From an optimization exercise on the open Yosys and OpenROAD flow, aimed at small area, a short achievable clock period and few clock cycles; shortcuts taken in it are not production practice.
Where RTL was checked, it was by simulation tests only, not by an equivalence proof against the original.
Some runs may be left out. An edit can pass the tests and still lose a function that they never use.
The RTL of runs 2 to 4 was laid out without a check of its function.

==> run_1/wire_density.png <==
The bar under the picture is 100 um long. 22 x 22 tiles, from dark blue (low) to red (high), scaled to the fullest tile. Values are wire area over tile area, all layers added.
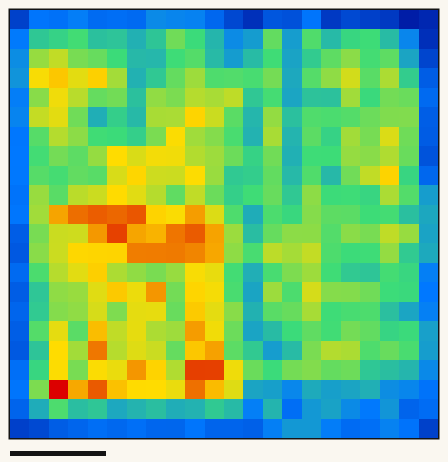
==> run_1/final_ir_drop.png <==
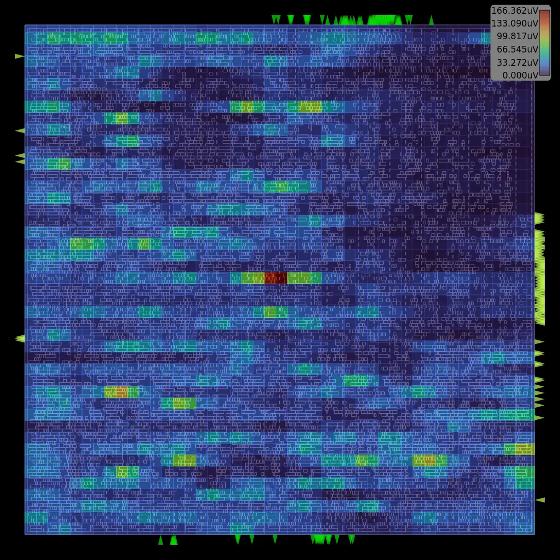
==> run_1/pdn.png <==
The bar under the picture is 100 um long. Pins as bars on the die edge.
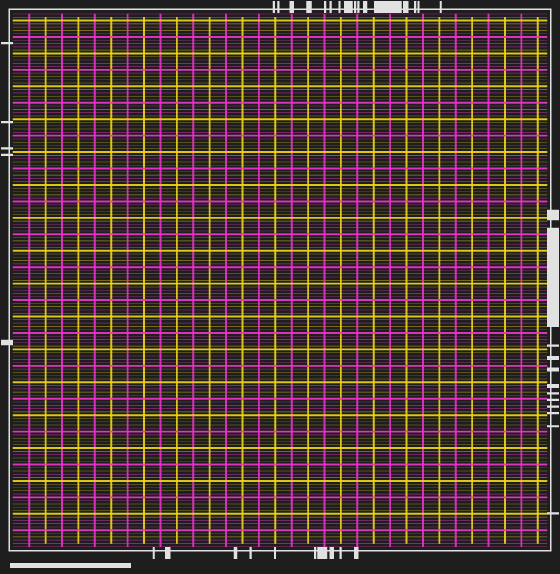
`flow/config.mk`:
```
export PLATFORM = sky130hd
export DESIGN_NAME = CPU
export DESIGN_NICKNAME = CPU
export VERILOG_FILES = /design/flow/design.v
export SDC_FILE = /design/flow/constraint.sdc
export NUM_CORES = 8
export LEC_CHECK = 0
export CAP_MARGIN = 20
export CORE_MARGIN = 2
export CORE_UTILIZATION = 40
export SETUP_SLACK_MARGIN = 0.4
export SLEW_MARGIN = 20
```
`flow/constraint.sdc`:
```
create_clock -name core_clock -period 12.0 [get_ports {clk}]
set_input_delay 2.4000 -clock core_clock [delete_from_list [all_inputs] [get_ports {clk}]]
set_output_delay 2.4000 -clock core_clock [all_outputs]
set_load 0.01 [all_outputs]
```
`flow/design.v`:
```
module CPU(clk,
            rst_n,
            wen_D,
            addr_D,
            wdata_D,
            rdata_D,
            addr_I,
            rdata_I);
    input         clk, rst_n ;
    output        wen_D  ;
    output [31:0] addr_D ;
    output [31:0] wdata_D;
    input  [31:0] rdata_D;
    output [31:0] addr_I ;
    input  [31:0] rdata_I;
    reg    [31:0] PC          ;              
    wire   [31:0] PC_nxt      ;              
    wire          regWrite    ;              
    wire   [ 4:0] rs1, rs2, rd;              
    wire   [31:0] rs1_data    ;              
    wire   [31:0] rs2_data    ;              
    wire   [31:0] rd_data     ;              
    wire [31:0] instr = rdata_I;
    wire [6:0]  opcode = instr[6:0];
    wire [4:0]  reg_rd = instr[11:7];
    wire [2:0]  funct3 = instr[14:12];
    wire [4:0]  reg_rs1 = instr[19:15];
    wire [4:0]  reg_rs2 = instr[24:20];
    wire [6:0]  funct7 = instr[31:25];
    wire        Branch, MemRead, MemtoReg, MemWrite, ALUSrc, ALUregWrite, Jump, Jalr;
    wire [3:0]  ALU_control;
    wire        mulDiv_valid, mulDiv_ready;
    wire [1:0]  mulDiv_control;
    assign regWrite = ALUregWrite || mulDiv_ready;
    wire [31:0] imm;
    wire [31:0] ALU_in1;
    wire [31:0] ALU_in2;
    wire [31:0] ALU_result;
    wire        ALU_zero;
    wire [31:0] MulDiv_result;
    wire [31:0] PC_plus4 = PC + 32'd4;
    wire [31:0] branch_jal_target;
    wire [31:0] jalr_target;
    wire [31:0] mem_data_out = rdata_D;
    wire [31:0] wb_data = MemtoReg     ? mem_data_out : 
                          ALUregWrite  ? ALU_result :
                          mulDiv_ready ? MulDiv_result :
                          32'b0;
    assign rd_data = (Jump || Jalr) ? PC_plus4 : wb_data;
    assign rs1 = reg_rs1;
    assign rs2 = reg_rs2;
    assign rd  = reg_rd;
    reg_file reg0(                           
        .clk(clk),                           
        .rst_n(rst_n),                       
        .wen(regWrite),                      
        .a1(rs1),                            
        .a2(rs2),                            
        .aw(rd),                             
        .d(rd_data),                         
        .q1(rs1_data),                       
        .q2(rs2_data));                      
    ImmediateGenerator immGen(
        .instr(instr),
        .imm(imm)
    );
    assign ALU_in1 = ALU_control == 4'b0111 ? PC : rs1_data;
    assign ALU_in2 = ALUSrc ? imm : rs2_data;
    ALU alu0(
        .in1(ALU_in1),
        .in2(ALU_in2),
        .control(ALU_control),
        .result(ALU_result),
        .zero(ALU_zero)
    );
    assign branch_jal_target = PC + imm;             
    assign jalr_target = (rs1_data + imm) & ~32'h1;  
    wire stall = mulDiv_valid;
    wire signed_lt = ($signed(rs1_data) < $signed(rs2_data));
    wire branch_taken = Branch & (
       (funct3 == 3'b000 & ALU_zero)  |  
       (funct3 == 3'b001 & ~ALU_zero) |  
       (funct3 == 3'b100 & signed_lt) |  
       (funct3 == 3'b101 & ~signed_lt)   
    );
    assign PC_nxt = (stall)        ? PC : 
                    (Jump)         ? branch_jal_target :
                    (Jalr)         ? jalr_target :
                    (branch_taken) ? branch_jal_target :
                    PC_plus4;
    assign wen_D = MemWrite;
    assign addr_D  = ALU_result;
    assign wdata_D = rs2_data;
    assign addr_I = PC;
    ControlUnit ctrl(
        .opcode(opcode),
        .funct3(funct3),
        .funct7(funct7),
        .mulDiv_ready(mulDiv_ready),
        .ALUregWrite(ALUregWrite),
        .ALUSrc(ALUSrc),
        .MemRead(MemRead),
        .MemWrite(MemWrite),
        .MemtoReg(MemtoReg),
        .Branch(Branch),
        .Jump(Jump),
        .Jalr(Jalr),
        .ALUOp(ALU_control),
        .mulDiv_valid(mulDiv_valid),
        .mulDivOp(mulDiv_control)
    );
    MulDiv mulDiv0(
        .clk(clk),
        .rst_n(rst_n),
        .valid(mulDiv_valid),
        .ready(mulDiv_ready),
        .control(mulDiv_control),
        .in_A(rs1_data),
        .in_B(rs2_data),
        .out(MulDiv_result)
    );
    always @(posedge clk or negedge rst_n) begin
        if (!rst_n) begin
            PC <= 32'h00010000;  
        end
        else begin
            PC <= PC_nxt;
        end
    end
endmodule
module reg_file(clk, rst_n, wen, a1, a2, aw, d, q1, q2);
    parameter BITS = 32;
    parameter word_depth = 32;
    parameter addr_width = 5;  
    input clk, rst_n, wen;  
    input [BITS-1:0] d;
    input [addr_width-1:0] a1, a2, aw;
    output [BITS-1:0] q1, q2;
    reg [BITS-1:0] mem [0:word_depth-1];
    reg [BITS-1:0] mem_nxt [0:word_depth-1];
    integer i;
    assign q1 = mem[a1];
    assign q2 = mem[a2];
    always @(*) begin
        for (i=0; i<word_depth; i=i+1)
            mem_nxt[i] = (wen && (aw == i)) ? d : mem[i];
    end
    always @(posedge clk or negedge rst_n) begin
        if (!rst_n) begin
            mem[0] <= 0;
            for (i=1; i<word_depth; i=i+1) begin
                case(i)
                    32'd2: mem[i] <= 32'hbffffff0;
                    32'd3: mem[i] <= 32'h10008000;
                    default: mem[i] <= 32'h0;
                endcase
            end
        end
        else begin
            mem[0] <= 0;
            for (i=1; i<word_depth; i=i+1)
                mem[i] <= mem_nxt[i];
        end
    end
endmodule
module ControlUnit(
    input [6:0] opcode,
    input [2:0] funct3,
    input [6:0] funct7,
    input mulDiv_ready,
    output reg ALUregWrite,
    output reg ALUSrc,
    output reg MemRead,
    output reg MemWrite,
    output reg MemtoReg,
    output reg Branch,
    output reg Jump,
    output reg Jalr,
    output reg [3:0] ALUOp,
    output reg mulDiv_valid,
    output reg [1:0] mulDivOp);
    wire isMul  = (opcode == 7'b0110011 && funct7 == 7'b0000001 && funct3 == 3'b000);
    wire isDivu = (opcode == 7'b0110011 && funct7 == 7'b0000001 && funct3 == 3'b101);
    wire isRemu = (opcode == 7'b0110011 && funct7 == 7'b0000001 && funct3 == 3'b111);
    always @(*) begin
        ALUregWrite     = 0;
        ALUSrc          = 0;
        MemRead         = 0;
        MemWrite        = 0;
        MemtoReg        = 0;
        Branch          = 0;
        Jump            = 0;
        Jalr            = 0;
        ALUOp           = 4'b0000;
        mulDiv_valid    = 0;
        mulDivOp     = 2'b00;
        case(opcode)
            7'b0110011: begin  
                if (funct7 == 7'b0000000) begin
                    ALUregWrite = 1;
                    ALUSrc   = 0;
                    case(funct3)
                        3'b000: ALUOp = 4'b0001;  
                        default: ALUOp = 4'b0000;
                    endcase
                end else if (funct7 == 7'b0100000) begin
                    ALUregWrite = 1;
                    ALUSrc   = 0;
                    case(funct3)
                        3'b000: ALUOp = 4'b0010;  
                        default: ALUOp = 4'b0000;
                    endcase
                end else if (funct7 == 7'b0000001) begin
                    ALUregWrite = 0;
                    mulDiv_valid = ~mulDiv_ready;
                    if(isMul)  mulDivOp = 2'b00;  
                    else if(isDivu) mulDivOp = 2'b01;  
                    else if(isRemu) mulDivOp = 2'b10;  
                end
            end
            7'b0010011: begin  
                ALUregWrite = 1;
                ALUSrc   = 1;
                case(funct3)
                    3'b000: ALUOp = 4'b0001;  
                    3'b001: ALUOp = 4'b0011;  
                    3'b101: ALUOp = (funct7[5]) ? 4'b0101 : 4'b0100;  
                    3'b010: ALUOp = 4'b0110;  
                    default: ALUOp = 4'b0000;
                endcase
            end
            7'b0000011: begin  
                ALUregWrite = 1;
                ALUSrc   = 1;
                MemRead  = 1;
                MemtoReg = 1;
                ALUOp    = 4'b0001;  
            end
            7'b0100011: begin  
                ALUSrc   = 1;
                MemWrite = 1;
                ALUOp    = 4'b0001;  
            end
            7'b1100011: begin  
                Branch = 1;
                ALUOp  = 4'b0010;  
            end
            7'b1101111: begin  
                ALUregWrite = 1;
                Jump     = 1;
                ALUOp    = 4'b0001;  
            end
            7'b1100111: begin  
                ALUregWrite = 1;
                Jalr     = 1;
                ALUSrc   = 1;
                ALUOp    = 4'b0001;  
            end
            7'b0110111: begin  
                ALUregWrite = 1;
                ALUSrc   = 1;
                ALUOp    = 4'b1000; 
            end
            7'b0010111: begin  
                ALUregWrite = 1;
                ALUSrc   = 1;
                ALUOp    = 4'b0111;
            end
            default: begin
            end
        endcase
    end
endmodule
module ImmediateGenerator(
    input [31:0] instr,
    output reg [31:0] imm);
    wire [6:0] opcode = instr[6:0];
    wire [2:0] funct3 = instr[14:12];
    always @(*) begin
        case(opcode)
            7'b0000011,  
            7'b0010011,  
            7'b1100111:  
                imm = {{20{instr[31]}}, instr[31:20]};
            7'b0100011:  
                imm = {{20{instr[31]}}, instr[31:25], instr[11:7]};
            7'b1100011:  
                imm = {{19{instr[31]}}, instr[31], instr[7], instr[30:25], instr[11:8], 1'b0};
            7'b0010111,  
            7'b0110111:  
                imm = {instr[31:12], 12'b0};
            7'b1101111:  
                imm = {{11{instr[31]}}, instr[31], instr[19:12], instr[20], instr[30:21], 1'b0};
            default: imm = 32'b0;
        endcase
    end
endmodule
module ALU(
    input  [31:0] in1,
    input  [31:0] in2,
    input  [3:0]  control,
    output reg [31:0] result,
    output zero);
    always @(*) begin
        case(control)
            4'b0001: result = in1 + in2;                                     
            4'b0010: result = in1 - in2;                                     
            4'b0011: result = in1 << in2[4:0];                               
            4'b0100: result = in1 >> in2[4:0];                               
            4'b0101: result = $signed(in1) >>> in2[4:0];                     
            4'b0110: result = $signed(in1) < $signed(in2) ? 32'b1 : 32'b0;   
            4'b0111: result = in1 + in2;                                     
            4'b1000: result = in2;                                           
            default: result = 32'b0;
        endcase
    end
    assign zero = (result == 32'b0);
endmodule
module MulDiv(
    input clk,
    input rst_n,
    input valid,
    output reg ready,
    input  [1:0] control,
    input  [31:0] in_A,
    input  [31:0] in_B,
    output [31:0] out);
    localparam IDLE = 2'b00;
    localparam MUL  = 2'b01;
    localparam DIV  = 2'b10;
    reg [1:0] state, next_state;
    reg [5:0] calc_counter;
    reg [31:0] multiplicand;
    reg [64:0] product;
    reg [63:0] divisor;
    reg [64:0] remainder;
    always @(*) begin
        next_state = state;
        case(state)
            IDLE: begin
                if(valid) begin
                    case(control)
                        2'b00: next_state = MUL;  
                        2'b01,
                        2'b10: next_state = DIV;  
                        default: next_state = IDLE;
                    endcase
                end else begin
                    next_state = IDLE;
                end
            end
            MUL: begin
                if(calc_counter == 6'd31)
                    next_state = IDLE;
                else
                    next_state = MUL;
            end
            DIV: begin
                if(calc_counter == 6'd31)
                    next_state = IDLE;
                else
                    next_state = DIV;
            end
            default: next_state = IDLE;
        endcase
    end
    always @(posedge clk or negedge rst_n) begin
        if(!rst_n)
            state <= IDLE;
        else
            state <= next_state;
    end
    always @(posedge clk or negedge rst_n) begin
        if(!rst_n) begin
            calc_counter <= 6'd0;
        end else begin
            if((state == MUL || state == DIV) && next_state != IDLE)
                calc_counter <= calc_counter + 1;
            else
                calc_counter <= 6'd0;
        end
    end
    always @(*) begin
        ready = 1'b0;
        if((state == MUL || state == DIV) && calc_counter == 6'd31)
            ready = 1'b1;
    end
    assign out = ( (state == MUL) && (calc_counter == 6'd31) ) ? product[31:0] :
             ( (state == DIV) && (calc_counter == 6'd31) && (control == 2'b01) ) ? remainder[31:0] :
             ( (state == DIV) && (calc_counter == 6'd31) && (control == 2'b10) ) ? remainder[64:33] :
             32'b0;
    always @(posedge clk or negedge rst_n) begin
        if(!rst_n) begin
            multiplicand <= 32'b0;
            product <= 65'b0;
            divisor <= 64'b0;
            remainder <= 65'b0;
        end else begin
            case(state)
                IDLE: begin
                    if(valid) begin
                        case(control)
                            2'b00: begin  
                                multiplicand <= in_B;
                                if (in_A[0] == 1) begin
                                    product <= ({33'b0, in_A} + {1'b0, in_B, 32'b0}) >> 1;
                                end else begin
                                    product <= {33'b0, in_A} >> 1;
                                end
                            end
                            2'b01, 2'b10: begin  
                                divisor <= {in_B, 32'b0};
                                if ({32'b0, in_A, 1'b0} >= {1'b0, in_B, 32'b0}) begin
                                    remainder <= ((({33'b0, in_A} << 1) - {in_B, 32'b0}) << 1) + 1;
                                end else begin
                                    remainder <= {33'b0, in_A} << 2;
                                end
                            end
                        endcase
                    end
                end
                MUL: begin
                    if (product[0] == 1)
                        product <= (product + {1'b0, multiplicand, 32'b0}) >> 1;
                    else
                        product <= product >> 1;
                end
                DIV: begin
                    if (remainder >= divisor)
                        remainder <= ((remainder - divisor) << 1) + 1;
                    else
                        remainder <= remainder << 1;
                end
            endcase
        end
    end
endmodule
```
`flow/run.sh`:
```
#!/bin/bash
# synth_recipe.tcl (not shown) runs the flow's synth.tcl, then flattens the netlist and writes it again
# the make line also repeats each setting of config.mk as NAME=value (left out here)
make -C /OpenROAD-flow-scripts/flow DESIGN_CONFIG=/design/flow/config.mk WORK_HOME=/design/flow/orfs CLKGATE_MAP_FILE= SYNTH_SCRIPT=/design/flow/synth_recipe.tcl finish
```
==> metrics.csv, run 1 <==
stage,metric,value,unit
synth,synth_nets,9781,
hold_path,whs_path_depth,1,
worst_setup_path,r2r-start,reg0.mem[8][0],
worst_setup_path,r2r-end,PC[21],
timing,fin_crit_sh,96.8,%
worst_setup_path,crit_path_frequent_cell,buf_4,
synth,postSynth.asyncResetShare,100,%
clock_network,clock-sinks,1225,
global_routing,antenna_found_initial,40,
routing,routedWlPerCell,40.2,um
synth,netlist_top_cells_area,"dfrtp_1 38%, o21ai_0 5.6%, nand2_1 5.4%",
placed_design,place_hpwl,349000,um
global_routing,grt_pass1_wl,673000,um
hold_path,whs_endpoint,mulDiv0.calc_counter[0],
worst_setup_path,cp_slowest_stage_delay,740,ps
floorplan,initial_core_util,40.2,%
timing,finalCriticalPeriod,11620,ps
worst_setup_path,path_max_fanout,17,
worst_setup_path,worst_path_max_delay_cell,a31oi_1,
timing,maxSlewViolCount,0,
routing,met2WireLength,208000,um
global_routing,grt_use_total,48.5,%
routing,drc,0,
finish,multi_input_area,44800,sq um
finish,register_area,30700,sq um
routing,routed_wirelength,497000,um
global_routing,grt_remaining_overflow,0,
synth,synth_top_area_cell,dfrtp_1,
status,status,timing/DRC/antenna clean,
routing,first_iter_violations,12900,
clock_network,h-tree-depth,4,
clock_network,ctsLongestPathBuffers,3,
timing,slew_headroom,17.2,%
floorplan,die_w,447,um
synth,synth_seq_cells,1225,
finish,drive_gt1_share,12.8,%
routing,vias,85600,
placed_design,dp.cells,12100,
clock_network,cts_buffers,144,
routing,vias_per_cell,6.93,
clock_network,clk_latency,850,ps
flow_run,max_cap_viol_count,0,
synth,synth_area,78400,sq um
Testbench counts for the RTL of run 1, summed over its fixed seeds: cycles 166,359.
About wire_density.png:
fullest tile = 0.88
tiles over half the peak = 59%
mean over tiles = 0.45

About final_ir_drop.png:

About pdn.png:
yellow -> VDD
magenta -> VSS
met5 straps = 32
signal pins = 163
met4 straps = 32

[run 1: critical path: cells and delay by family]
| kind | cells | cell delay, ps |
|---|---|---|
| AOI/OAI and AO/OA | 9 | 2250 |
| xor gates and xnor gates | 1 | 130 |
| adders and majority gates | 1 | 380 |
| buffers and inverters | 7 | 2170 |
| and+or+nand+nor | 5 | 1820 |
[run 1: layer usage]
layer,up-vias,track usage [%]
met5,-,0.0488
met4,34,41.1
met3,2144,15.8
met2,6470,71.3
met1,41900,57.3
li1,35100,-
[run 1: sequential cells by signal, summed over array words and instances, names as in the netlist]
register	flops
mulDiv0.remainder	65
mulDiv0.multiplicand	32
reg0.mem	992
mulDiv0.product	64
PC	32
mulDiv0.state	2
mulDiv0.divisor	32
mulDiv0.calc_counter	6
[run 1: cells in the final DEF (no fill, tap or decap), types with 46 or more instances in the layout]
| master | Yosys | routed |
|---|---|---|
| a2111oi_0 | 88 | 81 |
| a211oi_1 | 49 | 46 |
| a21o_1 | 67 | 66 |
| a21oi_1 | 732 | 726 |
| a221oi_1 | 113 | 113 |
| a22o_1 | 64 | 64 |
| a22oi_1 | 487 | 485 |
| and3_1 | 436 | 434 |
| buf_12 | 0 | 63 |
| buf_4 | 19 | 531 |
| clkbuf_16 | 0 | 146 |
| clkdlybuf4s50_1 | 0 | 154 |
| dfrtp_1 | 1195 | 1195 |
| ha_1 | 232 | 228 |
| inv_1 | 217 | 217 |
| mux2_2 | 50 | 50 |
| mux2i_1 | 128 | 123 |
| nand2_1 | 1128 | 1113 |
| nand2b_1 | 64 | 61 |
| nand3_1 | 296 | 286 |
| nand4_1 | 101 | 101 |
| nor2_1 | 977 | 909 |
| nor2_4 | 0 | 51 |
| nor3_1 | 146 | 138 |
| nor4_1 | 61 | 60 |
| o211ai_1 | 49 | 49 |
| o21ai_0 | 880 | 850 |
| o31ai_1 | 48 | 47 |
| xnor2_1 | 88 | 88 |
| xor2_1 | 52 | 52 |
[run 1: kinds of logic after synthesis]
family          count (synthesis)  synth area share, %
compound gates               3119                 26.0
xor+xnor                      140                 1.56
fa+ha+maj                     238                 3.86
buf+inv                      1023                 5.21
flops                        1225                 39.2
mux                           192                 2.73
simple gates                 3540                 21.5
[run 1: cell type report]
class	instances	area share [%]
clock inverters	56	0.881
flip-flops and latches	1225	33.5
diodes	22	0.0600
repair buffers	770	7.68
inverters	227	0.929
clock buffers	210	4.57
multi-input cells	7229	48.8
well taps	2624	3.58
[run 1: worst max path at each step]
stage,start,end,depth (start not counted)
after CTS,rdata_I[18],addr_D[30],23
final,rdata_I[17],addr_D[18],23
after global routing,rdata_I[15],addr_D[30],28
after floorplan,rdata_I[21],addr_D[30],28
after detailed placement,rdata_I[22],addr_D[31],25
after global placement,rdata_I[22],addr_D[31],25
[run 1: what timing repair did]
action | in CTS | in global routing
cloned | 0 | 1
setup endpoints to repair | 12 | 15
setup buffers | 2 | 9
gates resized for setup | 13 | 74
pin swaps | 1 | 10
[run 1: through the flow]
stage          area, sq um  utilization (%)  setup TNS [ps]  worst slack (ps)
6_report             91700             47.1               0               385
5_1_grt              91700             47.1               0               279
4_1_cts              91200             46.8               0               406
3_5_place_dp         86200             44.2           -87.0             -87.0
3_3_place_gp         86100             44.2            -131              -131
2_1_floorplan        78400                -               0              1290
==> run_1/met4.png <==
The bar under the picture is 100 um long.
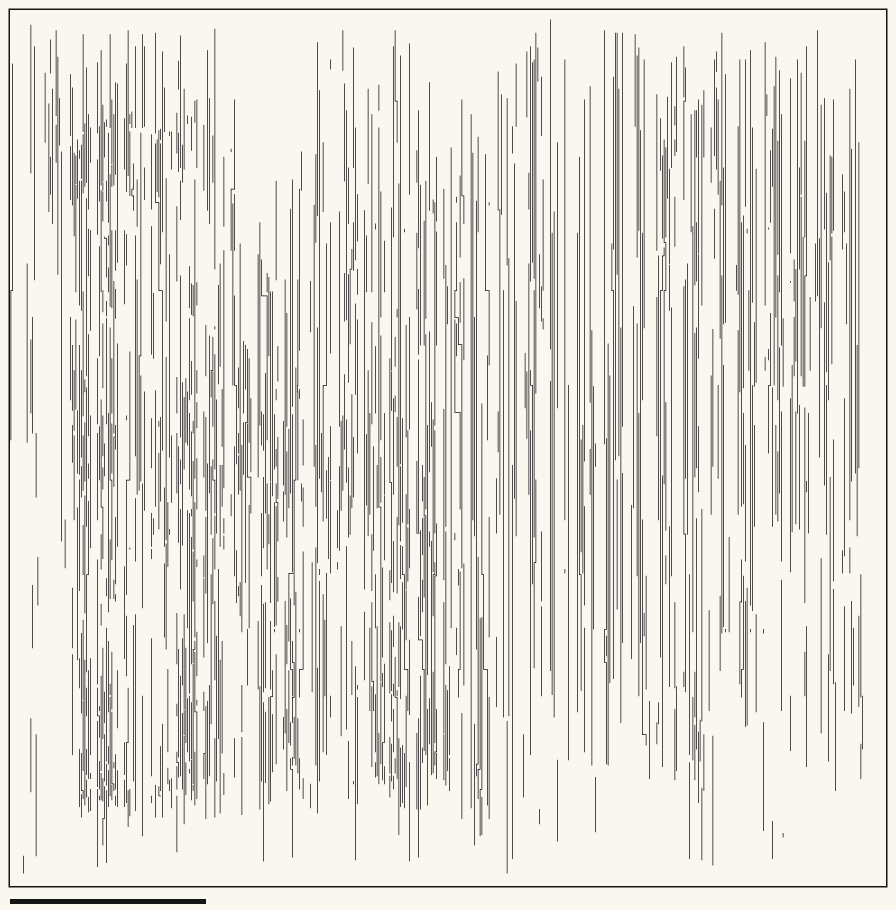

## Run 2: files that changed since run 1, shown whole
==> flow/design.v <==
module CPU(clk,
            rst_n,
            wen_D,
            addr_D,
            wdata_D,
            rdata_D,
            addr_I,
            rdata_I);
    input         clk, rst_n ;
    output        wen_D  ;
    output [31:0] addr_D ;
    output [31:0] wdata_D;
    input  [31:0] rdata_D;
    output [31:0] addr_I ;
    input  [31:0] rdata_I;
    reg  [31:0] PC;           
    reg  [31:0] IR;           
    reg         ex_v;         
    reg         m_wr;         
    reg         m_ld;         
    reg         m_st;         
    reg  [4:0]  m_rd;
    reg  [31:0] m_val;        
    reg  [31:0] m_sd;         
    wire        rf_we = m_wr;
    wire [31:0] rf_wd = m_ld ? rdata_D : m_val;
    wire [31:0] rf_q [0:31];
    reg  [31:1] rf_vld;
    assign rf_q[0] = 32'b0;
    genvar gi;
    generate
        for (gi = 1; gi < 32; gi = gi + 1) begin : RF
            reg [31:0] r;
            if (gi == 2 || gi == 3) begin : RST
                always @(posedge clk or negedge rst_n) begin
                    if (!rst_n)
                        r <= (gi == 2) ? 32'hbffffff0 : 32'h10008000;
                    else if (rf_we && m_rd == gi)
                        r <= rf_wd;
                end
            end else begin : NRST
                always @(posedge clk) begin
                    if (rf_we && m_rd == gi)
                        r <= rf_wd;
                end
            end
            assign rf_q[gi] = r;
        end
    endgenerate
    always @(posedge clk or negedge rst_n) begin
        if (!rst_n)
            rf_vld <= 31'b110;             
        else if (rf_we)
            rf_vld[m_rd] <= 1'b1;
    end
    wire [31:0] vld = {rf_vld, 1'b0};
    wire [4:0] rs1 = IR[19:15];
    wire [4:0] rs2 = IR[24:20];
    wire [4:0] rd  = IR[11:7];
    wire [2:0] f3  = IR[14:12];
    wire i_br    =  IR[6] & ~IR[2];
    wire i_jalr  =  IR[6] &  IR[2] & ~IR[3];
    wire i_jal   =  IR[6] &  IR[3];
    wire i_U     = ~IR[6] &  IR[2];
    wire i_lui   =  i_U &  IR[5];
    wire i_auipc =  i_U & ~IR[5];
    wire i_ld    = ~IR[6] & ~IR[5] & ~IR[4];
    wire i_st    = ~IR[6] &  IR[5] & ~IR[4];
    wire i_opimm = ~IR[6] & ~IR[5] &  IR[4] & ~IR[2];
    wire i_op    = ~IR[6] &  IR[5] &  IR[4] & ~IR[2];
    wire i_md    =  i_op & IR[25];
    wire use1 = ~i_U & ~i_jal;
    wire use2 =  i_op | i_st | i_br;
    wire wr   = ~i_st & ~i_br & (rd != 5'd0);
    wire [31:0] imm_i = {{20{IR[31]}}, IR[31:20]};
    wire [31:0] imm_s = {{20{IR[31]}}, IR[31:25], IR[11:7]};
    wire [31:0] imm_b = {{19{IR[31]}}, IR[31], IR[7], IR[30:25], IR[11:8], 1'b0};
    wire [31:0] imm_u = {IR[31:12], 12'b0};
    wire [31:0] imm_j = {{11{IR[31]}}, IR[31], IR[19:12], IR[20], IR[30:21], 1'b0};
    wire [31:0] r1 = rf_q[rs1] & {32{vld[rs1]}};
    wire [31:0] r2 = rf_q[rs2] & {32{vld[rs2]}};
    wire fw1 = m_wr & ~m_ld & (m_rd == rs1);
    wire fw2 = m_wr & ~m_ld & (m_rd == rs2);
    wire [31:0] a = fw1 ? m_val : r1;
    wire [31:0] b = fw2 ? m_val : r2;
    wire lu_stall = m_ld & m_wr & ((use1 & (m_rd == rs1)) | (use2 & (m_rd == rs2)));
    wire sel_shift = i_opimm & f3[0];
    wire sel_slt   = i_opimm & f3[1];
    wire sub       = (i_op & IR[30]) | i_br | sel_slt;
    wire [31:0] bi = (i_op | i_br) ? b : (i_st ? imm_s : imm_i);
    wire [31:0] bx = sub ? ~bi : bi;
    wire [31:0] sum = a + bx + {31'b0, sub};
    wire lt = (a[31] ^ bi[31]) ? a[31] : sum[31];
    wire eq = (a == b);
    wire        sh_left = ~f3[2];
    wire [31:0] sh_in;
    wire [31:0] sh_rev;
    genvar gs;
    generate
        for (gs = 0; gs < 32; gs = gs + 1) begin : SHR
            assign sh_in[gs] = sh_left ? a[31-gs] : a[gs];
        end
    endgenerate
    wire [32:0] sh_ext = {IR[30] & a[31] & ~sh_left, sh_in};
    wire [32:0] sh_out = $signed(sh_ext) >>> IR[24:20];
    generate
        for (gs = 0; gs < 32; gs = gs + 1) begin : SHL
            assign sh_rev[gs] = sh_left ? sh_out[31-gs] : sh_out[gs];
        end
    endgenerate
    wire [31:0] imm_pc = i_br ? imm_b : (i_jal ? imm_j : imm_u);
    wire [31:0] tgt    = PC + imm_pc - 32'd4;
    wire taken = f3[2] ? (lt ^ f3[0]) : (eq ^ f3[0]);
    reg         md_busy;
    reg         md_first;
    reg  [4:0]  md_cnt;
    reg  [31:0] md_acc;       
    reg  [31:0] md_bb;        
    reg  [31:0] md_xq;        
    function [5:0] clz32(input [31:0] x);
        reg [4:0] n;
        reg [31:0] v;
        begin
            v = x;
            n[4] = (v[31:16] == 16'b0); if (n[4]) v = {v[15:0], 16'b0};
            n[3] = (v[31:24] ==  8'b0); if (n[3]) v = {v[23:0],  8'b0};
            n[2] = (v[31:28] ==  4'b0); if (n[2]) v = {v[27:0],  4'b0};
            n[1] = (v[31:30] ==  2'b0); if (n[1]) v = {v[29:0],  2'b0};
            n[0] = ~v[31];
            clz32 = (x == 32'b0) ? 6'd32 : {1'b0, n};
        end
    endfunction
    wire        is_mul = ~f3[2];
    wire        is_rem =  f3[1];
    wire [5:0]  clza = clz32(a);
    wire [5:0]  clzb = clz32(b);
    wire [6:0]  sdiff = {1'b0, clzb} - {1'b0, clza};    
    wire        a_short = sdiff[6];                     
    wire        bz = clzb[5];
    wire        zq = bz | a_short;
    wire [31:0] pp0  = md_xq[0] ? md_bb : 32'b0;
    wire [31:0] pp1  = md_xq[1] ? {md_bb[30:0], 1'b0} : 32'b0;
    wire [31:0] prod = md_acc + pp0 + pp1;
    wire [31:0] d_eff = md_first ? (md_bb << md_cnt) : md_bb;
    wire [32:0] diff = {1'b0, md_acc} - {1'b0, d_eff};
    wire        ge = ~diff[32];
    wire [31:0] rem_n = ge ? diff[31:0] : md_acc;
    wire [31:0] quo_n = {md_xq[30:0], ge};
    wire        md_last = is_mul ? (md_xq[31:2] == 30'b0) : (md_cnt == 5'd0);
    wire [31:0] md_res = is_mul ? prod : (is_rem ? rem_n : quo_n);
    wire md_wait  = i_md & ~(md_busy & md_last);
    wire stall    = ex_v & (lu_stall | md_wait);
    wire ex_go    = ex_v & ~stall;
    wire redirect = ex_go & (i_jal | i_jalr | (i_br & taken));
    wire [31:0] rtgt = i_jalr ? {sum[31:1], 1'b0} : tgt;
    always @(posedge clk or negedge rst_n) begin
        if (!rst_n)
            md_busy <= 1'b0;
        else if (ex_v & i_md & ~lu_stall)
            md_busy <= ~(md_busy & md_last);
    end
    always @(posedge clk) begin
        if (~md_busy) begin
            md_first <= 1'b1;
            if (is_mul) begin
                md_acc <= 32'b0;
                md_bb  <= a_short ? b : a;
                md_xq  <= a_short ? a : b;
            end else begin
                md_acc <= a;
                md_bb  <= b;
                md_xq  <= {32{bz}};
                md_cnt <= zq ? 5'd0 : sdiff[4:0];
            end
        end else begin
            md_first <= 1'b0;
            if (is_mul) begin
                md_acc <= prod;
                md_bb  <= {md_bb[29:0], 2'b0};
                md_xq  <= {2'b0, md_xq[31:2]};
            end else begin
                md_acc <= rem_n;
                md_bb  <= {1'b0, d_eff[31:1]};
                md_xq  <= quo_n;
                md_cnt <= md_cnt - 5'd1;
            end
        end
    end
    wire [31:0] ex_res = i_md             ? md_res :
                         (i_jal | i_jalr) ? PC :
                         i_lui            ? imm_u :
                         i_auipc          ? tgt :
                         sel_shift        ? sh_rev[31:0] :
                         sel_slt          ? {31'b0, lt} :
                                            sum;
    always @(posedge clk or negedge rst_n) begin
        if (!rst_n) begin
            m_wr <= 1'b0;
            m_ld <= 1'b0;
            m_st <= 1'b0;
            ex_v <= 1'b0;
            PC   <= 32'h00010000;
        end else begin
            m_wr <= ex_go & wr;
            m_ld <= ex_go & i_ld;
            m_st <= ex_go & i_st;
            if (~stall) begin
                ex_v <= ~redirect;
                PC   <= redirect ? rtgt : PC + 32'd4;
            end
        end
    end
    always @(posedge clk) begin
        m_rd  <= rd;
        m_val <= ex_res;
        m_sd  <= b;
        if (~stall)
            IR <= rdata_I;
    end
    assign addr_I  = PC;
    assign wen_D   = m_st;
    assign addr_D  = m_val;
    assign wdata_D = m_sd;
endmodule
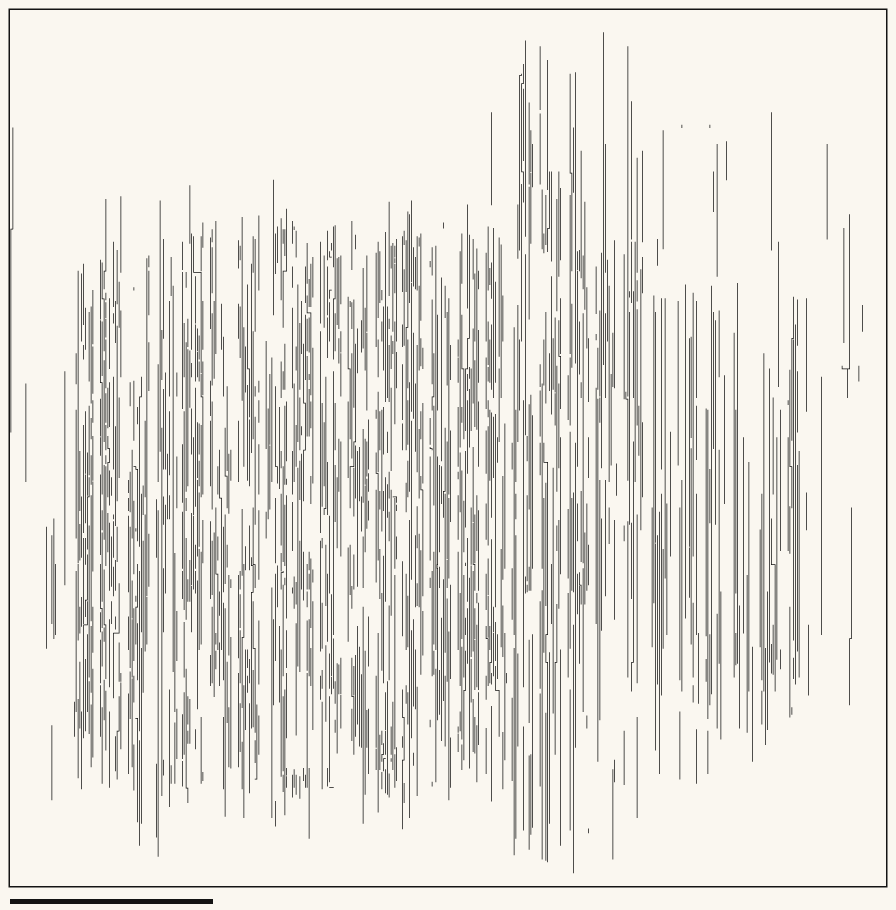
(run_2/met4.png)
The bar under the picture is 100 um long.
main direction = vertical
longest straight run = 201 um

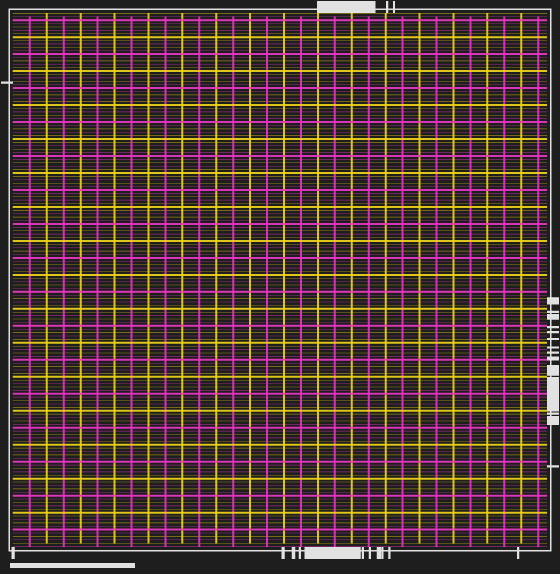
(run_2/pdn.png)
The bar under the picture is 100 um long. Pins as bars on the die edge.
magenta -> VSS
yellow -> VDD
signal pins = 163
met5 straps = 31
met1 rails = 158

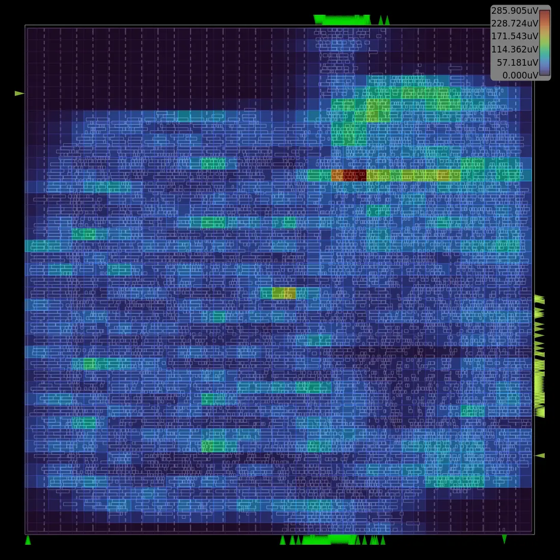
(run_2/final_ir_drop.png)

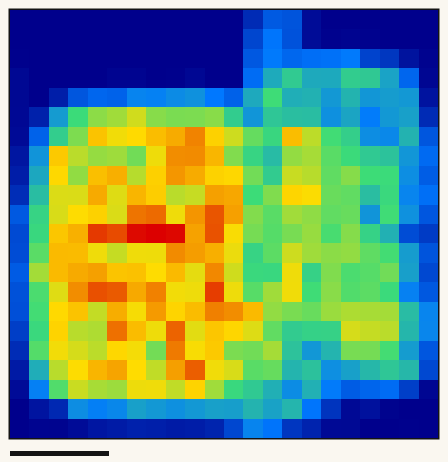
(run_2/wire_density.png)
The bar under the picture is 100 um long. 22 x 22 tiles, from dark blue (low) to red (high), scaled to the fullest tile. Values are wire area over tile area, all layers added.
nearly empty tiles = 17%
densest ninth of the die = centre
fullest tile = 0.95
emptiest ninth of the die = north-west

==> metrics.csv, run 2 <==
stage,metric,value,unit,change
routing,routedWlPerCell,41.0,um,was 40.2 um
timing,fmax,97.6,MHz,was 86.1 MHz
synth,ys.flop_type,edfxtp_1,,was dfrtp_1
synth,syn_avg_cell_area,10.3,sq um,was 8.27 sq um
timing,hold_violations,0,,unchanged
global_routing,use_met2,57.5,%,was 71.3%
status,status,timing/DRC/antenna clean,,unchanged
synth,netlist_top_cells_area,"edfxtp_1 39%, a22oi_1 5.6%, dfxtp_1 4.5%",,"was dfrtp_1 38%, o21ai_0 5.6%, nand2_1 5.4%"
finish,largest_reg_flops,992,,unchanged
global_routing,grt_util_met3,18.8,%,was 15.8%
global_routing,met1_usage,48.4,%,was 57.3%
clock_network,h-tree-depth,4,,unchanged
global_routing,grt_max_degree,188,,was 159
finish,layout_commonest_cell,edfxtp_1,,was dfrtp_1
routing,first_iter_violations,15500,,was 12900
placed_design,pre_cts_slack,2040,ps,was -87.0 ps
worst_setup_path,path_max_fanout,29,,was 17
timing,skew,92.8,ps,was 37.4 ps
routing,drc,0,,unchanged
clock_network,cts_buffers,142,,was 144
floorplan,initial_core_util,40.2,%,about the same
clock_network,clk_latency,890,ps,was 850 ps
hold_path,hold_path_class,flop to flop,,unchanged
synth,synth_seq_cells,1260,,was 1225
finish,area_growth,14.1,%,was 17.0%
worst_setup_path,worst_path_max_delay_cell,edfxtp_1,,was a31oi_1
routing,first_pass_iters,12,,unchanged
clock_network,cts_tree,done,,unchanged
finish,final_cell_mix,"963 x edfxtp_1, 547 x a22oi_1, 484 x nand2_1",,"was 1195 x dfrtp_1, 1113 x nand2_1, 909 x nor2_1"
flow_run,max_cap_viol_count,0,,unchanged
placed_design,place.gp.congestion,1.03,,was 1.07
clock_network,clk_pin_slew,60,ps,about the same
synth,synth_cells,7138,,was 9477
synth,synth_area,73400,sq um,was 78400 sq um
timing,fin_crit_sh,85.4,%,was 96.8%
clock_network,cts_resized,0,,was 13
timing,finalCriticalPeriod,10250,ps,was 11620 ps
finish,instances_no_fill,9727,,was 12400
worst_setup_path,cp_slowest_stage_delay,950,ps,was 740 ps
global_routing,grt_use_total,41.2,%,was 48.5%
routing,vias_per_cell,7.45,,was 6.93
global_routing,grt_remaining_overflow,0,,unchanged
placed_design,dp.cells,9420,,was 12100
synth,yosysSeqAreaShare,48.4,%,was 39.2%
floorplan,row_count,157,,was 162
floorplan,die_w,432,um,was 447 um
floorplan,core_area,183000,sq um,was 195000 sq um
synth,synth_edf_count,963,,was 0
floorplan,die_h,432,um,was 447 um
placed_design,numPortBuffers,159,,was 162
timing,tightestPinTransition,1360,ps,was 1240 ps
synth,synth_top_area_share,39.4,%,was 38.2%
synth,synth_top_area_cell,edfxtp_1,,was dfrtp_1
synth,yosysUniqueCellTypes,100,,was 117
clock_network,hold_buffers,0,,unchanged
clock_network,clock-sinks,1260,,was 1225
placed_design,place_hpwl,251000,um,was 349000 um
finish,fin_nets,7453,,was 9901
clock_network,ctsLongestPathBuffers,3,,unchanged
floorplan,io_pins,163,,unchanged
synth,synth_nets,7411,,was 9781
synth,postSynth.asyncResetShare,10.4,%,was 100%
timing,maxSlewViolCount,0,,unchanged
timing,finalSetupViolCount,0,,unchanged
worst_setup_path,critPathArrivalTime,10930,ps,was 9220 ps
finish,top_register,RF.r,,was reg0.mem
worst_setup_path,critPathRequiredTime,12680,ps,was 9600 ps
synth,yosysWarnings,1,,was 8
global_routing,first_global_vias,66000,,was 80000
synth,ys_top_cells_by_count,"963 x edfxtp_1, 547 x a22oi_1, 485 x nand2_1",,"was 1195 x dfrtp_1, 1128 x nand2_1, 977 x nor2_1"
timing,tns,0,ps,unchanged
worst_setup_path,end_kind,flop,,was output pin
finish,drive_gt1_share,11.8,%,was 12.8%
global_routing,grt_pass1_wl,537000,um,was 673000 um
routing,routed_wirelength,399000,um,was 497000 um
global_routing,antenna_found_initial,35,,was 40
clock_network,cts_setup_buffers,0,,was 2
global_routing,busiest_layer,met2,,unchanged
floorplan,dieArea,187000,sq um,was 199000 sq um
timing,slew_headroom,8.92,%,was 17.2%
worst_setup_path,crit_type,flop to flop,,was primary input to output pin
clock_network,clock_tree.root_cell,clkbuf_16,,unchanged
worst_setup_path,cp-start-kind,flop,,was primary input
timing,rsz0062_at_grt,false,,was true
timing,finalWorstSetupSlack,1750,ps,was 385 ps
routing,vias,72400,,was 85600
synth,synth.most_common_cell,edfxtp_1,,was dfrtp_1
routing,ant_nets,0,,unchanged
-- run 2: cell type report --
class | instances | area (sq um)
antenna | 44 | 110
clock buffer | 182 | 3890
clock inverter | 80 | 1140
fill | 16900 | 98900
inverter | 236 | 890
multi-input combinational | 5076 | 35200
sequential | 1260 | 35600
tap | 2385 | 2980
timing repair buffer | 464 | 3930
-- run 2: worst paths after layout --
check,end,from,cells after the start,slack (ps)
max in group asynchronous,m_ld,rst_n,2,8480
min in group asynchronous,PC[19],rst_n,1,1630
setup / recovery,md_bb[6],IR[15],29,1750
setup reg to reg,md_bb[6],IR[15],29,1750
hold reg to reg,rf_vld[8],rf_vld[8],1,490
hold / removal,rf_vld[8],rf_vld[8],1,490
-- run 2: cell families (layout without fill, tap and decap cells) --
| kind of cell | count (synthesis) | after routing | share of synthesized area (%) |
|---|---|---|---|
| XOR/XNOR | 197 | 197 | 2.35 |
| buffers and inverters | 802 | 962 | 4.37 |
| AND/OR/NAND/NOR | 2262 | 2262 | 15.7 |
| adder cells (fa/ha/maj) | 208 | 208 | 3.90 |
| AO/OA/AOI/OAI | 2147 | 2147 | 20.4 |
| other | 1 | 45 | 0.00511 |
| multiplexers | 261 | 261 | 4.88 |
| flip-flops | 1260 | 1260 | 48.4 |
-- run 2: layer usage --
layer	share of wire, %	up-vias
li1	-	27800
met1	33	34800
met2	40	7495
met3	17	2400
met4	11	14
met5	0.11	-
-- run 2: metrics by stage --
step | utilization [%] | area [sq um] | hold WS, ps
6_report | 45.8 | 83700 | 487
5_1_grt | 45.8 | 83600 | 507
4_1_cts | 45.8 | 83600 | 489
3_5_place_dp | 43.0 | 78600 | 473
3_3_place_gp | 43.0 | 78600 | 470
2_1_floorplan | - | 73400 | 384
-- run 2: worst max-delay path, delay by kind of cell, from the launching register on --
family	cells	cell delay, ps
DFF	1	950
buffers and inverters	5	1860
adders and majority gates	2	760
AOI/OAI and AO/OA	11	2560
and+or+nand+nor	11	3880
==> inputs of run 3 (changes only) <==
--- a/flow/design.v
+++ b/flow/design.v
@@ -15,6 +15,8 @@
     input  [31:0] rdata_I;
     reg  [31:0] PC;           
     reg  [31:0] IR;           
+    reg  [31:0] pc_ex;        
+    reg         ex_pt;        
     reg         ex_v;         
     reg         m_wr;         
     reg         m_ld;         
@@ -54,6 +56,13 @@
             rf_vld[m_rd] <= 1'b1;
     end
     wire [31:0] vld = {rf_vld, 1'b0};
+    wire [31:0] fi     = rdata_I;
+    wire        f_jal  = fi[6] & fi[3];
+    wire        f_br   = fi[6] & ~fi[2];
+    wire        f_pt   = f_jal | (f_br & fi[31]);
+    wire [31:0] f_imm  = fi[3] ? {{11{fi[31]}}, fi[31], fi[19:12], fi[20], fi[30:21], 1'b0}
+                               : {{19{fi[31]}}, fi[31], fi[7], fi[30:25], fi[11:8], 1'b0};
+    wire [31:0] f_tgt  = PC + f_imm;
     wire [4:0] rs1 = IR[19:15];
     wire [4:0] rs2 = IR[24:20];
     wire [4:0] rd  = IR[11:7];
@@ -108,8 +117,8 @@
             assign sh_rev[gs] = sh_left ? sh_out[31-gs] : sh_out[gs];
         end
     endgenerate
-    wire [31:0] imm_pc = i_br ? imm_b : (i_jal ? imm_j : imm_u);
-    wire [31:0] tgt    = PC + imm_pc - 32'd4;
+    wire [31:0] tgt    = pc_ex + (i_br ? imm_b : imm_u);
+    wire [31:0] pc4    = pc_ex + 32'd4;
     wire taken = f3[2] ? (lt ^ f3[0]) : (eq ^ f3[0]);
     reg         md_busy;
     reg         md_first;
@@ -151,8 +160,8 @@
     wire md_wait  = i_md & ~(md_busy & md_last);
     wire stall    = ex_v & (lu_stall | md_wait);
     wire ex_go    = ex_v & ~stall;
-    wire redirect = ex_go & (i_jal | i_jalr | (i_br & taken));
-    wire [31:0] rtgt = i_jalr ? {sum[31:1], 1'b0} : tgt;
+    wire redirect = ex_go & (i_jalr | (i_br & (taken ^ ex_pt)));
+    wire [31:0] rtgt = i_jalr ? {sum[31:1], 1'b0} : (ex_pt ? pc4 : tgt);
     always @(posedge clk or negedge rst_n) begin
         if (!rst_n)
             md_busy <= 1'b0;
@@ -187,7 +196,7 @@
         end
     end
     wire [31:0] ex_res = i_md             ? md_res :
-                         (i_jal | i_jalr) ? PC :
+                         (i_jal | i_jalr) ? pc4 :
                          i_lui            ? imm_u :
                          i_auipc          ? tgt :
                          sel_shift        ? sh_rev[31:0] :
@@ -206,7 +215,7 @@
             m_st <= ex_go & i_st;
             if (~stall) begin
                 ex_v <= ~redirect;
-                PC   <= redirect ? rtgt : PC + 32'd4;
+                PC   <= redirect ? rtgt : (f_pt ? f_tgt : PC + 32'd4);
             end
         end
     end
@@ -214,8 +223,11 @@
         m_rd  <= rd;
         m_val <= ex_res;
         m_sd  <= b;
-        if (~stall)
-            IR <= rdata_I;
+        if (~stall) begin
+            IR    <= rdata_I;
+            pc_ex <= PC;
+            ex_pt <= f_pt;
+        end
     end
     assign addr_I  = PC;
     assign wen_D   = m_st;
--- a/flow/config.mk
+++ b/flow/config.mk
@@ -8,5 +8,5 @@
 export CAP_MARGIN = 20
 export CORE_MARGIN = 2
 export CORE_UTILIZATION = 40
-export SETUP_SLACK_MARGIN = 0.4
+export SETUP_SLACK_MARGIN = 5
 export SLEW_MARGIN = 20
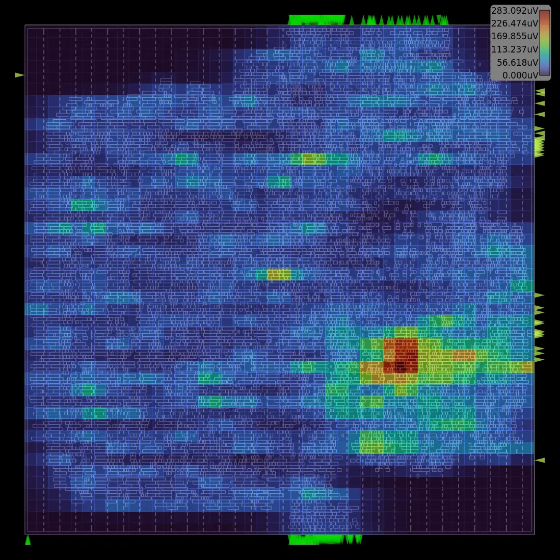
(run_3/final_ir_drop.png)

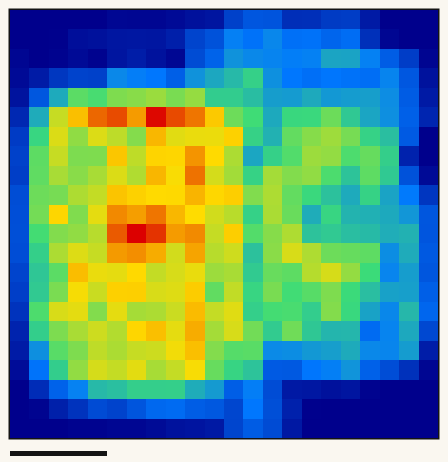
(run_3/wire_density.png)
The bar under the picture is 100 um long. 22 x 22 tiles, from dark blue (low) to red (high), scaled to the fullest tile. Values are wire area over tile area, all layers added.
emptiest ninth of the die = south-east
mean over tiles = 0.44
nearly empty tiles = 11%
fullest tile = 1.1

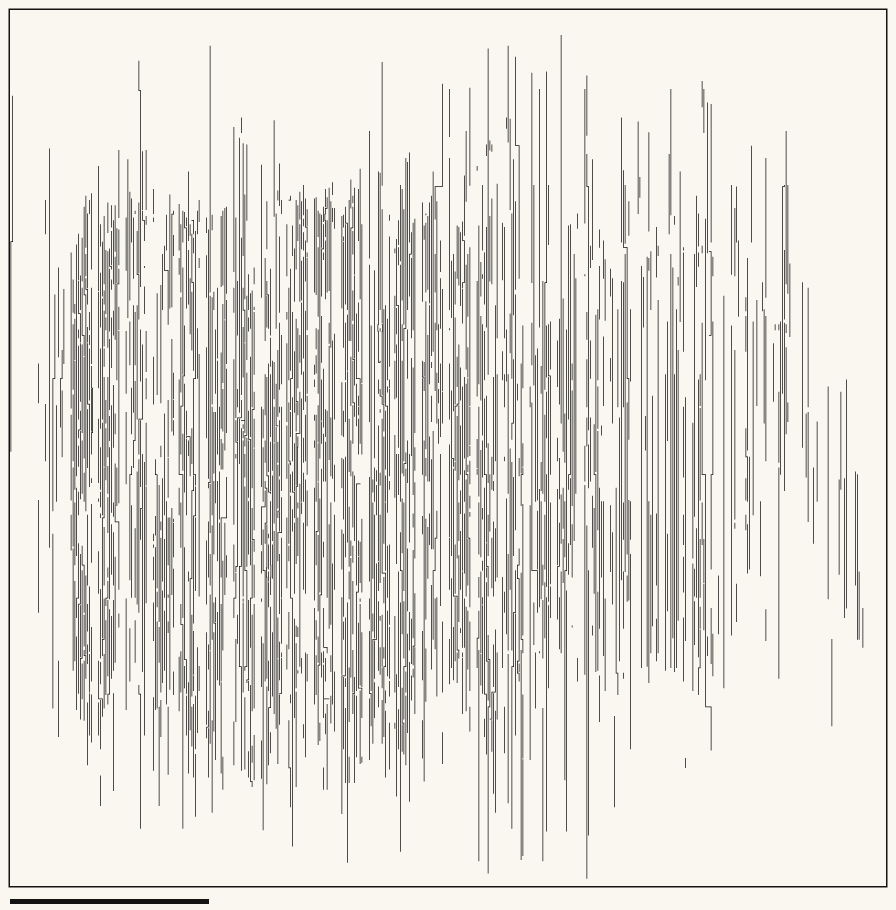
(run_3/met4.png)
The bar under the picture is 100 um long.
share of all routed wire = 11%
longest straight run = 208 um
main direction = vertical

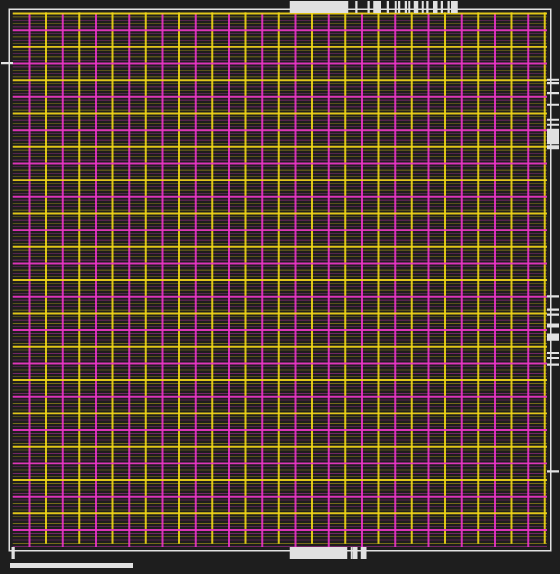
(run_3/pdn.png)
The bar under the picture is 100 um long. Pins as bars on the die edge.
magenta -> VSS
yellow -> VDD
signal pins = 163
met5 straps = 32
met4 straps = 32

==> metrics.csv, run 3 <==
stage,metric,value,unit,change
placed_design,placed_area,81600,sq um,was 78600 sq um
timing,finalWorstSetupSlack,4650,ps,was 1750 ps
synth,yosysSeqAreaShare,47.9,%,was 48.4%
timing,skew,87.6,ps,was 92.8 ps
floorplan,die_h,441,um,was 432 um
routing,ant_nets,0,,unchanged
synth,synth_cells,7236,,was 7138
placed_design,place_hpwl,266000,um,was 251000 um
synth,synth_nets,7513,,was 7411
worst_setup_path,reg2reg_depth,31,,was 29
clock_network,cts_buffers,147,,was 142
timing,fmax,136,MHz,was 97.6 MHz
floorplan,row_count,160,,was 157
synth,netlist_top_cells_area,"edfxtp_1 39%, a22oi_1 6.0%, dfxtp_1 4.4%",,"was edfxtp_1 39%, a22oi_1 5.6%, dfxtp_1 4.5%"
synth,syn_avg_cell_area,10.5,sq um,was 10.3 sq um
worst_setup_path,critPathArrivalTime,8030,ps,was 10930 ps
routing,vias,77900,,was 72400
synth,synth.most_common_cell,edfxtp_1,,unchanged
timing,finalSetupViolCount,0,,unchanged
worst_setup_path,r2r_slack,4650,ps,was 1750 ps
global_routing,grt_max_degree,91,,was 188
routing,met2WireLength,175000,um,was 159000 um
global_routing,grt_remaining_overflow,0,,unchanged
worst_setup_path,crit_type,flop to flop,,unchanged
synth,ys.flop_type,edfxtp_1,,unchanged
timing,tns,0,ps,unchanged
timing,rsz0062_at_grt,true,,was false
global_routing,grt_use_total,43.2,%,was 41.2%
worst_setup_path,cp_slowest_stage_delay,750,ps,was 950 ps
worst_setup_path,end_kind,flop,,unchanged
finish,area_growth,22.9,%,was 14.1%
floorplan,core_area,190000,sq um,was 183000 sq um
timing,slew_headroom,12.7,%,was 8.92%
flow_run,max_cap_viol_count,0,,unchanged
routing,first_iter_violations,16000,,was 15500
finish,fillers,17100,,was 16900
clock_network,cts_tree,done,,unchanged
clock_network,h-tree-depth,4,,unchanged
finish,top_register,RF.r,,unchanged
floorplan,die_w,441,um,was 432 um
placed_design,numPortBuffers,160,,was 159
worst_setup_path,crit_start,IR[22],,was IR[15]
finish,largest_reg_flops,992,,unchanged
routing,drc,0,,unchanged
worst_setup_path,endpoint,md_xq[1],,was md_bb[6]
clock_network,ctsLongestPathBuffers,3,,unchanged
finish,utilization,49.4,%,was 45.8%
routing,dr.max_layer_used,met5,,unchanged
routing,vias_per_cell,7.48,,was 7.45
routing,route.layer.met1.wl,144000,um,was 131000 um
synth,postSynth.asyncResetShare,10.2,%,was 10.4%
finish,drive_gt1_share,20.1,%,was 11.8%
timing,fin_hold_ws,481,ps,was 487 ps
finish,final_cell_mix,"996 x edfxtp_1, 583 x a22oi_1, 500 x nand2_1",,"was 963 x edfxtp_1, 547 x a22oi_1, 484 x nand2_1"
clock_network,hold_buffers,0,,unchanged
placed_design,place.gp.congestion,1.04,,was 1.03
routing,routed_wirelength,443000,um,was 399000 um
synth,yosysUniqueCellTypes,126,,was 100
clock_network,clk_pin_slew,60,ps,about the same
synth,yosysWarnings,1,,unchanged
floorplan,io_pins,163,,unchanged
placed_design,pre_cts_slack,2580,ps,was 2040 ps
finish,multi_input_area,39200,sq um,was 35200 sq um
timing,tightestPinTransition,1270,ps,was 1360 ps
worst_setup_path,path_max_fanout,26,,was 29
clock_network,clk_latency,860,ps,was 890 ps
global_routing,grt_pass1_wl,580000,um,was 537000 um
finish,instances_no_fill,10400,,was 9727
routing,first_pass_iters,11,,was 12
floorplan,dieArea,194000,sq um,was 187000 sq um
synth,synth_edf_count,996,,was 963
status,status,timing/DRC/antenna clean,,unchanged
timing,hold_violations,0,,unchanged
finish,final_area,93800,sq um,was 83700 sq um
worst_setup_path,critPathRequiredTime,12680,ps,about the same
routing,wl_met3,73500,um,was 66200 um
worst_setup_path,cp-start-kind,flop,,unchanged
synth,synth_area,76300,sq um,was 73400 sq um
worst_setup_path,worst_path_max_delay_cell,a31oi_1,,was edfxtp_1
floorplan,initial_core_util,40.2,%,about the same
synth,synth_top_area_share,39.2,%,was 39.4%
worst_setup_path,r2r-end,md_xq[1],,was md_bb[6]
timing,maxSlewViolCount,0,,unchanged
placed_design,dp.cells,9694,,was 9420
hold_path,hold_path_class,flop to flop,,unchanged
worst_setup_path,r2r-start,IR[22],,was IR[15]
hold_path,hp-start,rf_vld[26],,was rf_vld[8]
synth,synth_top_area_cell,edfxtp_1,,unchanged
global_routing,first_global_vias,70400,,was 66000
finish,fin_nets,8003,,was 7453
## run 3: kinds of logic after synthesis
logic type	Yosys count	share of synthesized area, %
and+or+nand+nor	2324	15.7
AOI/OAI and AO/OA	2111	19.6
DFF	1294	47.9
buffers and inverters	699	4.03
muxes	324	5.79
xor gates and xnor gates	273	3.13
adders and majority gates	211	3.81
## run 3: how the worst min path moves through the flow
stage | cells past startpoint | slack, ps | end
2_1_floorplan | 0 | 380 | m_rd[0]
3_3_place_gp | 1 | 460 | rf_vld[26]
3_5_place_dp | 1 | 470 | rf_vld[7]
4_1_cts | 1 | 480 | rf_vld[26]
5_1_grt | 1 | 500 | rf_vld[30]
6_report | 1 | 480 | rf_vld[26]
## run 3: layout make-up
| cell class | instances | share of cell area, % |
|---|---|---|
| Inverter | 175 | 0.724 |
| Antenna cell | 60 | 0.160 |
| Tap cell | 2511 | 3.35 |
| Timing Repair inverter | 1 | 0.00533 |
| Timing Repair Buffer | 859 | 9.62 |
| Sequential cell | 1294 | 39.0 |
| Clock inverter | 83 | 1.09 |
| Multi-Input combinational cell | 5248 | 41.8 |
| Clock buffer | 189 | 4.30 |
## run 3: per-layer routing
metal / GRT usage [%] / vias to the layer above
li1: - / 29300
met1: 50.0 / 37400
met2: 60.4 / 8279
met3: 20.8 / 2895
met4: 34.7 / 38
met5: 1.29 / -
## run 3: critical path, delay by kind of cell (launching register included)
kind            cells  cell delay [ps]
mux                 1              460
fa+ha+maj           2              420
flops               1              520
simple gates        7             1470
buf+inv             8             1450
compound gates     13             2860
## run 3: what timing repair did
item | in CTS | in global routing
gates resized for setup | 399 | 321
pin swaps | 77 | 141
endpoints found under the hold margin | 0 | 0
setup endpoints to repair | 155 | 126
cloned | 22 | 17
buffers inserted | 186 | 167
==> run 4: a larger rewrite; changed files in full <==
removed: flow/run.sh
==> flow/design.v <==
module CPU(clk,
            rst_n,
            wen_D,
            addr_D,
            wdata_D,
            rdata_D,
            addr_I,
            rdata_I);
    input         clk, rst_n ;
    output        wen_D  ;
    output [31:0] addr_D ;
    output [31:0] wdata_D;
    input  [31:0] rdata_D;
    output [31:0] addr_I ;
    input  [31:0] rdata_I;
    integer k;
    reg  [31:0] PC;           
    reg         ex_v;         
    reg  [31:0] IR;           
    reg  [31:0] ex_a;         
    reg  [31:0] ex_b;         
    reg  [31:0] ex_alt;       
    reg         ex_pt;        
    reg         ex_fw1;       
    reg         ex_fw2;       
    reg         ex_lu;        
    reg         m_wr;         
    reg         m_ld;         
    reg         m_st;         
    reg  [4:0]  m_rd;
    reg  [31:0] m_val;        
    reg  [31:0] m_sd;         
    wire [31:0] rf_wd = m_ld ? rdata_D : m_val;
    wire [31:0] rf_q [1:31];
    reg  [31:1] rf_vld;
    genvar gi;
    generate
        for (gi = 1; gi < 32; gi = gi + 1) begin : RF
            reg [31:0] r;
            if (gi == 2 || gi == 3) begin : RST
                always @(posedge clk or negedge rst_n) begin
                    if (!rst_n)
                        r <= (gi == 2) ? 32'hbffffff0 : 32'h10008000;
                    else if (m_wr && m_rd == gi)
                        r <= rf_wd;
                end
            end else begin : NRST
                always @(posedge clk) begin
                    if (m_wr && m_rd == gi)
                        r <= rf_wd;
                end
            end
            assign rf_q[gi] = r;
        end
    endgenerate
    always @(posedge clk or negedge rst_n) begin
        if (!rst_n)
            rf_vld <= 31'b110;             
        else if (m_wr)
            rf_vld[m_rd] <= 1'b1;
    end
    wire [4:0] rd  = IR[11:7];
    wire [2:0] f3  = IR[14:12];
    wire i_br    =  IR[6] & ~IR[2];
    wire i_jalr  =  IR[6] &  IR[2] & ~IR[3];
    wire i_jal   =  IR[6] &  IR[3];
    wire i_U     = ~IR[6] &  IR[2];
    wire i_lui   =  i_U &  IR[5];
    wire i_auipc =  i_U & ~IR[5];
    wire i_ld    = ~IR[6] & ~IR[5] & ~IR[4];
    wire i_st    = ~IR[6] &  IR[5] & ~IR[4];
    wire i_opimm = ~IR[6] & ~IR[5] &  IR[4] & ~IR[2];
    wire i_op    = ~IR[6] &  IR[5] &  IR[4] & ~IR[2];
    wire i_md    =  i_op & IR[25];
    wire wr      = ~i_st & ~i_br & (rd != 5'd0);
    wire [31:0] imm_i = {{20{IR[31]}}, IR[31:20]};
    wire [31:0] imm_s = {{20{IR[31]}}, IR[31:25], IR[11:7]};
    wire [31:0] imm_u = {IR[31:12], 12'b0};
    wire [31:0] a  = ex_fw1 ? m_val : ex_a;
    wire [31:0] b  = ex_fw2 ? m_val : ex_b;
    wire [31:0] bi = (i_op | i_br) ? b : (i_st ? imm_s : imm_i);
    wire        i_sub = i_op & IR[30];
    wire [31:0] sum   = a + (i_sub ? ~bi : bi) + {31'b0, i_sub};
    wire        lt    = $signed(a) < $signed(bi);
    wire        eq    = (a == b);
    wire        sh_left = ~f3[2];
    wire [31:0] sh_in, sh_res;
    genvar gs;
    generate
        for (gs = 0; gs < 32; gs = gs + 1) begin : SHR
            assign sh_in[gs] = sh_left ? a[31-gs] : a[gs];
        end
    endgenerate
    wire [32:0] sh_out = $signed({IR[30] & a[31] & ~sh_left, sh_in}) >>> IR[24:20];
    generate
        for (gs = 0; gs < 32; gs = gs + 1) begin : SHL
            assign sh_res[gs] = sh_left ? sh_out[31-gs] : sh_out[gs];
        end
    endgenerate
    wire taken = f3[2] ? (lt ^ f3[0]) : (eq ^ f3[0]);
    reg         md_busy;
    reg         md_al;        
    reg  [4:0]  md_cnt;       
    reg  [31:0] md_acc;       
    reg  [31:0] md_bb;        
    reg  [31:0] md_xq;        
    function [5:0] clz32(input [31:0] x);
        reg [4:0] n;
        reg [31:0] v;
        begin
            v = x;
            n[4] = (v[31:16] == 16'b0); if (n[4]) v = {v[15:0], 16'b0};
            n[3] = (v[31:24] ==  8'b0); if (n[3]) v = {v[23:0],  8'b0};
            n[2] = (v[31:28] ==  4'b0); if (n[2]) v = {v[27:0],  4'b0};
            n[1] = (v[31:30] ==  2'b0); if (n[1]) v = {v[29:0],  2'b0};
            n[0] = ~v[31];
            clz32 = (x == 32'b0) ? 6'd32 : {1'b0, n};
        end
    endfunction
    function [7:0] nib_therm(input [31:0] x);
        integer j;
        reg any;
        begin
            any = 1'b0;
            for (j = 7; j >= 0; j = j - 1) begin
                any = any | (x[4*j +: 4] != 4'b0);
                nib_therm[j] = any;
            end
        end
    endfunction
    wire        is_mul = ~f3[2];
    wire        is_rem =  f3[1];
    wire        a_fewer = |(nib_therm(b) & ~nib_therm(a));
    wire [5:0]  clza  = clz32(a);
    wire [5:0]  clzb  = clz32(b);
    wire [6:0]  sdiff = {1'b0, clzb} - {1'b0, clza};
    wire        bz    = (b == 32'b0);
    wire        one   = bz | sdiff[6] | (sdiff[4:0] == 5'd0);
    wire [4:0]  sh    = one ? 5'd0 : sdiff[4:0];
    wire [31:0] pp0  = md_xq[0] ? md_bb : 32'b0;
    wire [31:0] pp1  = md_xq[1] ? {md_bb[30:0], 1'b0} : 32'b0;
    wire [31:0] cs_s = md_acc ^ pp0 ^ pp1;
    wire [31:0] cs_c = {(md_acc[30:0] & pp0[30:0]) | (md_acc[30:0] & pp1[30:0]) | (pp0[30:0] & pp1[30:0]), 1'b0};
    wire [32:0] ad_x = is_mul ? {1'b0, cs_s} : {1'b0, md_acc};
    wire [32:0] ad_y = is_mul ? {1'b0, cs_c} : {1'b1, ~md_bb};
    wire [32:0] ad_s = ad_x + ad_y + {32'b0, ~is_mul};
    wire        ge    = ~ad_s[32];
    wire [31:0] rem_n = ge ? ad_s[31:0] : md_acc;
    wire [31:0] quo_n = {md_xq[30:0], ge};
    wire        md_last = is_mul ? (md_xq[31:2] == 30'b0) : (~md_al & (md_cnt == 5'd0));
    wire [31:0] md_res  = is_mul ? ad_s[31:0] : (is_rem ? rem_n : quo_n);
    wire md_wait  = i_md & ~(md_busy & md_last);
    wire stall    = ex_v & (ex_lu | md_wait);
    wire ex_go    = ex_v & ~stall;
    wire redirect = ex_go & (i_jalr | (i_br & (taken ^ ex_pt)));
    wire [31:0] rtgt = i_jalr ? {sum[31:1], 1'b0} : ex_alt;
    always @(posedge clk or negedge rst_n) begin
        if (!rst_n)
            md_busy <= 1'b0;
        else if (ex_v & i_md & ~ex_lu)
            md_busy <= ~(md_busy & md_last);
    end
    always @(posedge clk) begin
        if (~md_busy) begin
            if (is_mul) begin
                md_acc <= 32'b0;
                md_bb  <= a_fewer ? b : a;
                md_xq  <= a_fewer ? a : b;
            end else begin
                md_acc <= a;
                md_bb  <= b;
                md_xq  <= {32{bz}};
                md_cnt <= sh;
                md_al  <= ~one;
            end
        end else begin
            if (is_mul) begin
                md_acc <= ad_s[31:0];
                md_bb  <= {md_bb[29:0], 2'b0};
                md_xq  <= {2'b0, md_xq[31:2]};
            end else if (md_al) begin
                md_bb  <= md_bb << md_cnt;
                md_al  <= 1'b0;
            end else begin
                md_acc <= rem_n;
                md_bb  <= {1'b0, md_bb[31:1]};
                md_xq  <= quo_n;
                md_cnt <= md_cnt - 5'd1;
            end
        end
    end
    wire [31:0] ex_res = i_md              ? md_res :
                         i_jal             ? ex_alt :
                         i_jalr            ? PC :
                         i_lui             ? imm_u :
                         i_auipc           ? ex_alt :
                         (i_opimm & f3[0]) ? sh_res :
                         (i_opimm & f3[1]) ? {31'b0, lt} :
                                             sum;
    wire [31:0] fi     = rdata_I;
    wire [4:0]  f_rs1  = fi[19:15];
    wire [4:0]  f_rs2  = fi[24:20];
    wire        f_jal  =  fi[6] & fi[3];
    wire        f_br   =  fi[6] & ~fi[2];
    wire        f_U    = ~fi[6] & fi[2];
    wire        f_use1 = ~f_U & ~f_jal;
    wire        f_use2 = fi[5] & ~fi[2] & (~fi[4] | ~fi[6]);    
    wire        f_pt   = f_jal | (f_br & fi[31]);
    wire [31:0] f_imm  = f_U   ? {fi[31:12], 12'b0} :
                         fi[3] ? {{11{fi[31]}}, fi[31], fi[19:12], fi[20], fi[30:21], 1'b0} :
                                 {{19{fi[31]}}, fi[31], fi[7], fi[30:25], fi[11:8], 1'b0};
    wire [31:0] f_tgt  = PC + f_imm;
    wire [31:0] f_pc4  = PC + 32'd4;
    reg  [31:0] f_r1, f_r2;
    always @(*) begin
        f_r1 = 32'b0;
        f_r2 = 32'b0;
        for (k = 1; k < 32; k = k + 1) begin
            f_r1 = f_r1 | (rf_q[k] & {32{rf_vld[k] & (f_rs1 == k)}});
            f_r2 = f_r2 | (rf_q[k] & {32{rf_vld[k] & (f_rs2 == k)}});
        end
    end
    wire        f_byp1 = m_wr & (m_rd == f_rs1);
    wire        f_byp2 = m_wr & (m_rd == f_rs2);
    wire        h_byp1 = m_wr & (m_rd == IR[19:15]);
    wire        h_byp2 = m_wr & (m_rd == IR[24:20]);
    wire        n_wr   = ex_go & wr;
    wire        n_fw1  = n_wr & ~i_ld & (rd == f_rs1);
    wire        n_fw2  = n_wr & ~i_ld & (rd == f_rs2);
    wire        n_lu   = n_wr &  i_ld & ((f_use1 & (rd == f_rs1)) | (f_use2 & (rd == f_rs2)));
    always @(posedge clk or negedge rst_n) begin
        if (!rst_n) begin
            m_wr   <= 1'b0;
            m_ld   <= 1'b0;
            m_st   <= 1'b0;
            ex_v   <= 1'b0;
            ex_fw1 <= 1'b0;
            ex_fw2 <= 1'b0;
            ex_lu  <= 1'b0;
            PC     <= 32'h00010000;
        end else begin
            m_wr   <= n_wr;
            m_ld   <= ex_go & i_ld;
            m_st   <= ex_go & i_st;
            ex_fw1 <= n_fw1;
            ex_fw2 <= n_fw2;
            ex_lu  <= n_lu;
            if (~stall) begin
                ex_v <= ~redirect;
                PC   <= redirect ? rtgt : (f_pt ? f_tgt : f_pc4);
            end
        end
    end
    always @(posedge clk) begin
        m_rd  <= rd;
        m_val <= ex_res;
        m_sd  <= b;
        if (~stall) begin
            IR     <= fi;
            ex_alt <= f_pt ? f_pc4 : f_tgt;
            ex_pt  <= f_pt;
            ex_a   <= f_byp1 ? rf_wd : f_r1;
            ex_b   <= f_byp2 ? rf_wd : f_r2;
        end else begin
            if (h_byp1) ex_a <= rf_wd;
            if (h_byp2) ex_b <= rf_wd;
        end
    end
    assign addr_I  = PC;
    assign wen_D   = m_st;
    assign addr_D  = m_val;
    assign wdata_D = m_sd;
endmodule
==> flow/flow/run.sh <==
#!/bin/bash
set -uo pipefail
bash standard.sh SETUP_SLACK_MARGIN=7 finish > standard_flow.log 2>&1
==> flow/standard.sh <==
#!/bin/bash
# synth_recipe.tcl (not shown) runs the flow's synth.tcl, then flattens the netlist and writes it again
# the make line also repeats each setting of config.mk as NAME=value (left out here)
make -C /OpenROAD-flow-scripts/flow DESIGN_CONFIG=/design/flow/config.mk WORK_HOME=/design/flow/orfs CLKGATE_MAP_FILE= SYNTH_SCRIPT=/design/flow/synth_recipe.tcl "${@:-finish}"
==> flow/config.mk <==
export PLATFORM = sky130hd
export DESIGN_NAME = CPU
export DESIGN_NICKNAME = CPU
export VERILOG_FILES = /design/flow/design.v
export SDC_FILE = /design/flow/constraint.sdc
export NUM_CORES = 8
export LEC_CHECK = 0
export CAP_MARGIN = 20
export CORE_MARGIN = 2
export CORE_UTILIZATION = 40
export SETUP_SLACK_MARGIN = 0.4
export SLEW_MARGIN = 20
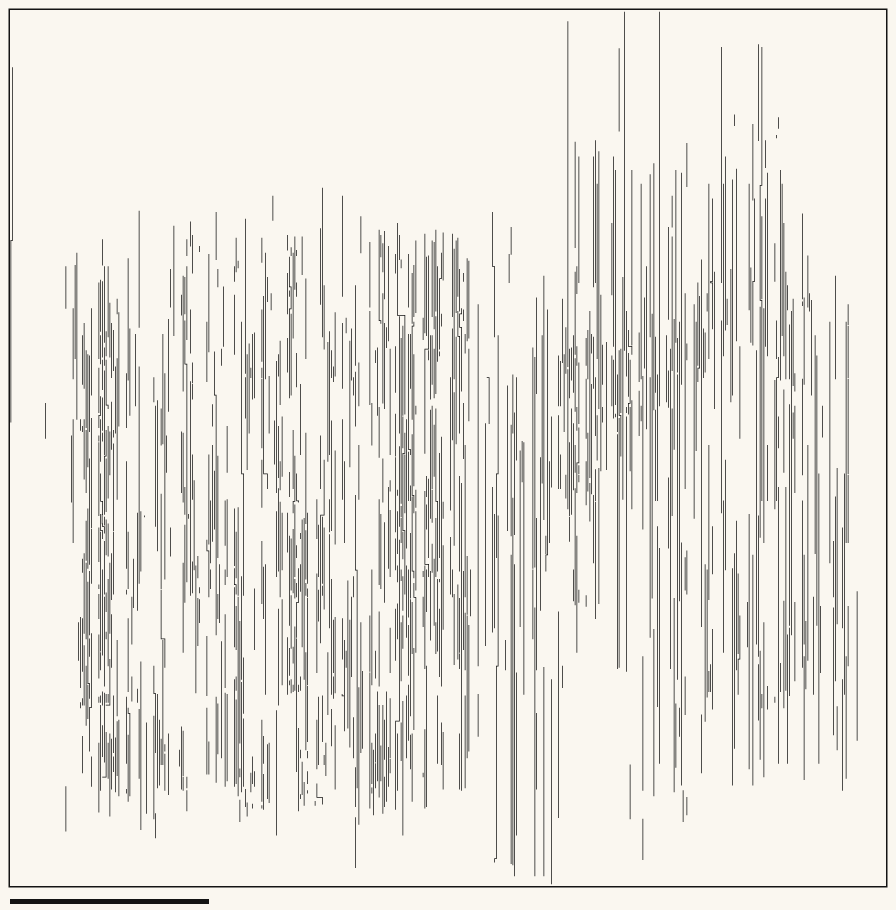
(run_4/met4.png)
The bar under the picture is 100 um long.
main direction = vertical
share of all routed wire = 9.5%

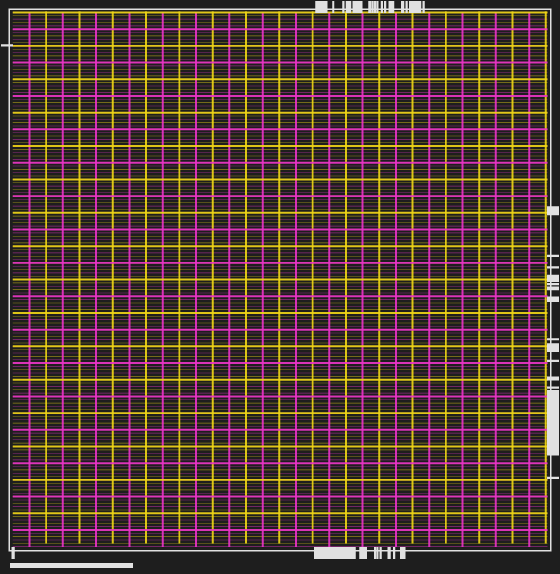
(run_4/pdn.png)
The bar under the picture is 100 um long. Pins as bars on the die edge.
magenta -> VSS
yellow -> VDD
met1 rails = 161
met4 straps = 32
signal pins = 163
rows = 160
met5 straps = 32

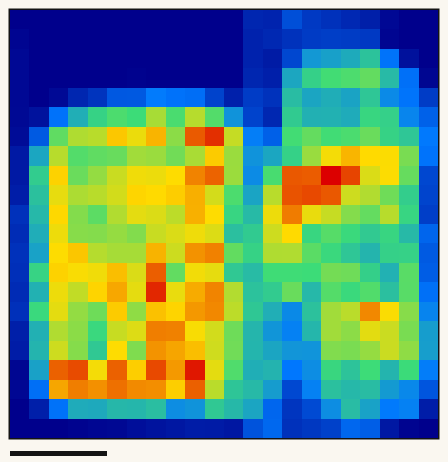
(run_4/wire_density.png)
The bar under the picture is 100 um long. 22 x 22 tiles, from dark blue (low) to red (high), scaled to the fullest tile. Values are wire area over tile area, all layers added.
mean over tiles = 0.37
emptiest ninth of the die = north-west
fullest tile = 0.89
nearly empty tiles = 15%
tiles over half the peak = 43%
densest ninth of the die = centre

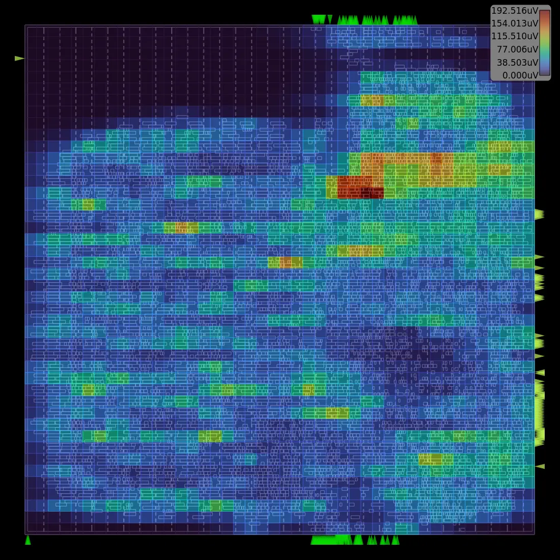
(run_4/final_ir_drop.png)

==> metrics.csv, run 4 <==
stage,metric,value,unit,change
synth,synth_cells,6833,,was 7236
clock_network,cts_buffers,148,,was 147
synth,synth_area,76000,sq um,was 76300 sq um
floorplan,row_count,160,,unchanged
placed_design,place.gp.congestion,1.04,,about the same
synth,syn_avg_cell_area,11.1,sq um,was 10.5 sq um
worst_setup_path,crit_type,primary input to flop,,was flop to flop
timing,finalSetupViolCount,0,,unchanged
routing,vias_per_cell,7.32,,was 7.48
routing,vias,70100,,was 77900
finish,area_growth,16.5,%,was 22.9%
clock_network,clk_pin_slew,70,ps,was 60 ps
worst_setup_path,end_kind,flop,,unchanged
routing,first_pass_iters,11,,unchanged
timing,tightestPinTransition,1160,ps,was 1270 ps
routing,route.layer.met1.wl,129000,um,was 144000 um
hold_path,hold_path_class,flop to flop,,unchanged
clock_network,ctsLongestPathBuffers,3,,unchanged
finish,instances_no_fill,9582,,was 10400
floorplan,initial_core_util,40.1,%,was 40.2%
floorplan,io_pins,163,,unchanged
finish,multi_input_area,35600,sq um,was 39200 sq um
finish,register_area,39300,sq um,was 36600 sq um
finish,fillers,17100,,about the same
synth,netlist_top_cells_area,"edfxtp_1 45%, a22oi_1 3.7%, a221oi_1 3.7%",,"was edfxtp_1 39%, a22oi_1 6.0%, dfxtp_1 4.4%"
clock_network,clk_latency,840,ps,was 860 ps
routing,first_iter_violations,14200,,was 16000
clock_network,clock_tree.root_cell,clkbuf_16,,unchanged
synth,synth_edf_count,1127,,was 996
synth,yosysWarnings,1,,unchanged
clock_network,cts_tree,done,,unchanged
worst_setup_path,cp-start-kind,primary input,,was flop
finish,fin_nets,7183,,was 8003
synth,synth_seq_cells,1361,,was 1294
clock_network,clock-sinks,1361,,was 1294
floorplan,die_h,440,um,was 441 um
global_routing,first_global_vias,64700,,was 70400
routing,routed_wirelength,384000,um,was 443000 um
synth,synth_top_area_share,44.5,%,was 39.2%
finish,layout_commonest_cell,edfxtp_1,,unchanged
worst_setup_path,worst_path_max_delay_cell,and3_4,,was a31oi_1
finish,largest_reg_flops,992,,unchanged
timing,slew_headroom,20.6,%,was 12.7%
timing,rsz0062_at_grt,true,,unchanged
timing,finalWorstSetupSlack,6860,ps,was 4650 ps
finish,final_cell_mix,"1127 x edfxtp_1, 439 x nand2_1, 407 x nor2_1",,"was 996 x edfxtp_1, 583 x a22oi_1, 500 x nand2_1"
clock_network,h-tree-depth,4,,unchanged
routing,dr.max_layer_used,met5,,unchanged
worst_setup_path,cp_slowest_stage_delay,640,ps,was 750 ps
global_routing,antenna_found_initial,13,,was 54
floorplan,core_area,190000,sq um,about the same
synth,yosysSeqAreaShare,51.6,%,was 47.9%
floorplan,dieArea,194000,sq um,about the same
synth,synth.most_common_cell,edfxtp_1,,unchanged
timing,fin_crit_sh,42.8,%,was 61.3%
global_routing,grt_max_degree,90,,was 91
placed_design,numPortBuffers,160,,unchanged
synth,synth_top_area_cell,edfxtp_1,,unchanged
synth,yosysUniqueCellTypes,107,,was 126
flow_run,max_cap_viol_count,0,,unchanged
routing,routedWlPerCell,40.1,um,was 42.6 um
worst_setup_path,critPathArrivalTime,5670,ps,was 8030 ps
synth,postSynth.asyncResetShare,9.92,%,was 10.2%
timing,skew,57.2,ps,was 87.6 ps
worst_setup_path,path_max_fanout,19,,was 26
finish,top_register,RF.r,,unchanged
timing,fmax,195,MHz,was 136 MHz
routing,drc,0,,unchanged
placed_design,pre_cts_slack,4630,ps,was 2580 ps
timing,finalCriticalPeriod,5140,ps,was 7350 ps
finish,drive_gt1_share,16.6,%,was 20.1%
floorplan,die_w,440,um,was 441 um
placed_design,place_hpwl,227000,um,was 266000 um
placed_design,dp.cells,9131,,was 9694
global_routing,grt_use_total,38.4,%,was 43.2%
status,status,timing/DRC/antenna clean,,unchanged
timing,hold_violations,0,,unchanged
timing,maxSlewViolCount,0,,unchanged
clock_network,hold_buffers,0,,unchanged
synth,synth_nets,7082,,was 7513
timing,tns,0,ps,unchanged
global_routing,grt_pass1_wl,521000,um,was 580000 um
worst_setup_path,critPathRequiredTime,12530,ps,was 12680 ps
routing,met2WireLength,158000,um,was 175000 um
worst_setup_path,r2r_slack,6960,ps,was 4650 ps
[run 4: changes by cell type after synthesis, moves of 64 or more]
cell,delta
a221oi_1,+294
a22oi_1,-233
a22o_1,+223
nand3_1,-214
and3_1,-203
edfxtp_1,+131
clkbuf_1,+114
a21oi_1,+95
a2111oi_0,-85
nand2_1,-73
dfxtp_1,-67
nor2_1,+64
[run 4: per-layer routing]
| layer | track usage, % | vias up |
|---|---|---|
| met5 | 0.422 | - |
| met3 | 15.7 | 2045 |
| li1 | - | 27200 |
| met1 | 46.3 | 34000 |
| met2 | 55.2 | 6879 |
| met4 | 27.6 | 8 |
[run 4: what timing repair did]
action,CTS,global route
gates cloned,8,3
setup buffers,74,79
pin swaps,55,71
endpoints found under the setup margin,246,125
gates resized for setup,286,143
[run 4: cells by family after synthesis]
| group | after synthesis | synth area share [%] |
|---|---|---|
| XOR/XNOR | 246 | 2.83 |
| AO/OA/AOI/OAI | 2319 | 21.7 |
| multiplexers | 340 | 6.29 |
| buffers and inverters | 746 | 3.91 |
| flip-flops | 1361 | 51.6 |
| AND/OR/NAND/NOR | 1638 | 10.2 |
| adder cells (fa/ha/maj) | 183 | 3.36 |
[run 4: final cells by class]
class,count,share of cell area [%]
diodes,12,0.0339
inverters,180,0.814
well taps,2511,3.55
flip-flops and latches,1361,44.3
clock buffers,191,4.54
multi-input cells,4730,40.2
clock inverters,84,1.09
repair buffers,513,5.41
[run 4: stage by stage]
| stage | hold slack, ps | utilization [%] | instance area [sq um] |
|---|---|---|---|
| 4_1_cts | 490 | 46.1 | 87300 |
| 3_5_place_dp | 467 | 42.4 | 80400 |
| 3_3_place_gp | 470 | 42.4 | 80400 |
| 6_report | 491 | 46.7 | 88500 |
| 2_1_floorplan | 433 | - | 76100 |
| 5_1_grt | 507 | 46.7 | 88500 |
[run 4: path summary, 6_finish.rpt]
kind | cells after the start | to | from
worst max-delay path | 9 | ex_b[1] | rdata_I[24]
worst min-delay path | 1 | rf_vld[19] | rf_vld[19]
worst max register to register | 23 | md_cnt[3] | ex_fw1
worst min register to register | 1 | rf_vld[19] | rf_vld[19]
max in group asynchronous | 3 | RF[3].r[7] | rst_n
min in group asynchronous | 1 | PC[11] | rst_n
[run 4: critical path, delay by kind of cell]
family / cells / cell delay (ps)
simple gates: 4 / 1480
buf+inv: 2 / 1010
compound gates: 3 / 770
==> run 5: a larger rewrite; changed files in full <==
==> flow/design.v <==
module CPU(clk,
            rst_n,
            wen_D,
            addr_D,
            wdata_D,
            rdata_D,
            addr_I,
            rdata_I);
    input         clk, rst_n ;
    output        wen_D  ;
    output [31:0] addr_D ;
    output [31:0] wdata_D;
    input  [31:0] rdata_D;
    output [31:0] addr_I ;
    input  [31:0] rdata_I;
    integer k;
    reg  [31:0] PC;           
    reg         ex_v;         
    reg  [31:0] IR;           
    reg  [31:0] ex_a;         
    reg  [31:0] ex_b;         
    reg  [31:0] ex_alt;       
    reg         ex_pt;        
    reg         d_br, d_jalr, d_md, d_ld, d_st, d_wr, d_useb, d_sub, d_lui;
    reg         d_rs_sum, d_rs_sh, d_rs_slt, d_rs_alt;    
    reg         ex_fw1;       
    reg         ex_fw2;       
    reg         ex_lu;        
    reg         m_wr;         
    reg         m_ld;         
    reg         m_st;         
    reg  [4:0]  m_rd;
    reg  [31:0] m_val;        
    reg  [31:0] m_sd;         
    wire [31:0] rf_wd = m_ld ? rdata_D : m_val;
    wire [31:0] rf_q [1:31];
    reg  [31:1] rf_vld;
    genvar gi;
    generate
        for (gi = 1; gi < 32; gi = gi + 1) begin : RF
            reg [31:0] r;
            if (gi == 2 || gi == 3) begin : RST
                always @(posedge clk or negedge rst_n) begin
                    if (!rst_n)
                        r <= (gi == 2) ? 32'hbffffff0 : 32'h10008000;
                    else if (m_wr && m_rd == gi)
                        r <= rf_wd;
                end
            end else begin : NRST
                always @(posedge clk) begin
                    if (m_wr && m_rd == gi)
                        r <= rf_wd;
                end
            end
            assign rf_q[gi] = r;
        end
    endgenerate
    always @(posedge clk or negedge rst_n) begin
        if (!rst_n)
            rf_vld <= 31'b110;             
        else if (m_wr)
            rf_vld[m_rd] <= 1'b1;
    end
    wire [4:0] rd  = IR[11:7];
    wire [2:0] f3  = IR[14:12];
    wire i_md    = d_md;
    wire i_ld    = d_ld;
    wire i_st    = d_st;
    wire [31:0] imm_i = {{20{IR[31]}}, IR[31:20]};
    wire [31:0] imm_s = {{20{IR[31]}}, IR[31:25], IR[11:7]};
    wire [31:0] imm_u = {IR[31:12], 12'b0};
    wire [31:0] a  = ex_fw1 ? m_val : ex_a;
    wire [31:0] b  = ex_fw2 ? m_val : ex_b;
    wire [31:0] bi = d_useb ? b : (i_st ? imm_s : imm_i);
    wire [31:0] sum   = a + (d_sub ? ~bi : bi) + {31'b0, d_sub};
    wire        lt    = $signed(a) < $signed(bi);
    wire        eq    = (a == b);
    wire        sh_left = ~f3[2] | d_md;
    wire [4:0]  sh_amt  = d_md ? sdiff : IR[24:20];
    wire [31:0] sh_in, sh_res;
    genvar gs;
    generate
        for (gs = 0; gs < 32; gs = gs + 1) begin : SHR
            assign sh_in[gs] = sh_left ? a[31-gs] : a[gs];
        end
    endgenerate
    wire [32:0] sh_out = $signed({IR[30] & a[31] & ~sh_left, sh_in}) >>> sh_amt;
    generate
        for (gs = 0; gs < 32; gs = gs + 1) begin : SHL
            assign sh_res[gs] = sh_left ? sh_out[31-gs] : sh_out[gs];
        end
    endgenerate
    wire taken = f3[2] ? (lt ^ f3[0]) : (eq ^ f3[0]);
    reg         md_busy;
    reg         md_ph;        
    reg  [5:0]  md_ca;        
    reg  [5:0]  md_cb;        
    reg  [4:0]  md_cnt;       
    reg  [31:0] md_xq;        
    function [5:0] clz32(input [31:0] x);
        reg [4:0] n;
        reg [31:0] v;
        begin
            v = x;
            n[4] = (v[31:16] == 16'b0); if (n[4]) v = {v[15:0], 16'b0};
            n[3] = (v[31:24] ==  8'b0); if (n[3]) v = {v[23:0],  8'b0};
            n[2] = (v[31:28] ==  4'b0); if (n[2]) v = {v[27:0],  4'b0};
            n[1] = (v[31:30] ==  2'b0); if (n[1]) v = {v[29:0],  2'b0};
            n[0] = ~v[31];
            clz32 = (x == 32'b0) ? 6'd32 : {1'b0, n};
        end
    endfunction
    function [7:0] nib_therm(input [31:0] x);
        integer j;
        reg any;
        begin
            any = 1'b0;
            for (j = 7; j >= 0; j = j - 1) begin
                any = any | (x[4*j +: 4] != 4'b0);
                nib_therm[j] = any;
            end
        end
    endfunction
    wire        is_mul = ~f3[2];
    wire        is_rem =  f3[1];
    wire        md_start = ex_v & i_md & ~md_busy & ~ex_lu;
    wire        a_fewer = |(nib_therm(b) & ~nib_therm(a));
    wire        bz    = (b == 32'b0);
    wire [4:0]  sdiff = md_cb[4:0] - md_ca[4:0];
    wire        one   = md_cb[5] | (md_ca >= md_cb);
    wire        md_al = md_ph & ~one;                
    wire [31:0] pp0  = md_xq[0] ? ex_a : 32'b0;
    wire [31:0] pp1  = md_xq[1] ? {ex_a[30:0], 1'b0} : 32'b0;
    wire [31:0] cs_s = ex_b ^ pp0 ^ pp1;
    wire [31:0] cs_c = {(ex_b[30:0] & pp0[30:0]) | (ex_b[30:0] & pp1[30:0]) | (pp0[30:0] & pp1[30:0]), 1'b0};
    wire [32:0] ad_x = is_mul ? {1'b0, cs_s} : {1'b0, ex_b};
    wire [32:0] ad_y = is_mul ? {1'b0, cs_c} : {1'b1, ~ex_a};
    wire [32:0] ad_s = ad_x + ad_y + {32'b0, ~is_mul};
    wire        ge    = ~ad_s[32];
    wire [31:0] rem_n = ge ? ad_s[31:0] : ex_b;
    wire [31:0] quo_n = {md_xq[30:0], ge};
    wire        md_last = is_mul ? (md_xq[31:2] == 30'b0) : (md_ph ? one : (md_cnt == 5'd0));
    wire [31:0] md_res  = is_mul ? ad_s[31:0] : (is_rem ? rem_n : quo_n);
    wire [31:0] md_a = md_start ? (is_mul ? (a_fewer ? b : a) : b) :
                       is_mul   ? {ex_a[29:0], 2'b0} :
                       md_al    ? sh_res :
                                  {1'b0, ex_a[31:1]};
    wire [31:0] md_b = md_start ? (is_mul ? 32'b0 : a) :
                       (is_mul | ~md_al) ? (is_mul ? ad_s[31:0] : rem_n) :
                                  ex_b;
    wire md_wait  = i_md & ~(md_busy & md_last);
    wire stall    = ex_v & (ex_lu | md_wait);
    wire ex_go    = ex_v & ~stall;
    wire redirect = ex_go & (d_jalr | (d_br & (taken ^ ex_pt)));
    wire [31:0] rtgt = d_jalr ? {sum[31:1], 1'b0} : ex_alt;
    always @(posedge clk or negedge rst_n) begin
        if (!rst_n)
            md_busy <= 1'b0;
        else if (ex_v & i_md & ~ex_lu)
            md_busy <= ~(md_busy & md_last);
    end
    always @(posedge clk) begin
        if (md_start) begin
            if (is_mul) begin
                md_xq  <= a_fewer ? a : b;
            end else begin
                md_xq  <= {32{bz}};
                md_ca  <= clz32(a);
                md_cb  <= clz32(b);
                md_ph  <= 1'b1;
            end
        end else if (md_busy) begin
            md_ph <= 1'b0;
            if (is_mul) begin
                md_xq  <= {2'b0, md_xq[31:2]};
            end else if (md_al) begin
                md_cnt <= sdiff;
            end else begin
                md_xq  <= quo_n;
                md_cnt <= md_cnt - 5'd1;
            end
        end
    end
    wire [31:0] ex_alt_res = d_lui ? imm_u : ex_alt;
    wire [31:0] ex_res = ({32{d_md}}     & md_res) |
                         ({32{d_rs_sum}} & sum) |
                         ({32{d_rs_sh}}  & sh_res) |
                         ({32{d_rs_slt}} & {31'b0, lt}) |
                         ({32{d_rs_alt}} & ex_alt_res);
    wire [31:0] fi     = rdata_I;
    wire [4:0]  f_rs1  = fi[19:15];
    wire [4:0]  f_rs2  = fi[24:20];
    wire        f_jal  =  fi[6] & fi[3];
    wire        f_br   =  fi[6] & ~fi[2];
    wire        f_U    = ~fi[6] & fi[2];
    wire        f_jalr =  fi[6] & fi[2] & ~fi[3];
    wire        f_ld   = ~fi[6] & ~fi[5] & ~fi[4];
    wire        f_st   = ~fi[6] &  fi[5] & ~fi[4];
    wire        f_opimm= ~fi[6] & ~fi[5] &  fi[4] & ~fi[2];
    wire        f_op   = ~fi[6] &  fi[5] &  fi[4] & ~fi[2];
    wire        f_use1 = ~f_U & ~f_jal;
    wire        f_use2 = fi[5] & ~fi[2] & (~fi[4] | ~fi[6]);    
    wire        f_pt   = f_jal | (f_br & fi[31]);
    wire [31:0] f_imm  = f_U   ? {fi[31:12], 12'b0} :
                         fi[3] ? {{11{fi[31]}}, fi[31], fi[19:12], fi[20], fi[30:21], 1'b0} :
                                 {{19{fi[31]}}, fi[31], fi[7], fi[30:25], fi[11:8], 1'b0};
    wire [31:0] f_tgt  = PC + f_imm;
    wire [31:0] f_pc4  = PC + 32'd4;
    reg  [31:0] f_r1, f_r2;
    always @(*) begin
        f_r1 = 32'b0;
        f_r2 = 32'b0;
        for (k = 1; k < 32; k = k + 1) begin
            f_r1 = f_r1 | (rf_q[k] & {32{rf_vld[k] & (f_rs1 == k)}});
            f_r2 = f_r2 | (rf_q[k] & {32{rf_vld[k] & (f_rs2 == k)}});
        end
    end
    wire        f_byp1 = m_wr & (m_rd == f_rs1);
    wire        f_byp2 = m_wr & (m_rd == f_rs2);
    wire        h_byp1 = m_wr & (m_rd == IR[19:15]);
    wire        h_byp2 = m_wr & (m_rd == IR[24:20]);
    wire        n_wr   = ex_go & d_wr;
    wire        n_fw1  = n_wr & ~i_ld & (rd == f_rs1);
    wire        n_fw2  = n_wr & ~i_ld & (rd == f_rs2);
    wire        n_lu   = n_wr &  i_ld & ((f_use1 & (rd == f_rs1)) | (f_use2 & (rd == f_rs2)));
    always @(posedge clk or negedge rst_n) begin
        if (!rst_n) begin
            m_wr   <= 1'b0;
            m_ld   <= 1'b0;
            m_st   <= 1'b0;
            ex_v   <= 1'b0;
            ex_fw1 <= 1'b0;
            ex_fw2 <= 1'b0;
            ex_lu  <= 1'b0;
            PC     <= 32'h00010000;
        end else begin
            m_wr   <= n_wr;
            m_ld   <= ex_go & i_ld;
            m_st   <= ex_go & i_st;
            ex_fw1 <= n_fw1;
            ex_fw2 <= n_fw2;
            ex_lu  <= n_lu;
            if (~stall) begin
                ex_v <= ~redirect;
                PC   <= redirect ? rtgt : (f_pt ? f_tgt : f_pc4);
            end
        end
    end
    always @(posedge clk) begin
        m_rd  <= rd;
        m_val <= ex_res;
        m_sd  <= b;
        if (~stall) begin
            IR     <= fi;
            ex_alt <= (f_pt | f_jalr) ? f_pc4 : f_tgt;
            d_br     <= f_br;
            d_jalr   <= f_jalr;
            d_md     <= f_op & fi[25];
            d_ld     <= f_ld;
            d_st     <= f_st;
            d_wr     <= ~f_st & ~f_br & (fi[11:7] != 5'd0);
            d_useb   <= f_op | f_br;
            d_sub    <= f_op & fi[30] & ~fi[25];
            d_lui    <= f_U & fi[5];
            d_rs_sum <= (f_op & ~fi[25]) | f_ld | f_st | (f_opimm & (fi[14:12] == 3'b000));
            d_rs_sh  <= f_opimm & fi[12];
            d_rs_slt <= f_opimm & fi[13];
            d_rs_alt <= f_jal | f_jalr | f_U;
            ex_pt  <= f_pt;
            ex_a   <= f_byp1 ? rf_wd : f_r1;
            ex_b   <= f_byp2 ? rf_wd : f_r2;
        end else if (md_start | md_busy) begin
            ex_a   <= md_a;
            ex_b   <= md_b;
        end else begin
            if (h_byp1) ex_a <= rf_wd;
            if (h_byp2) ex_b <= rf_wd;
        end
    end
    assign addr_I  = PC;
    assign wen_D   = m_st;
    assign addr_D  = m_val;
    assign wdata_D = m_sd;
endmodule
==> flow/flow/run.sh <==
#!/bin/bash
set -uo pipefail
bash standard.sh SETUP_SLACK_MARGIN=7.5 TNS_END_PERCENT=5 \
  "BUFFER_PORTS_ARGS=-buffer_cell sky130_fd_sc_hd__buf_4" finish > standard_flow.log 2>&1
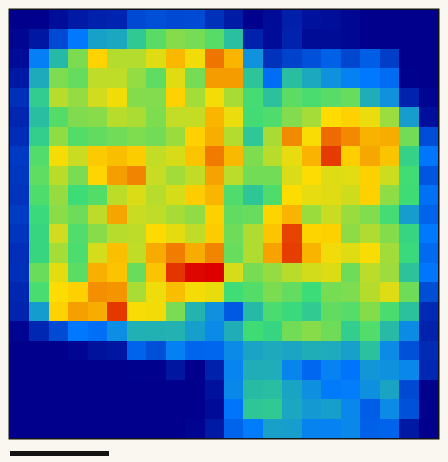
(run_5/wire_density.png)
The bar under the picture is 100 um long. 22 x 22 tiles, from dark blue (low) to red (high), scaled to the fullest tile. Values are wire area over tile area, all layers added.
nearly empty tiles = 14%
mean over tiles = 0.41
emptiest ninth of the die = south-west
densest ninth of the die = centre
fullest tile = 0.96
tiles over half the peak = 50%

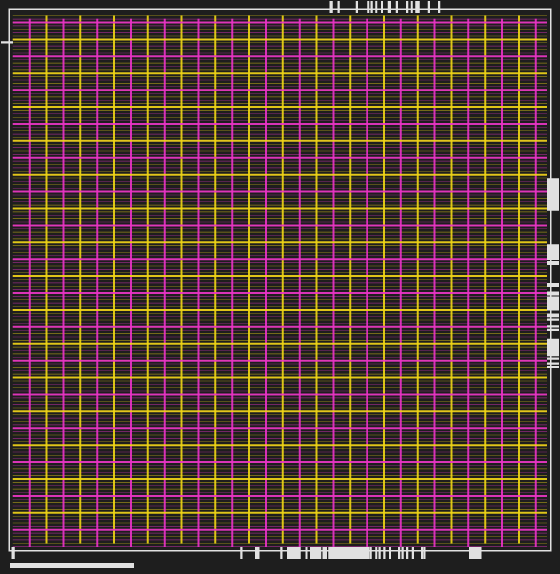
(run_5/pdn.png)
The bar under the picture is 100 um long. Pins as bars on the die edge.
yellow -> VDD
magenta -> VSS
rows = 157
met5 straps = 31

==> metrics.csv, run 5 <==
stage,metric,value,unit,change
clock_network,ctsLongestPathBuffers,3,,unchanged
synth,synth.most_common_cell,edfxtp_1,,unchanged
synth,synth_top_area_share,45.1,%,was 44.5%
placed_design,place_hpwl,248000,um,was 227000 um
routing,first_pass_iters,12,,was 11
routing,vias,70300,,was 70100
worst_setup_path,critPathRequiredTime,12670,ps,was 12530 ps
finish,final_cell_mix,"1113 x edfxtp_1, 463 x nor2_1, 453 x buf_4",,"was 1127 x edfxtp_1, 439 x nand2_1, 407 x nor2_1"
floorplan,die_w,434,um,was 440 um
finish,area_growth,18.1,%,was 16.5%
synth,synth_seq_cells,1317,,was 1361
worst_setup_path,crit_type,primary input to flop,,unchanged
timing,hold_violations,0,,unchanged
floorplan,io_pins,163,,unchanged
routing,routed_wirelength,405000,um,was 384000 um
synth,yosysUniqueCellTypes,103,,was 107
status,status,timing/DRC/antenna clean,,unchanged
worst_setup_path,path_max_fanout,17,,was 19
synth,yosysSeqAreaShare,51.6,%,about the same
timing,maxSlewViolCount,0,,unchanged
floorplan,core_area,183000,sq um,was 190000 sq um
synth,ys.flop_type,edfxtp_1,,unchanged
synth,synth_top_area_cell,edfxtp_1,,unchanged
routing,vias_per_cell,7.46,,was 7.32
clock_network,cts_tree,done,,unchanged
global_routing,antenna_found_initial,37,,was 13
synth,synth_nets,6897,,was 7082
clock_network,clock_tree.root_cell,clkbuf_16,,unchanged
hold_path,hold_path_class,flop to flop,,unchanged
timing,finalCriticalPeriod,5040,ps,was 5140 ps
worst_setup_path,end_kind,flop,,unchanged
synth,synth_area,74100,sq um,was 76000 sq um
routing,drc,0,,unchanged
routing,ant_nets,0,,unchanged
clock_network,cts_buffers,148,,unchanged
global_routing,grt_use_total,41.8,%,was 38.4%
finish,fin_nets,7055,,was 7183
placed_design,place.gp.congestion,1.04,,about the same
routing,first_iter_violations,13900,,was 14200
finish,drive_gt1_share,19.6,%,was 16.6%
finish,largest_reg_flops,992,,unchanged
finish,layout_commonest_cell,edfxtp_1,,unchanged
floorplan,die_h,434,um,was 440 um
timing,rsz0062_at_grt,true,,unchanged
global_routing,grt_pass1_wl,543000,um,was 521000 um
flow_run,max_cap_viol_count,0,,unchanged
synth,synth_edf_count,1113,,was 1127
clock_network,hold_buffers,0,,unchanged
clock_network,clk_latency,850,ps,was 840 ps
synth,synth_cells,6647,,was 6833
synth,syn_avg_cell_area,11.1,sq um,about the same
placed_design,numPortBuffers,160,,unchanged
finish,instances_no_fill,9412,,was 9582
clock_network,clock-sinks,1317,,was 1361
synth,ys_top_cells_by_count,"1113 x edfxtp_1, 506 x nor2_1, 452 x clkbuf_1",,"was 1127 x edfxtp_1, 449 x clkbuf_1, 446 x nand2_1"
floorplan,initial_core_util,40.4,%,was 40.1%
floorplan,dieArea,189000,sq um,was 194000 sq um
timing,fmax,198,MHz,was 195 MHz
timing,tightestPinTransition,1310,ps,was 1160 ps
Testbench counts for the RTL of run 5, summed over its fixed seeds: cycles 70,407.
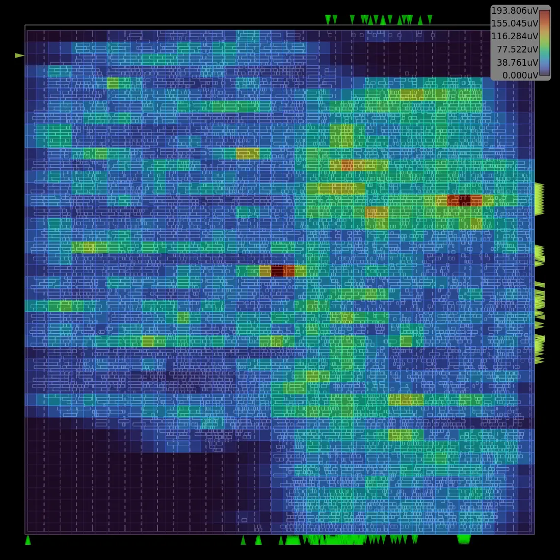
(run_5/final_ir_drop.png)

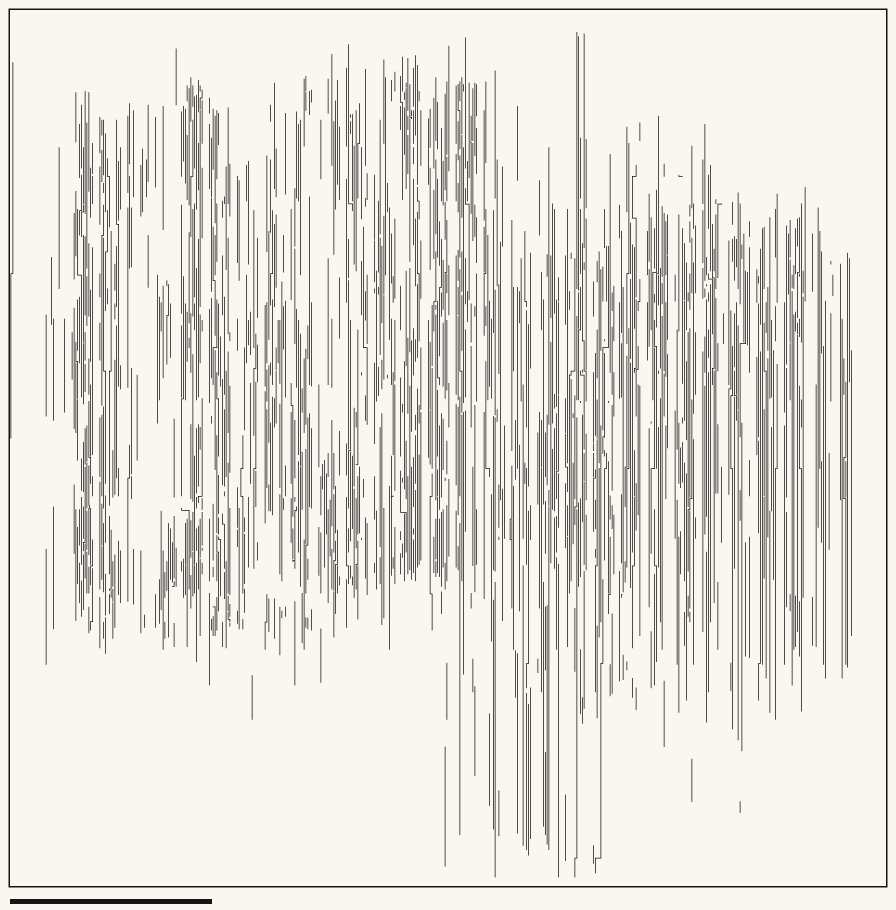
(run_5/met4.png)
The bar under the picture is 100 um long.
share of all routed wire = 11%
nets with wire on the layer = 506

==> run 5: changes by cell type after synthesis, moves of 27 or more <==
cell      before  now
a211oi_1      39   68
a21o_1        65  104
a222oi_1      67   99
a22oi_1      375  323
dfxtp_1       99   69
mux2_2        67  133
mux2i_1      163  241
mux4_2        97   10
nand2_1      446  303
nand3_1      190  149
nor2_1       440  506
o211ai_1      46   73
o21ai_0      357  212
==> run 5: layout make-up <==
type | instances | area [sq um] | area share, %
clock inverters | 89 | 1230 | 1.41
diodes | 15 | 37.5 | 0.0429
multi-input cells | 4623 | 35000 | 40.0
flip-flops and latches | 1317 | 38200 | 43.7
well taps | 2464 | 3080 | 3.52
clock buffers | 189 | 4090 | 4.68
repair buffers | 567 | 5240 | 5.99
inverters | 148 | 594 | 0.679
==> run 5: logic make-up after synthesis <==
kind of cell / Yosys count / share of synthesized area, %
and+or+nand+nor: 1593 / 10.5
DFF: 1317 / 51.6
buffers and inverters: 708 / 3.77
muxes: 389 / 5.69
xor gates and xnor gates: 250 / 2.96
AOI/OAI and AO/OA: 2206 / 22.0
adders and majority gates: 184 / 3.46
==> run 5: critical path, stage by stage <==
cell     delay [ps]
buf_4           250
nor2b_2         460
and3_2          270
buf_4           430
buf_4           620
a22oi_1         190
nand3_1         150
nor4_1           60
a21oi_1         550
o21ai_0         150
o21ai_0         100
==> run 5: layer usage <==
layer / vias to the layer above / track usage, % / wire length (um)
met5: - / 0.717 / 448
met2: 7257 / 58.8 / 162000
li1: 26700 / - / -
met4: 28 / 34.3 / 44300
met1: 33800 / 48.9 / 132000
met3: 2462 / 18.4 / 66100
==> run 5: final timing paths <==
check / startpoint / to / cells past startpoint
max in group asynchronous: rst_n / ex_fw2 / 2
setup / recovery: rdata_I[22] / ex_b[30] / 11
setup reg to reg: d_md / ex_a[24] / 11
hold reg to reg: rf_vld[10] / rf_vld[10] / 1
hold / removal: rf_vld[10] / rf_vld[10] / 1
min in group asynchronous: rst_n / m_st / 1
==> run 5: timing repair <==
item / in CTS / in global routing
setup buffers: 88 / 30
gates cloned: 15 / 1
gates resized for setup: 296 / 137
pin swaps: 48 / 23
setup endpoints to repair: 224 / 149
==> run 5: per-stage QoR <==
step           utilization [%]  instance area, sq um  worst slack (ps)
2_1_floorplan                -                 74200              6800
5_1_grt                   47.7                 87500              6960
3_5_place_dp              42.9                 78700              5590
4_1_cts                   47.2                 86600              7110
3_3_place_gp              42.9                 78700              5630
6_report                  47.7                 87500              6960
==> inputs of run 6 (changes only) <==
--- a/flow/design.v
+++ b/flow/design.v
@@ -96,7 +96,7 @@
     reg  [5:0]  md_ca;        
     reg  [5:0]  md_cb;        
     reg  [4:0]  md_cnt;       
-    reg  [31:0] md_xq;        
+    wire [31:0] md_xq = m_sd;   
     function [5:0] clz32(input [31:0] x);
         reg [4:0] n;
         reg [31:0] v;
@@ -159,26 +159,21 @@
         else if (ex_v & i_md & ~ex_lu)
             md_busy <= ~(md_busy & md_last);
     end
+    wire [31:0] md_xq_n = md_start ? (is_mul ? (a_fewer ? a : b) : {32{bz}}) :
+                          is_mul   ? {2'b0, md_xq[31:2]} :
+                          md_al    ? md_xq :
+                                     quo_n;
     always @(posedge clk) begin
         if (md_start) begin
-            if (is_mul) begin
-                md_xq  <= a_fewer ? a : b;
-            end else begin
-                md_xq  <= {32{bz}};
-                md_ca  <= clz32(a);
-                md_cb  <= clz32(b);
-                md_ph  <= 1'b1;
-            end
+            md_ph  <= ~is_mul;
+            md_ca  <= clz32(a);
+            md_cb  <= clz32(b);
         end else if (md_busy) begin
             md_ph <= 1'b0;
-            if (is_mul) begin
-                md_xq  <= {2'b0, md_xq[31:2]};
-            end else if (md_al) begin
+            if (md_al)
                 md_cnt <= sdiff;
-            end else begin
-                md_xq  <= quo_n;
+            else
                 md_cnt <= md_cnt - 5'd1;
-            end
         end
     end
     wire [31:0] ex_alt_res = d_lui ? imm_u : ex_alt;
@@ -206,19 +201,28 @@
                                  {{19{fi[31]}}, fi[31], fi[7], fi[30:25], fi[11:8], 1'b0};
     wire [31:0] f_tgt  = PC + f_imm;
     wire [31:0] f_pc4  = PC + 32'd4;
+    wire        f_byp1 = m_wr & (m_rd == f_rs1);
+    wire        f_byp2 = m_wr & (m_rd == f_rs2);
+    wire        h_byp1 = m_wr & (m_rd == IR[19:15]);
+    wire        h_byp2 = m_wr & (m_rd == IR[24:20]);
     reg  [31:0] f_r1, f_r2;
     always @(*) begin
         f_r1 = 32'b0;
         f_r2 = 32'b0;
         for (k = 1; k < 32; k = k + 1) begin
-            f_r1 = f_r1 | (rf_q[k] & {32{rf_vld[k] & (f_rs1 == k)}});
-            f_r2 = f_r2 | (rf_q[k] & {32{rf_vld[k] & (f_rs2 == k)}});
-        end
-    end
-    wire        f_byp1 = m_wr & (m_rd == f_rs1);
-    wire        f_byp2 = m_wr & (m_rd == f_rs2);
-    wire        h_byp1 = m_wr & (m_rd == IR[19:15]);
-    wire        h_byp2 = m_wr & (m_rd == IR[24:20]);
+            f_r1 = f_r1 | (rf_q[k] & {32{rf_vld[k] & (f_rs1 == k) & ~f_byp1 & ~stall}});
+            f_r2 = f_r2 | (rf_q[k] & {32{rf_vld[k] & (f_rs2 == k) & ~f_byp2 & ~stall}});
+        end
+    end
+    wire        md_on  = md_start | md_busy;
+    wire [31:0] o_a = ({32{~stall & f_byp1}} & rf_wd) |
+                      ({32{stall & md_on}} & md_a) |
+                      ({32{stall & ~md_on & h_byp1}} & rf_wd) |
+                      ({32{stall & ~md_on & ~h_byp1}} & ex_a);
+    wire [31:0] o_b = ({32{~stall & f_byp2}} & rf_wd) |
+                      ({32{stall & md_on}} & md_b) |
+                      ({32{stall & ~md_on & h_byp2}} & rf_wd) |
+                      ({32{stall & ~md_on & ~h_byp2}} & ex_b);
     wire        n_wr   = ex_go & d_wr;
     wire        n_fw1  = n_wr & ~i_ld & (rd == f_rs1);
     wire        n_fw2  = n_wr & ~i_ld & (rd == f_rs2);
@@ -249,7 +253,7 @@
     always @(posedge clk) begin
         m_rd  <= rd;
         m_val <= ex_res;
-        m_sd  <= b;
+        m_sd  <= (md_start | md_busy) ? md_xq_n : b;
         if (~stall) begin
             IR     <= fi;
             ex_alt <= (f_pt | f_jalr) ? f_pc4 : f_tgt;
@@ -267,15 +271,9 @@
             d_rs_slt <= f_opimm & fi[13];
             d_rs_alt <= f_jal | f_jalr | f_U;
             ex_pt  <= f_pt;
-            ex_a   <= f_byp1 ? rf_wd : f_r1;
-            ex_b   <= f_byp2 ? rf_wd : f_r2;
-        end else if (md_start | md_busy) begin
-            ex_a   <= md_a;
-            ex_b   <= md_b;
-        end else begin
-            if (h_byp1) ex_a <= rf_wd;
-            if (h_byp2) ex_b <= rf_wd;
-        end
+        end
+        ex_a <= f_r1 | o_a;
+        ex_b <= f_r2 | o_b;
     end
     assign addr_I  = PC;
     assign wen_D   = m_st;
==> flow/flow/run.sh (replaced) <==
#!/bin/bash
# Standard ORFS layout with these changes to how it is made:
#  - ports are buffered with buf_4 instead of the default delay-cell buffer;
#  - clock tree: larger sink clusters driven by clkbuf_8.
set -uo pipefail
bash standard.sh SETUP_SLACK_MARGIN=7.5 TNS_END_PERCENT=5 \
  "BUFFER_PORTS_ARGS=-buffer_cell sky130_fd_sc_hd__buf_4" \
  CTS_CLUSTER_SIZE=14 CTS_CLUSTER_DIAMETER=50 CTS_BUF_LIST=sky130_fd_sc_hd__clkbuf_8 \
  finish > standard_flow.log 2>&1
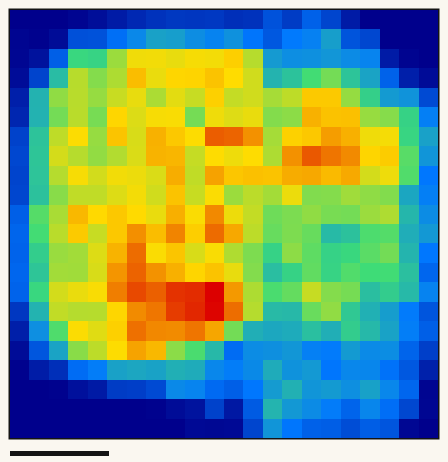
(run_6/wire_density.png)
The bar under the picture is 100 um long. 22 x 22 tiles, from dark blue (low) to red (high), scaled to the fullest tile. Values are wire area over tile area, all layers added.
mean over tiles = 0.53
nearly empty tiles = 9.1%
densest ninth of the die = centre
fullest tile = 1.2
tiles over half the peak = 50%

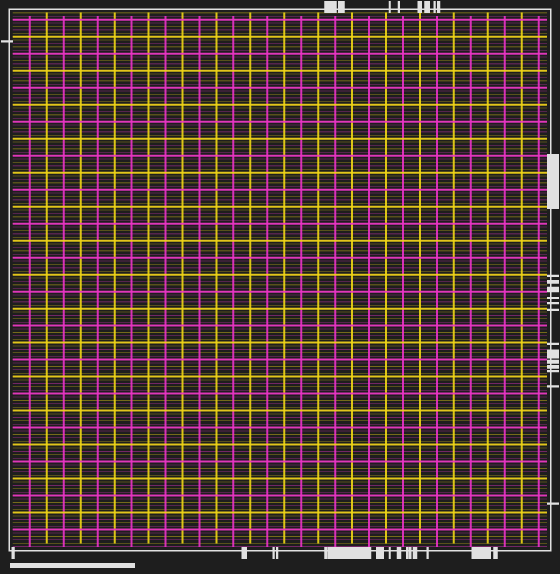
(run_6/pdn.png)
The bar under the picture is 100 um long. Pins as bars on the die edge.
magenta -> VSS
yellow -> VDD
met1 rails = 158
rows = 157
met4 straps = 31
met5 straps = 31
signal pins = 163

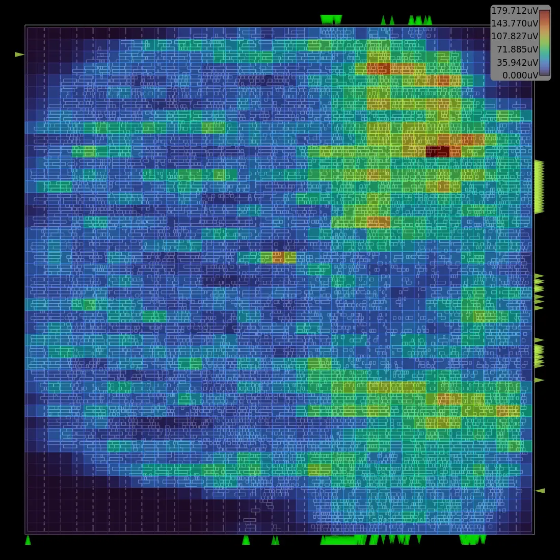
(run_6/final_ir_drop.png)

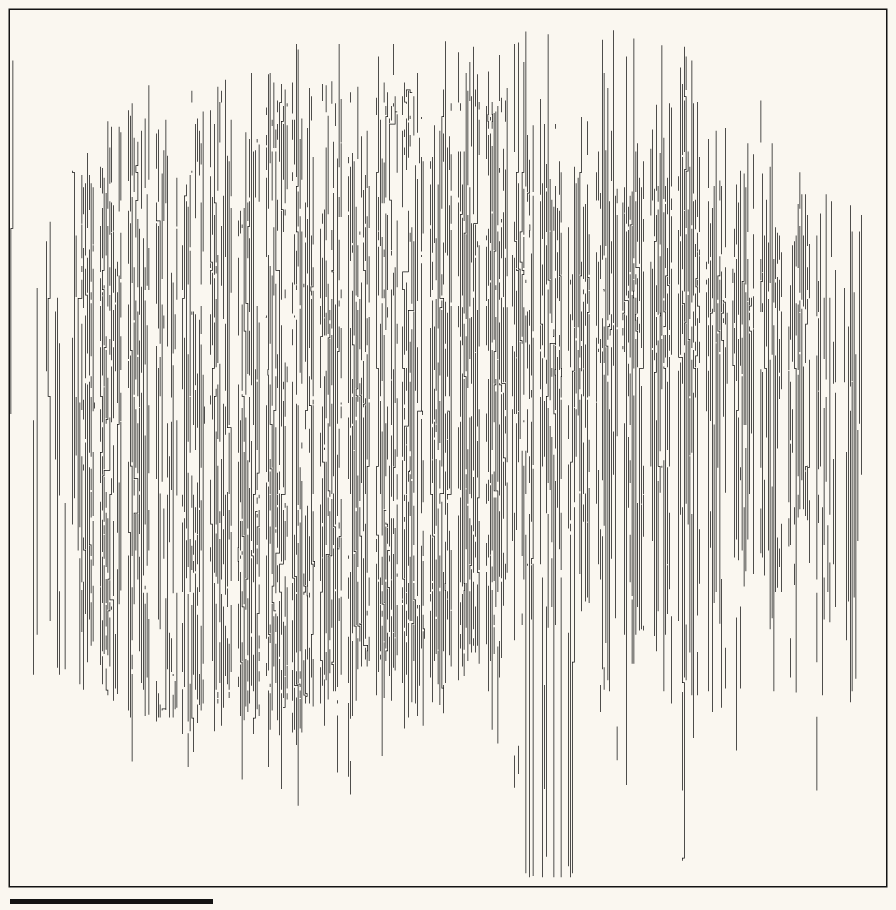
(run_6/met4.png)
The bar under the picture is 100 um long.
main direction = vertical
share of all routed wire = 12%
nets with wire on the layer = 708
wire length on this layer = 61.8 mm

==> metrics.csv, run 6 <==
stage,metric,value,unit,change
status,status,timing/DRC/antenna clean,,unchanged
placed_design,place.gp.congestion,1.09,,was 1.04
synth,synth_nets,6976,,was 6897
synth,ys.flop_type,edfxtp_1,,unchanged
floorplan,core_area,182000,sq um,was 183000 sq um
finish,fin_nets,7403,,was 7055
timing,tightestPinTransition,1410,ps,was 1310 ps
placed_design,pre_cts_slack,4590,ps,was 5590 ps
worst_setup_path,worst_path_max_delay_cell,and3_1,,was buf_4
synth,ys_top_cells_by_count,"1049 x edfxtp_1, 538 x a22oi_1, 442 x nor2_1",,"was 1113 x edfxtp_1, 506 x nor2_1, 452 x clkbuf_1"
finish,final_cell_mix,"1049 x edfxtp_1, 628 x buf_4, 522 x a22oi_1",,"was 1113 x edfxtp_1, 463 x nor2_1, 453 x buf_4"
routing,ant_nets,0,,unchanged
synth,postSynth.asyncResetShare,10.5,%,was 10.3%
worst_setup_path,cp.buffers_inverters,2,,was 3
clock_network,clk_pin_slew,80,ps,was 60 ps
placed_design,numPortBuffers,160,,unchanged
synth,synth_top_area_cell,edfxtp_1,,unchanged
timing,rsz0062_at_grt,true,,unchanged
routing,vias,78100,,was 70300
finish,layout_commonest_cell,edfxtp_1,,unchanged
timing,finalWorstSetupSlack,6830,ps,was 6960 ps
floorplan,io_pins,163,,unchanged
worst_setup_path,cp_cell_sequence,buf_4 -> nor2_2 -> and3_1 -> nor2b_4 -> buf_12 -> a22o_1 -> nor3_2 -> nand4_1 -> a221o_1,,was buf_4 -> nor2b_2 -> and3_2 -> buf_4 -> buf_4 -> a22oi_1 -> nand3_1 -> nor4_1 -> a21oi_1 -> o21ai_0 -> o21ai_0
timing,slew_headroom,5.37,%,was 11.7%
global_routing,grt_pass1_wl,641000,um,was 543000 um
routing,drc,0,,unchanged
floorplan,initial_core_util,40.2,%,was 40.4%
synth,synth_seq_cells,1285,,was 1317
finish,largest_reg_flops,992,,unchanged
floorplan,die_w,432,um,was 434 um
synth,yosysUniqueCellTypes,102,,was 103
clock_network,ctsLongestPathBuffers,3,,unchanged
global_routing,grt_max_degree,69,,was 90
worst_setup_path,crit_type,primary input to flop,,unchanged
placed_design,place_hpwl,313000,um,was 248000 um
global_routing,grt_remaining_overflow,0,,unchanged
global_routing,antenna_found_initial,72,,was 37
timing,fmax,193,MHz,was 198 MHz
Testbench counts for the RTL of run 6, summed over its fixed seeds: cycles 70,407.
[run 6: per-stage QoR]
| stage | util (%) | std cells | hold slack (ps) | area [sq um] |
|---|---|---|---|---|
| after detailed placement | 43.4 | 9160 | 479 | 79200 |
| after floorplan | - | 6726 | 423 | 73500 |
| final | 48.1 | 9737 | 490 | 87800 |
| after CTS | 47.3 | 9604 | 495 | 86200 |
| after global routing | 48.0 | 9685 | 518 | 87700 |
| after global placement | 43.4 | 9158 | 473 | 79200 |
[run 6: worst paths after layout]
path / cells past startpoint / slack, ps / to / from
worst max-delay path: 9 / 6830 / ex_b[29] / rdata_I[22]
worst min-delay path: 0 / 490 / ex_alt[0] / PC[0]
worst max register to register: 13 / 6850 / ex_a[12] / ex_fw1
worst min register to register: 0 / 490 / ex_alt[0] / PC[0]
max in group asynchronous: 2 / 9200 / RF[3].r[10] / rst_n
min in group asynchronous: 1 / 1370 / PC[31] / rst_n
[run 6: per-layer routing]
metal | vias to the layer above | GRT usage, %
met4 | 60 | 45.6
met5 | - | 11.7
met1 | 37700 | 57.5
met2 | 9250 | 66.6
met3 | 3373 | 31.3
li1 | 27700 | -
[run 6: repair_timing]
item | CTS | global route
setup endpoints to repair | 226 | 179
pin swaps | 66 | 69
cloned | 24 | 3
gates resized for setup | 396 | 169
setup buffers | 144 | 51
hold buffers | 0 | 0
[run 6: kinds of logic after synthesis]
family                     synth area share, %
xor gates and xnor gates                  2.80
DFF                                       50.4
muxes                                     5.41
AOI/OAI and AO/OA                         22.6
buffers and inverters                     3.53
and+or+nand+nor                           11.8
adders and majority gates                 3.50
[run 6: layout make-up]
type                            count  area (sq um)
Fill cell                       16700         94700
Timing Repair inverter              1          5.00
Multi-Input combinational cell   4786         36400
Antenna cell                       74           185
Clock buffer                      158          2170
Inverter                          161           644
Timing Repair Buffer              769          7250
Tap cell                         2385          2980
Clock inverter                    118          1220
Sequential cell                  1285         37000

static timing again, ports no longer ideal:
How much do the figures lean on ideal ports? The routed layouts below were timed once more, with nothing changed but the port constraints. Step 1 sets driving cells, clkbuf_16 on the clock port and buf_2 on the other inputs (assumed; they add their load-dependent delay and slew). Step 2 also shifts input and output timing later by t, the mid clock arrival at the registers, as if the neighbouring blocks saw the same clock. a / b / c = ideal ports / drivers / drivers and shift; a / b = the first two.
| run | shift t [ns] | setup slack, ns | worst setup path at the end |
|---|---|---|---|
| run 1 | 0.922 | 0.385 / 0.361 / 0.361 | input to output |
| run 2 | 0.927 | 1.749 / 1.749 / 1.749 | register to register |
| run 3 | 0.900 | 4.645 / 4.645 / 4.547 | input to register |
| run 4 | 0.901 | 6.860 / 6.908 / 6.007 | input to register |
| run 5 | 0.917 | 6.957 / 6.964 / 6.090 | input to register |
| run 6 | 1.073 | 6.829 / 6.845 / 5.817 | input to register |
After both steps every run listed still meets setup and hold. For run 6, which loses most, drivers alone change the setup slack by +0.016 ns; drivers and shift together by -1.012 ns.
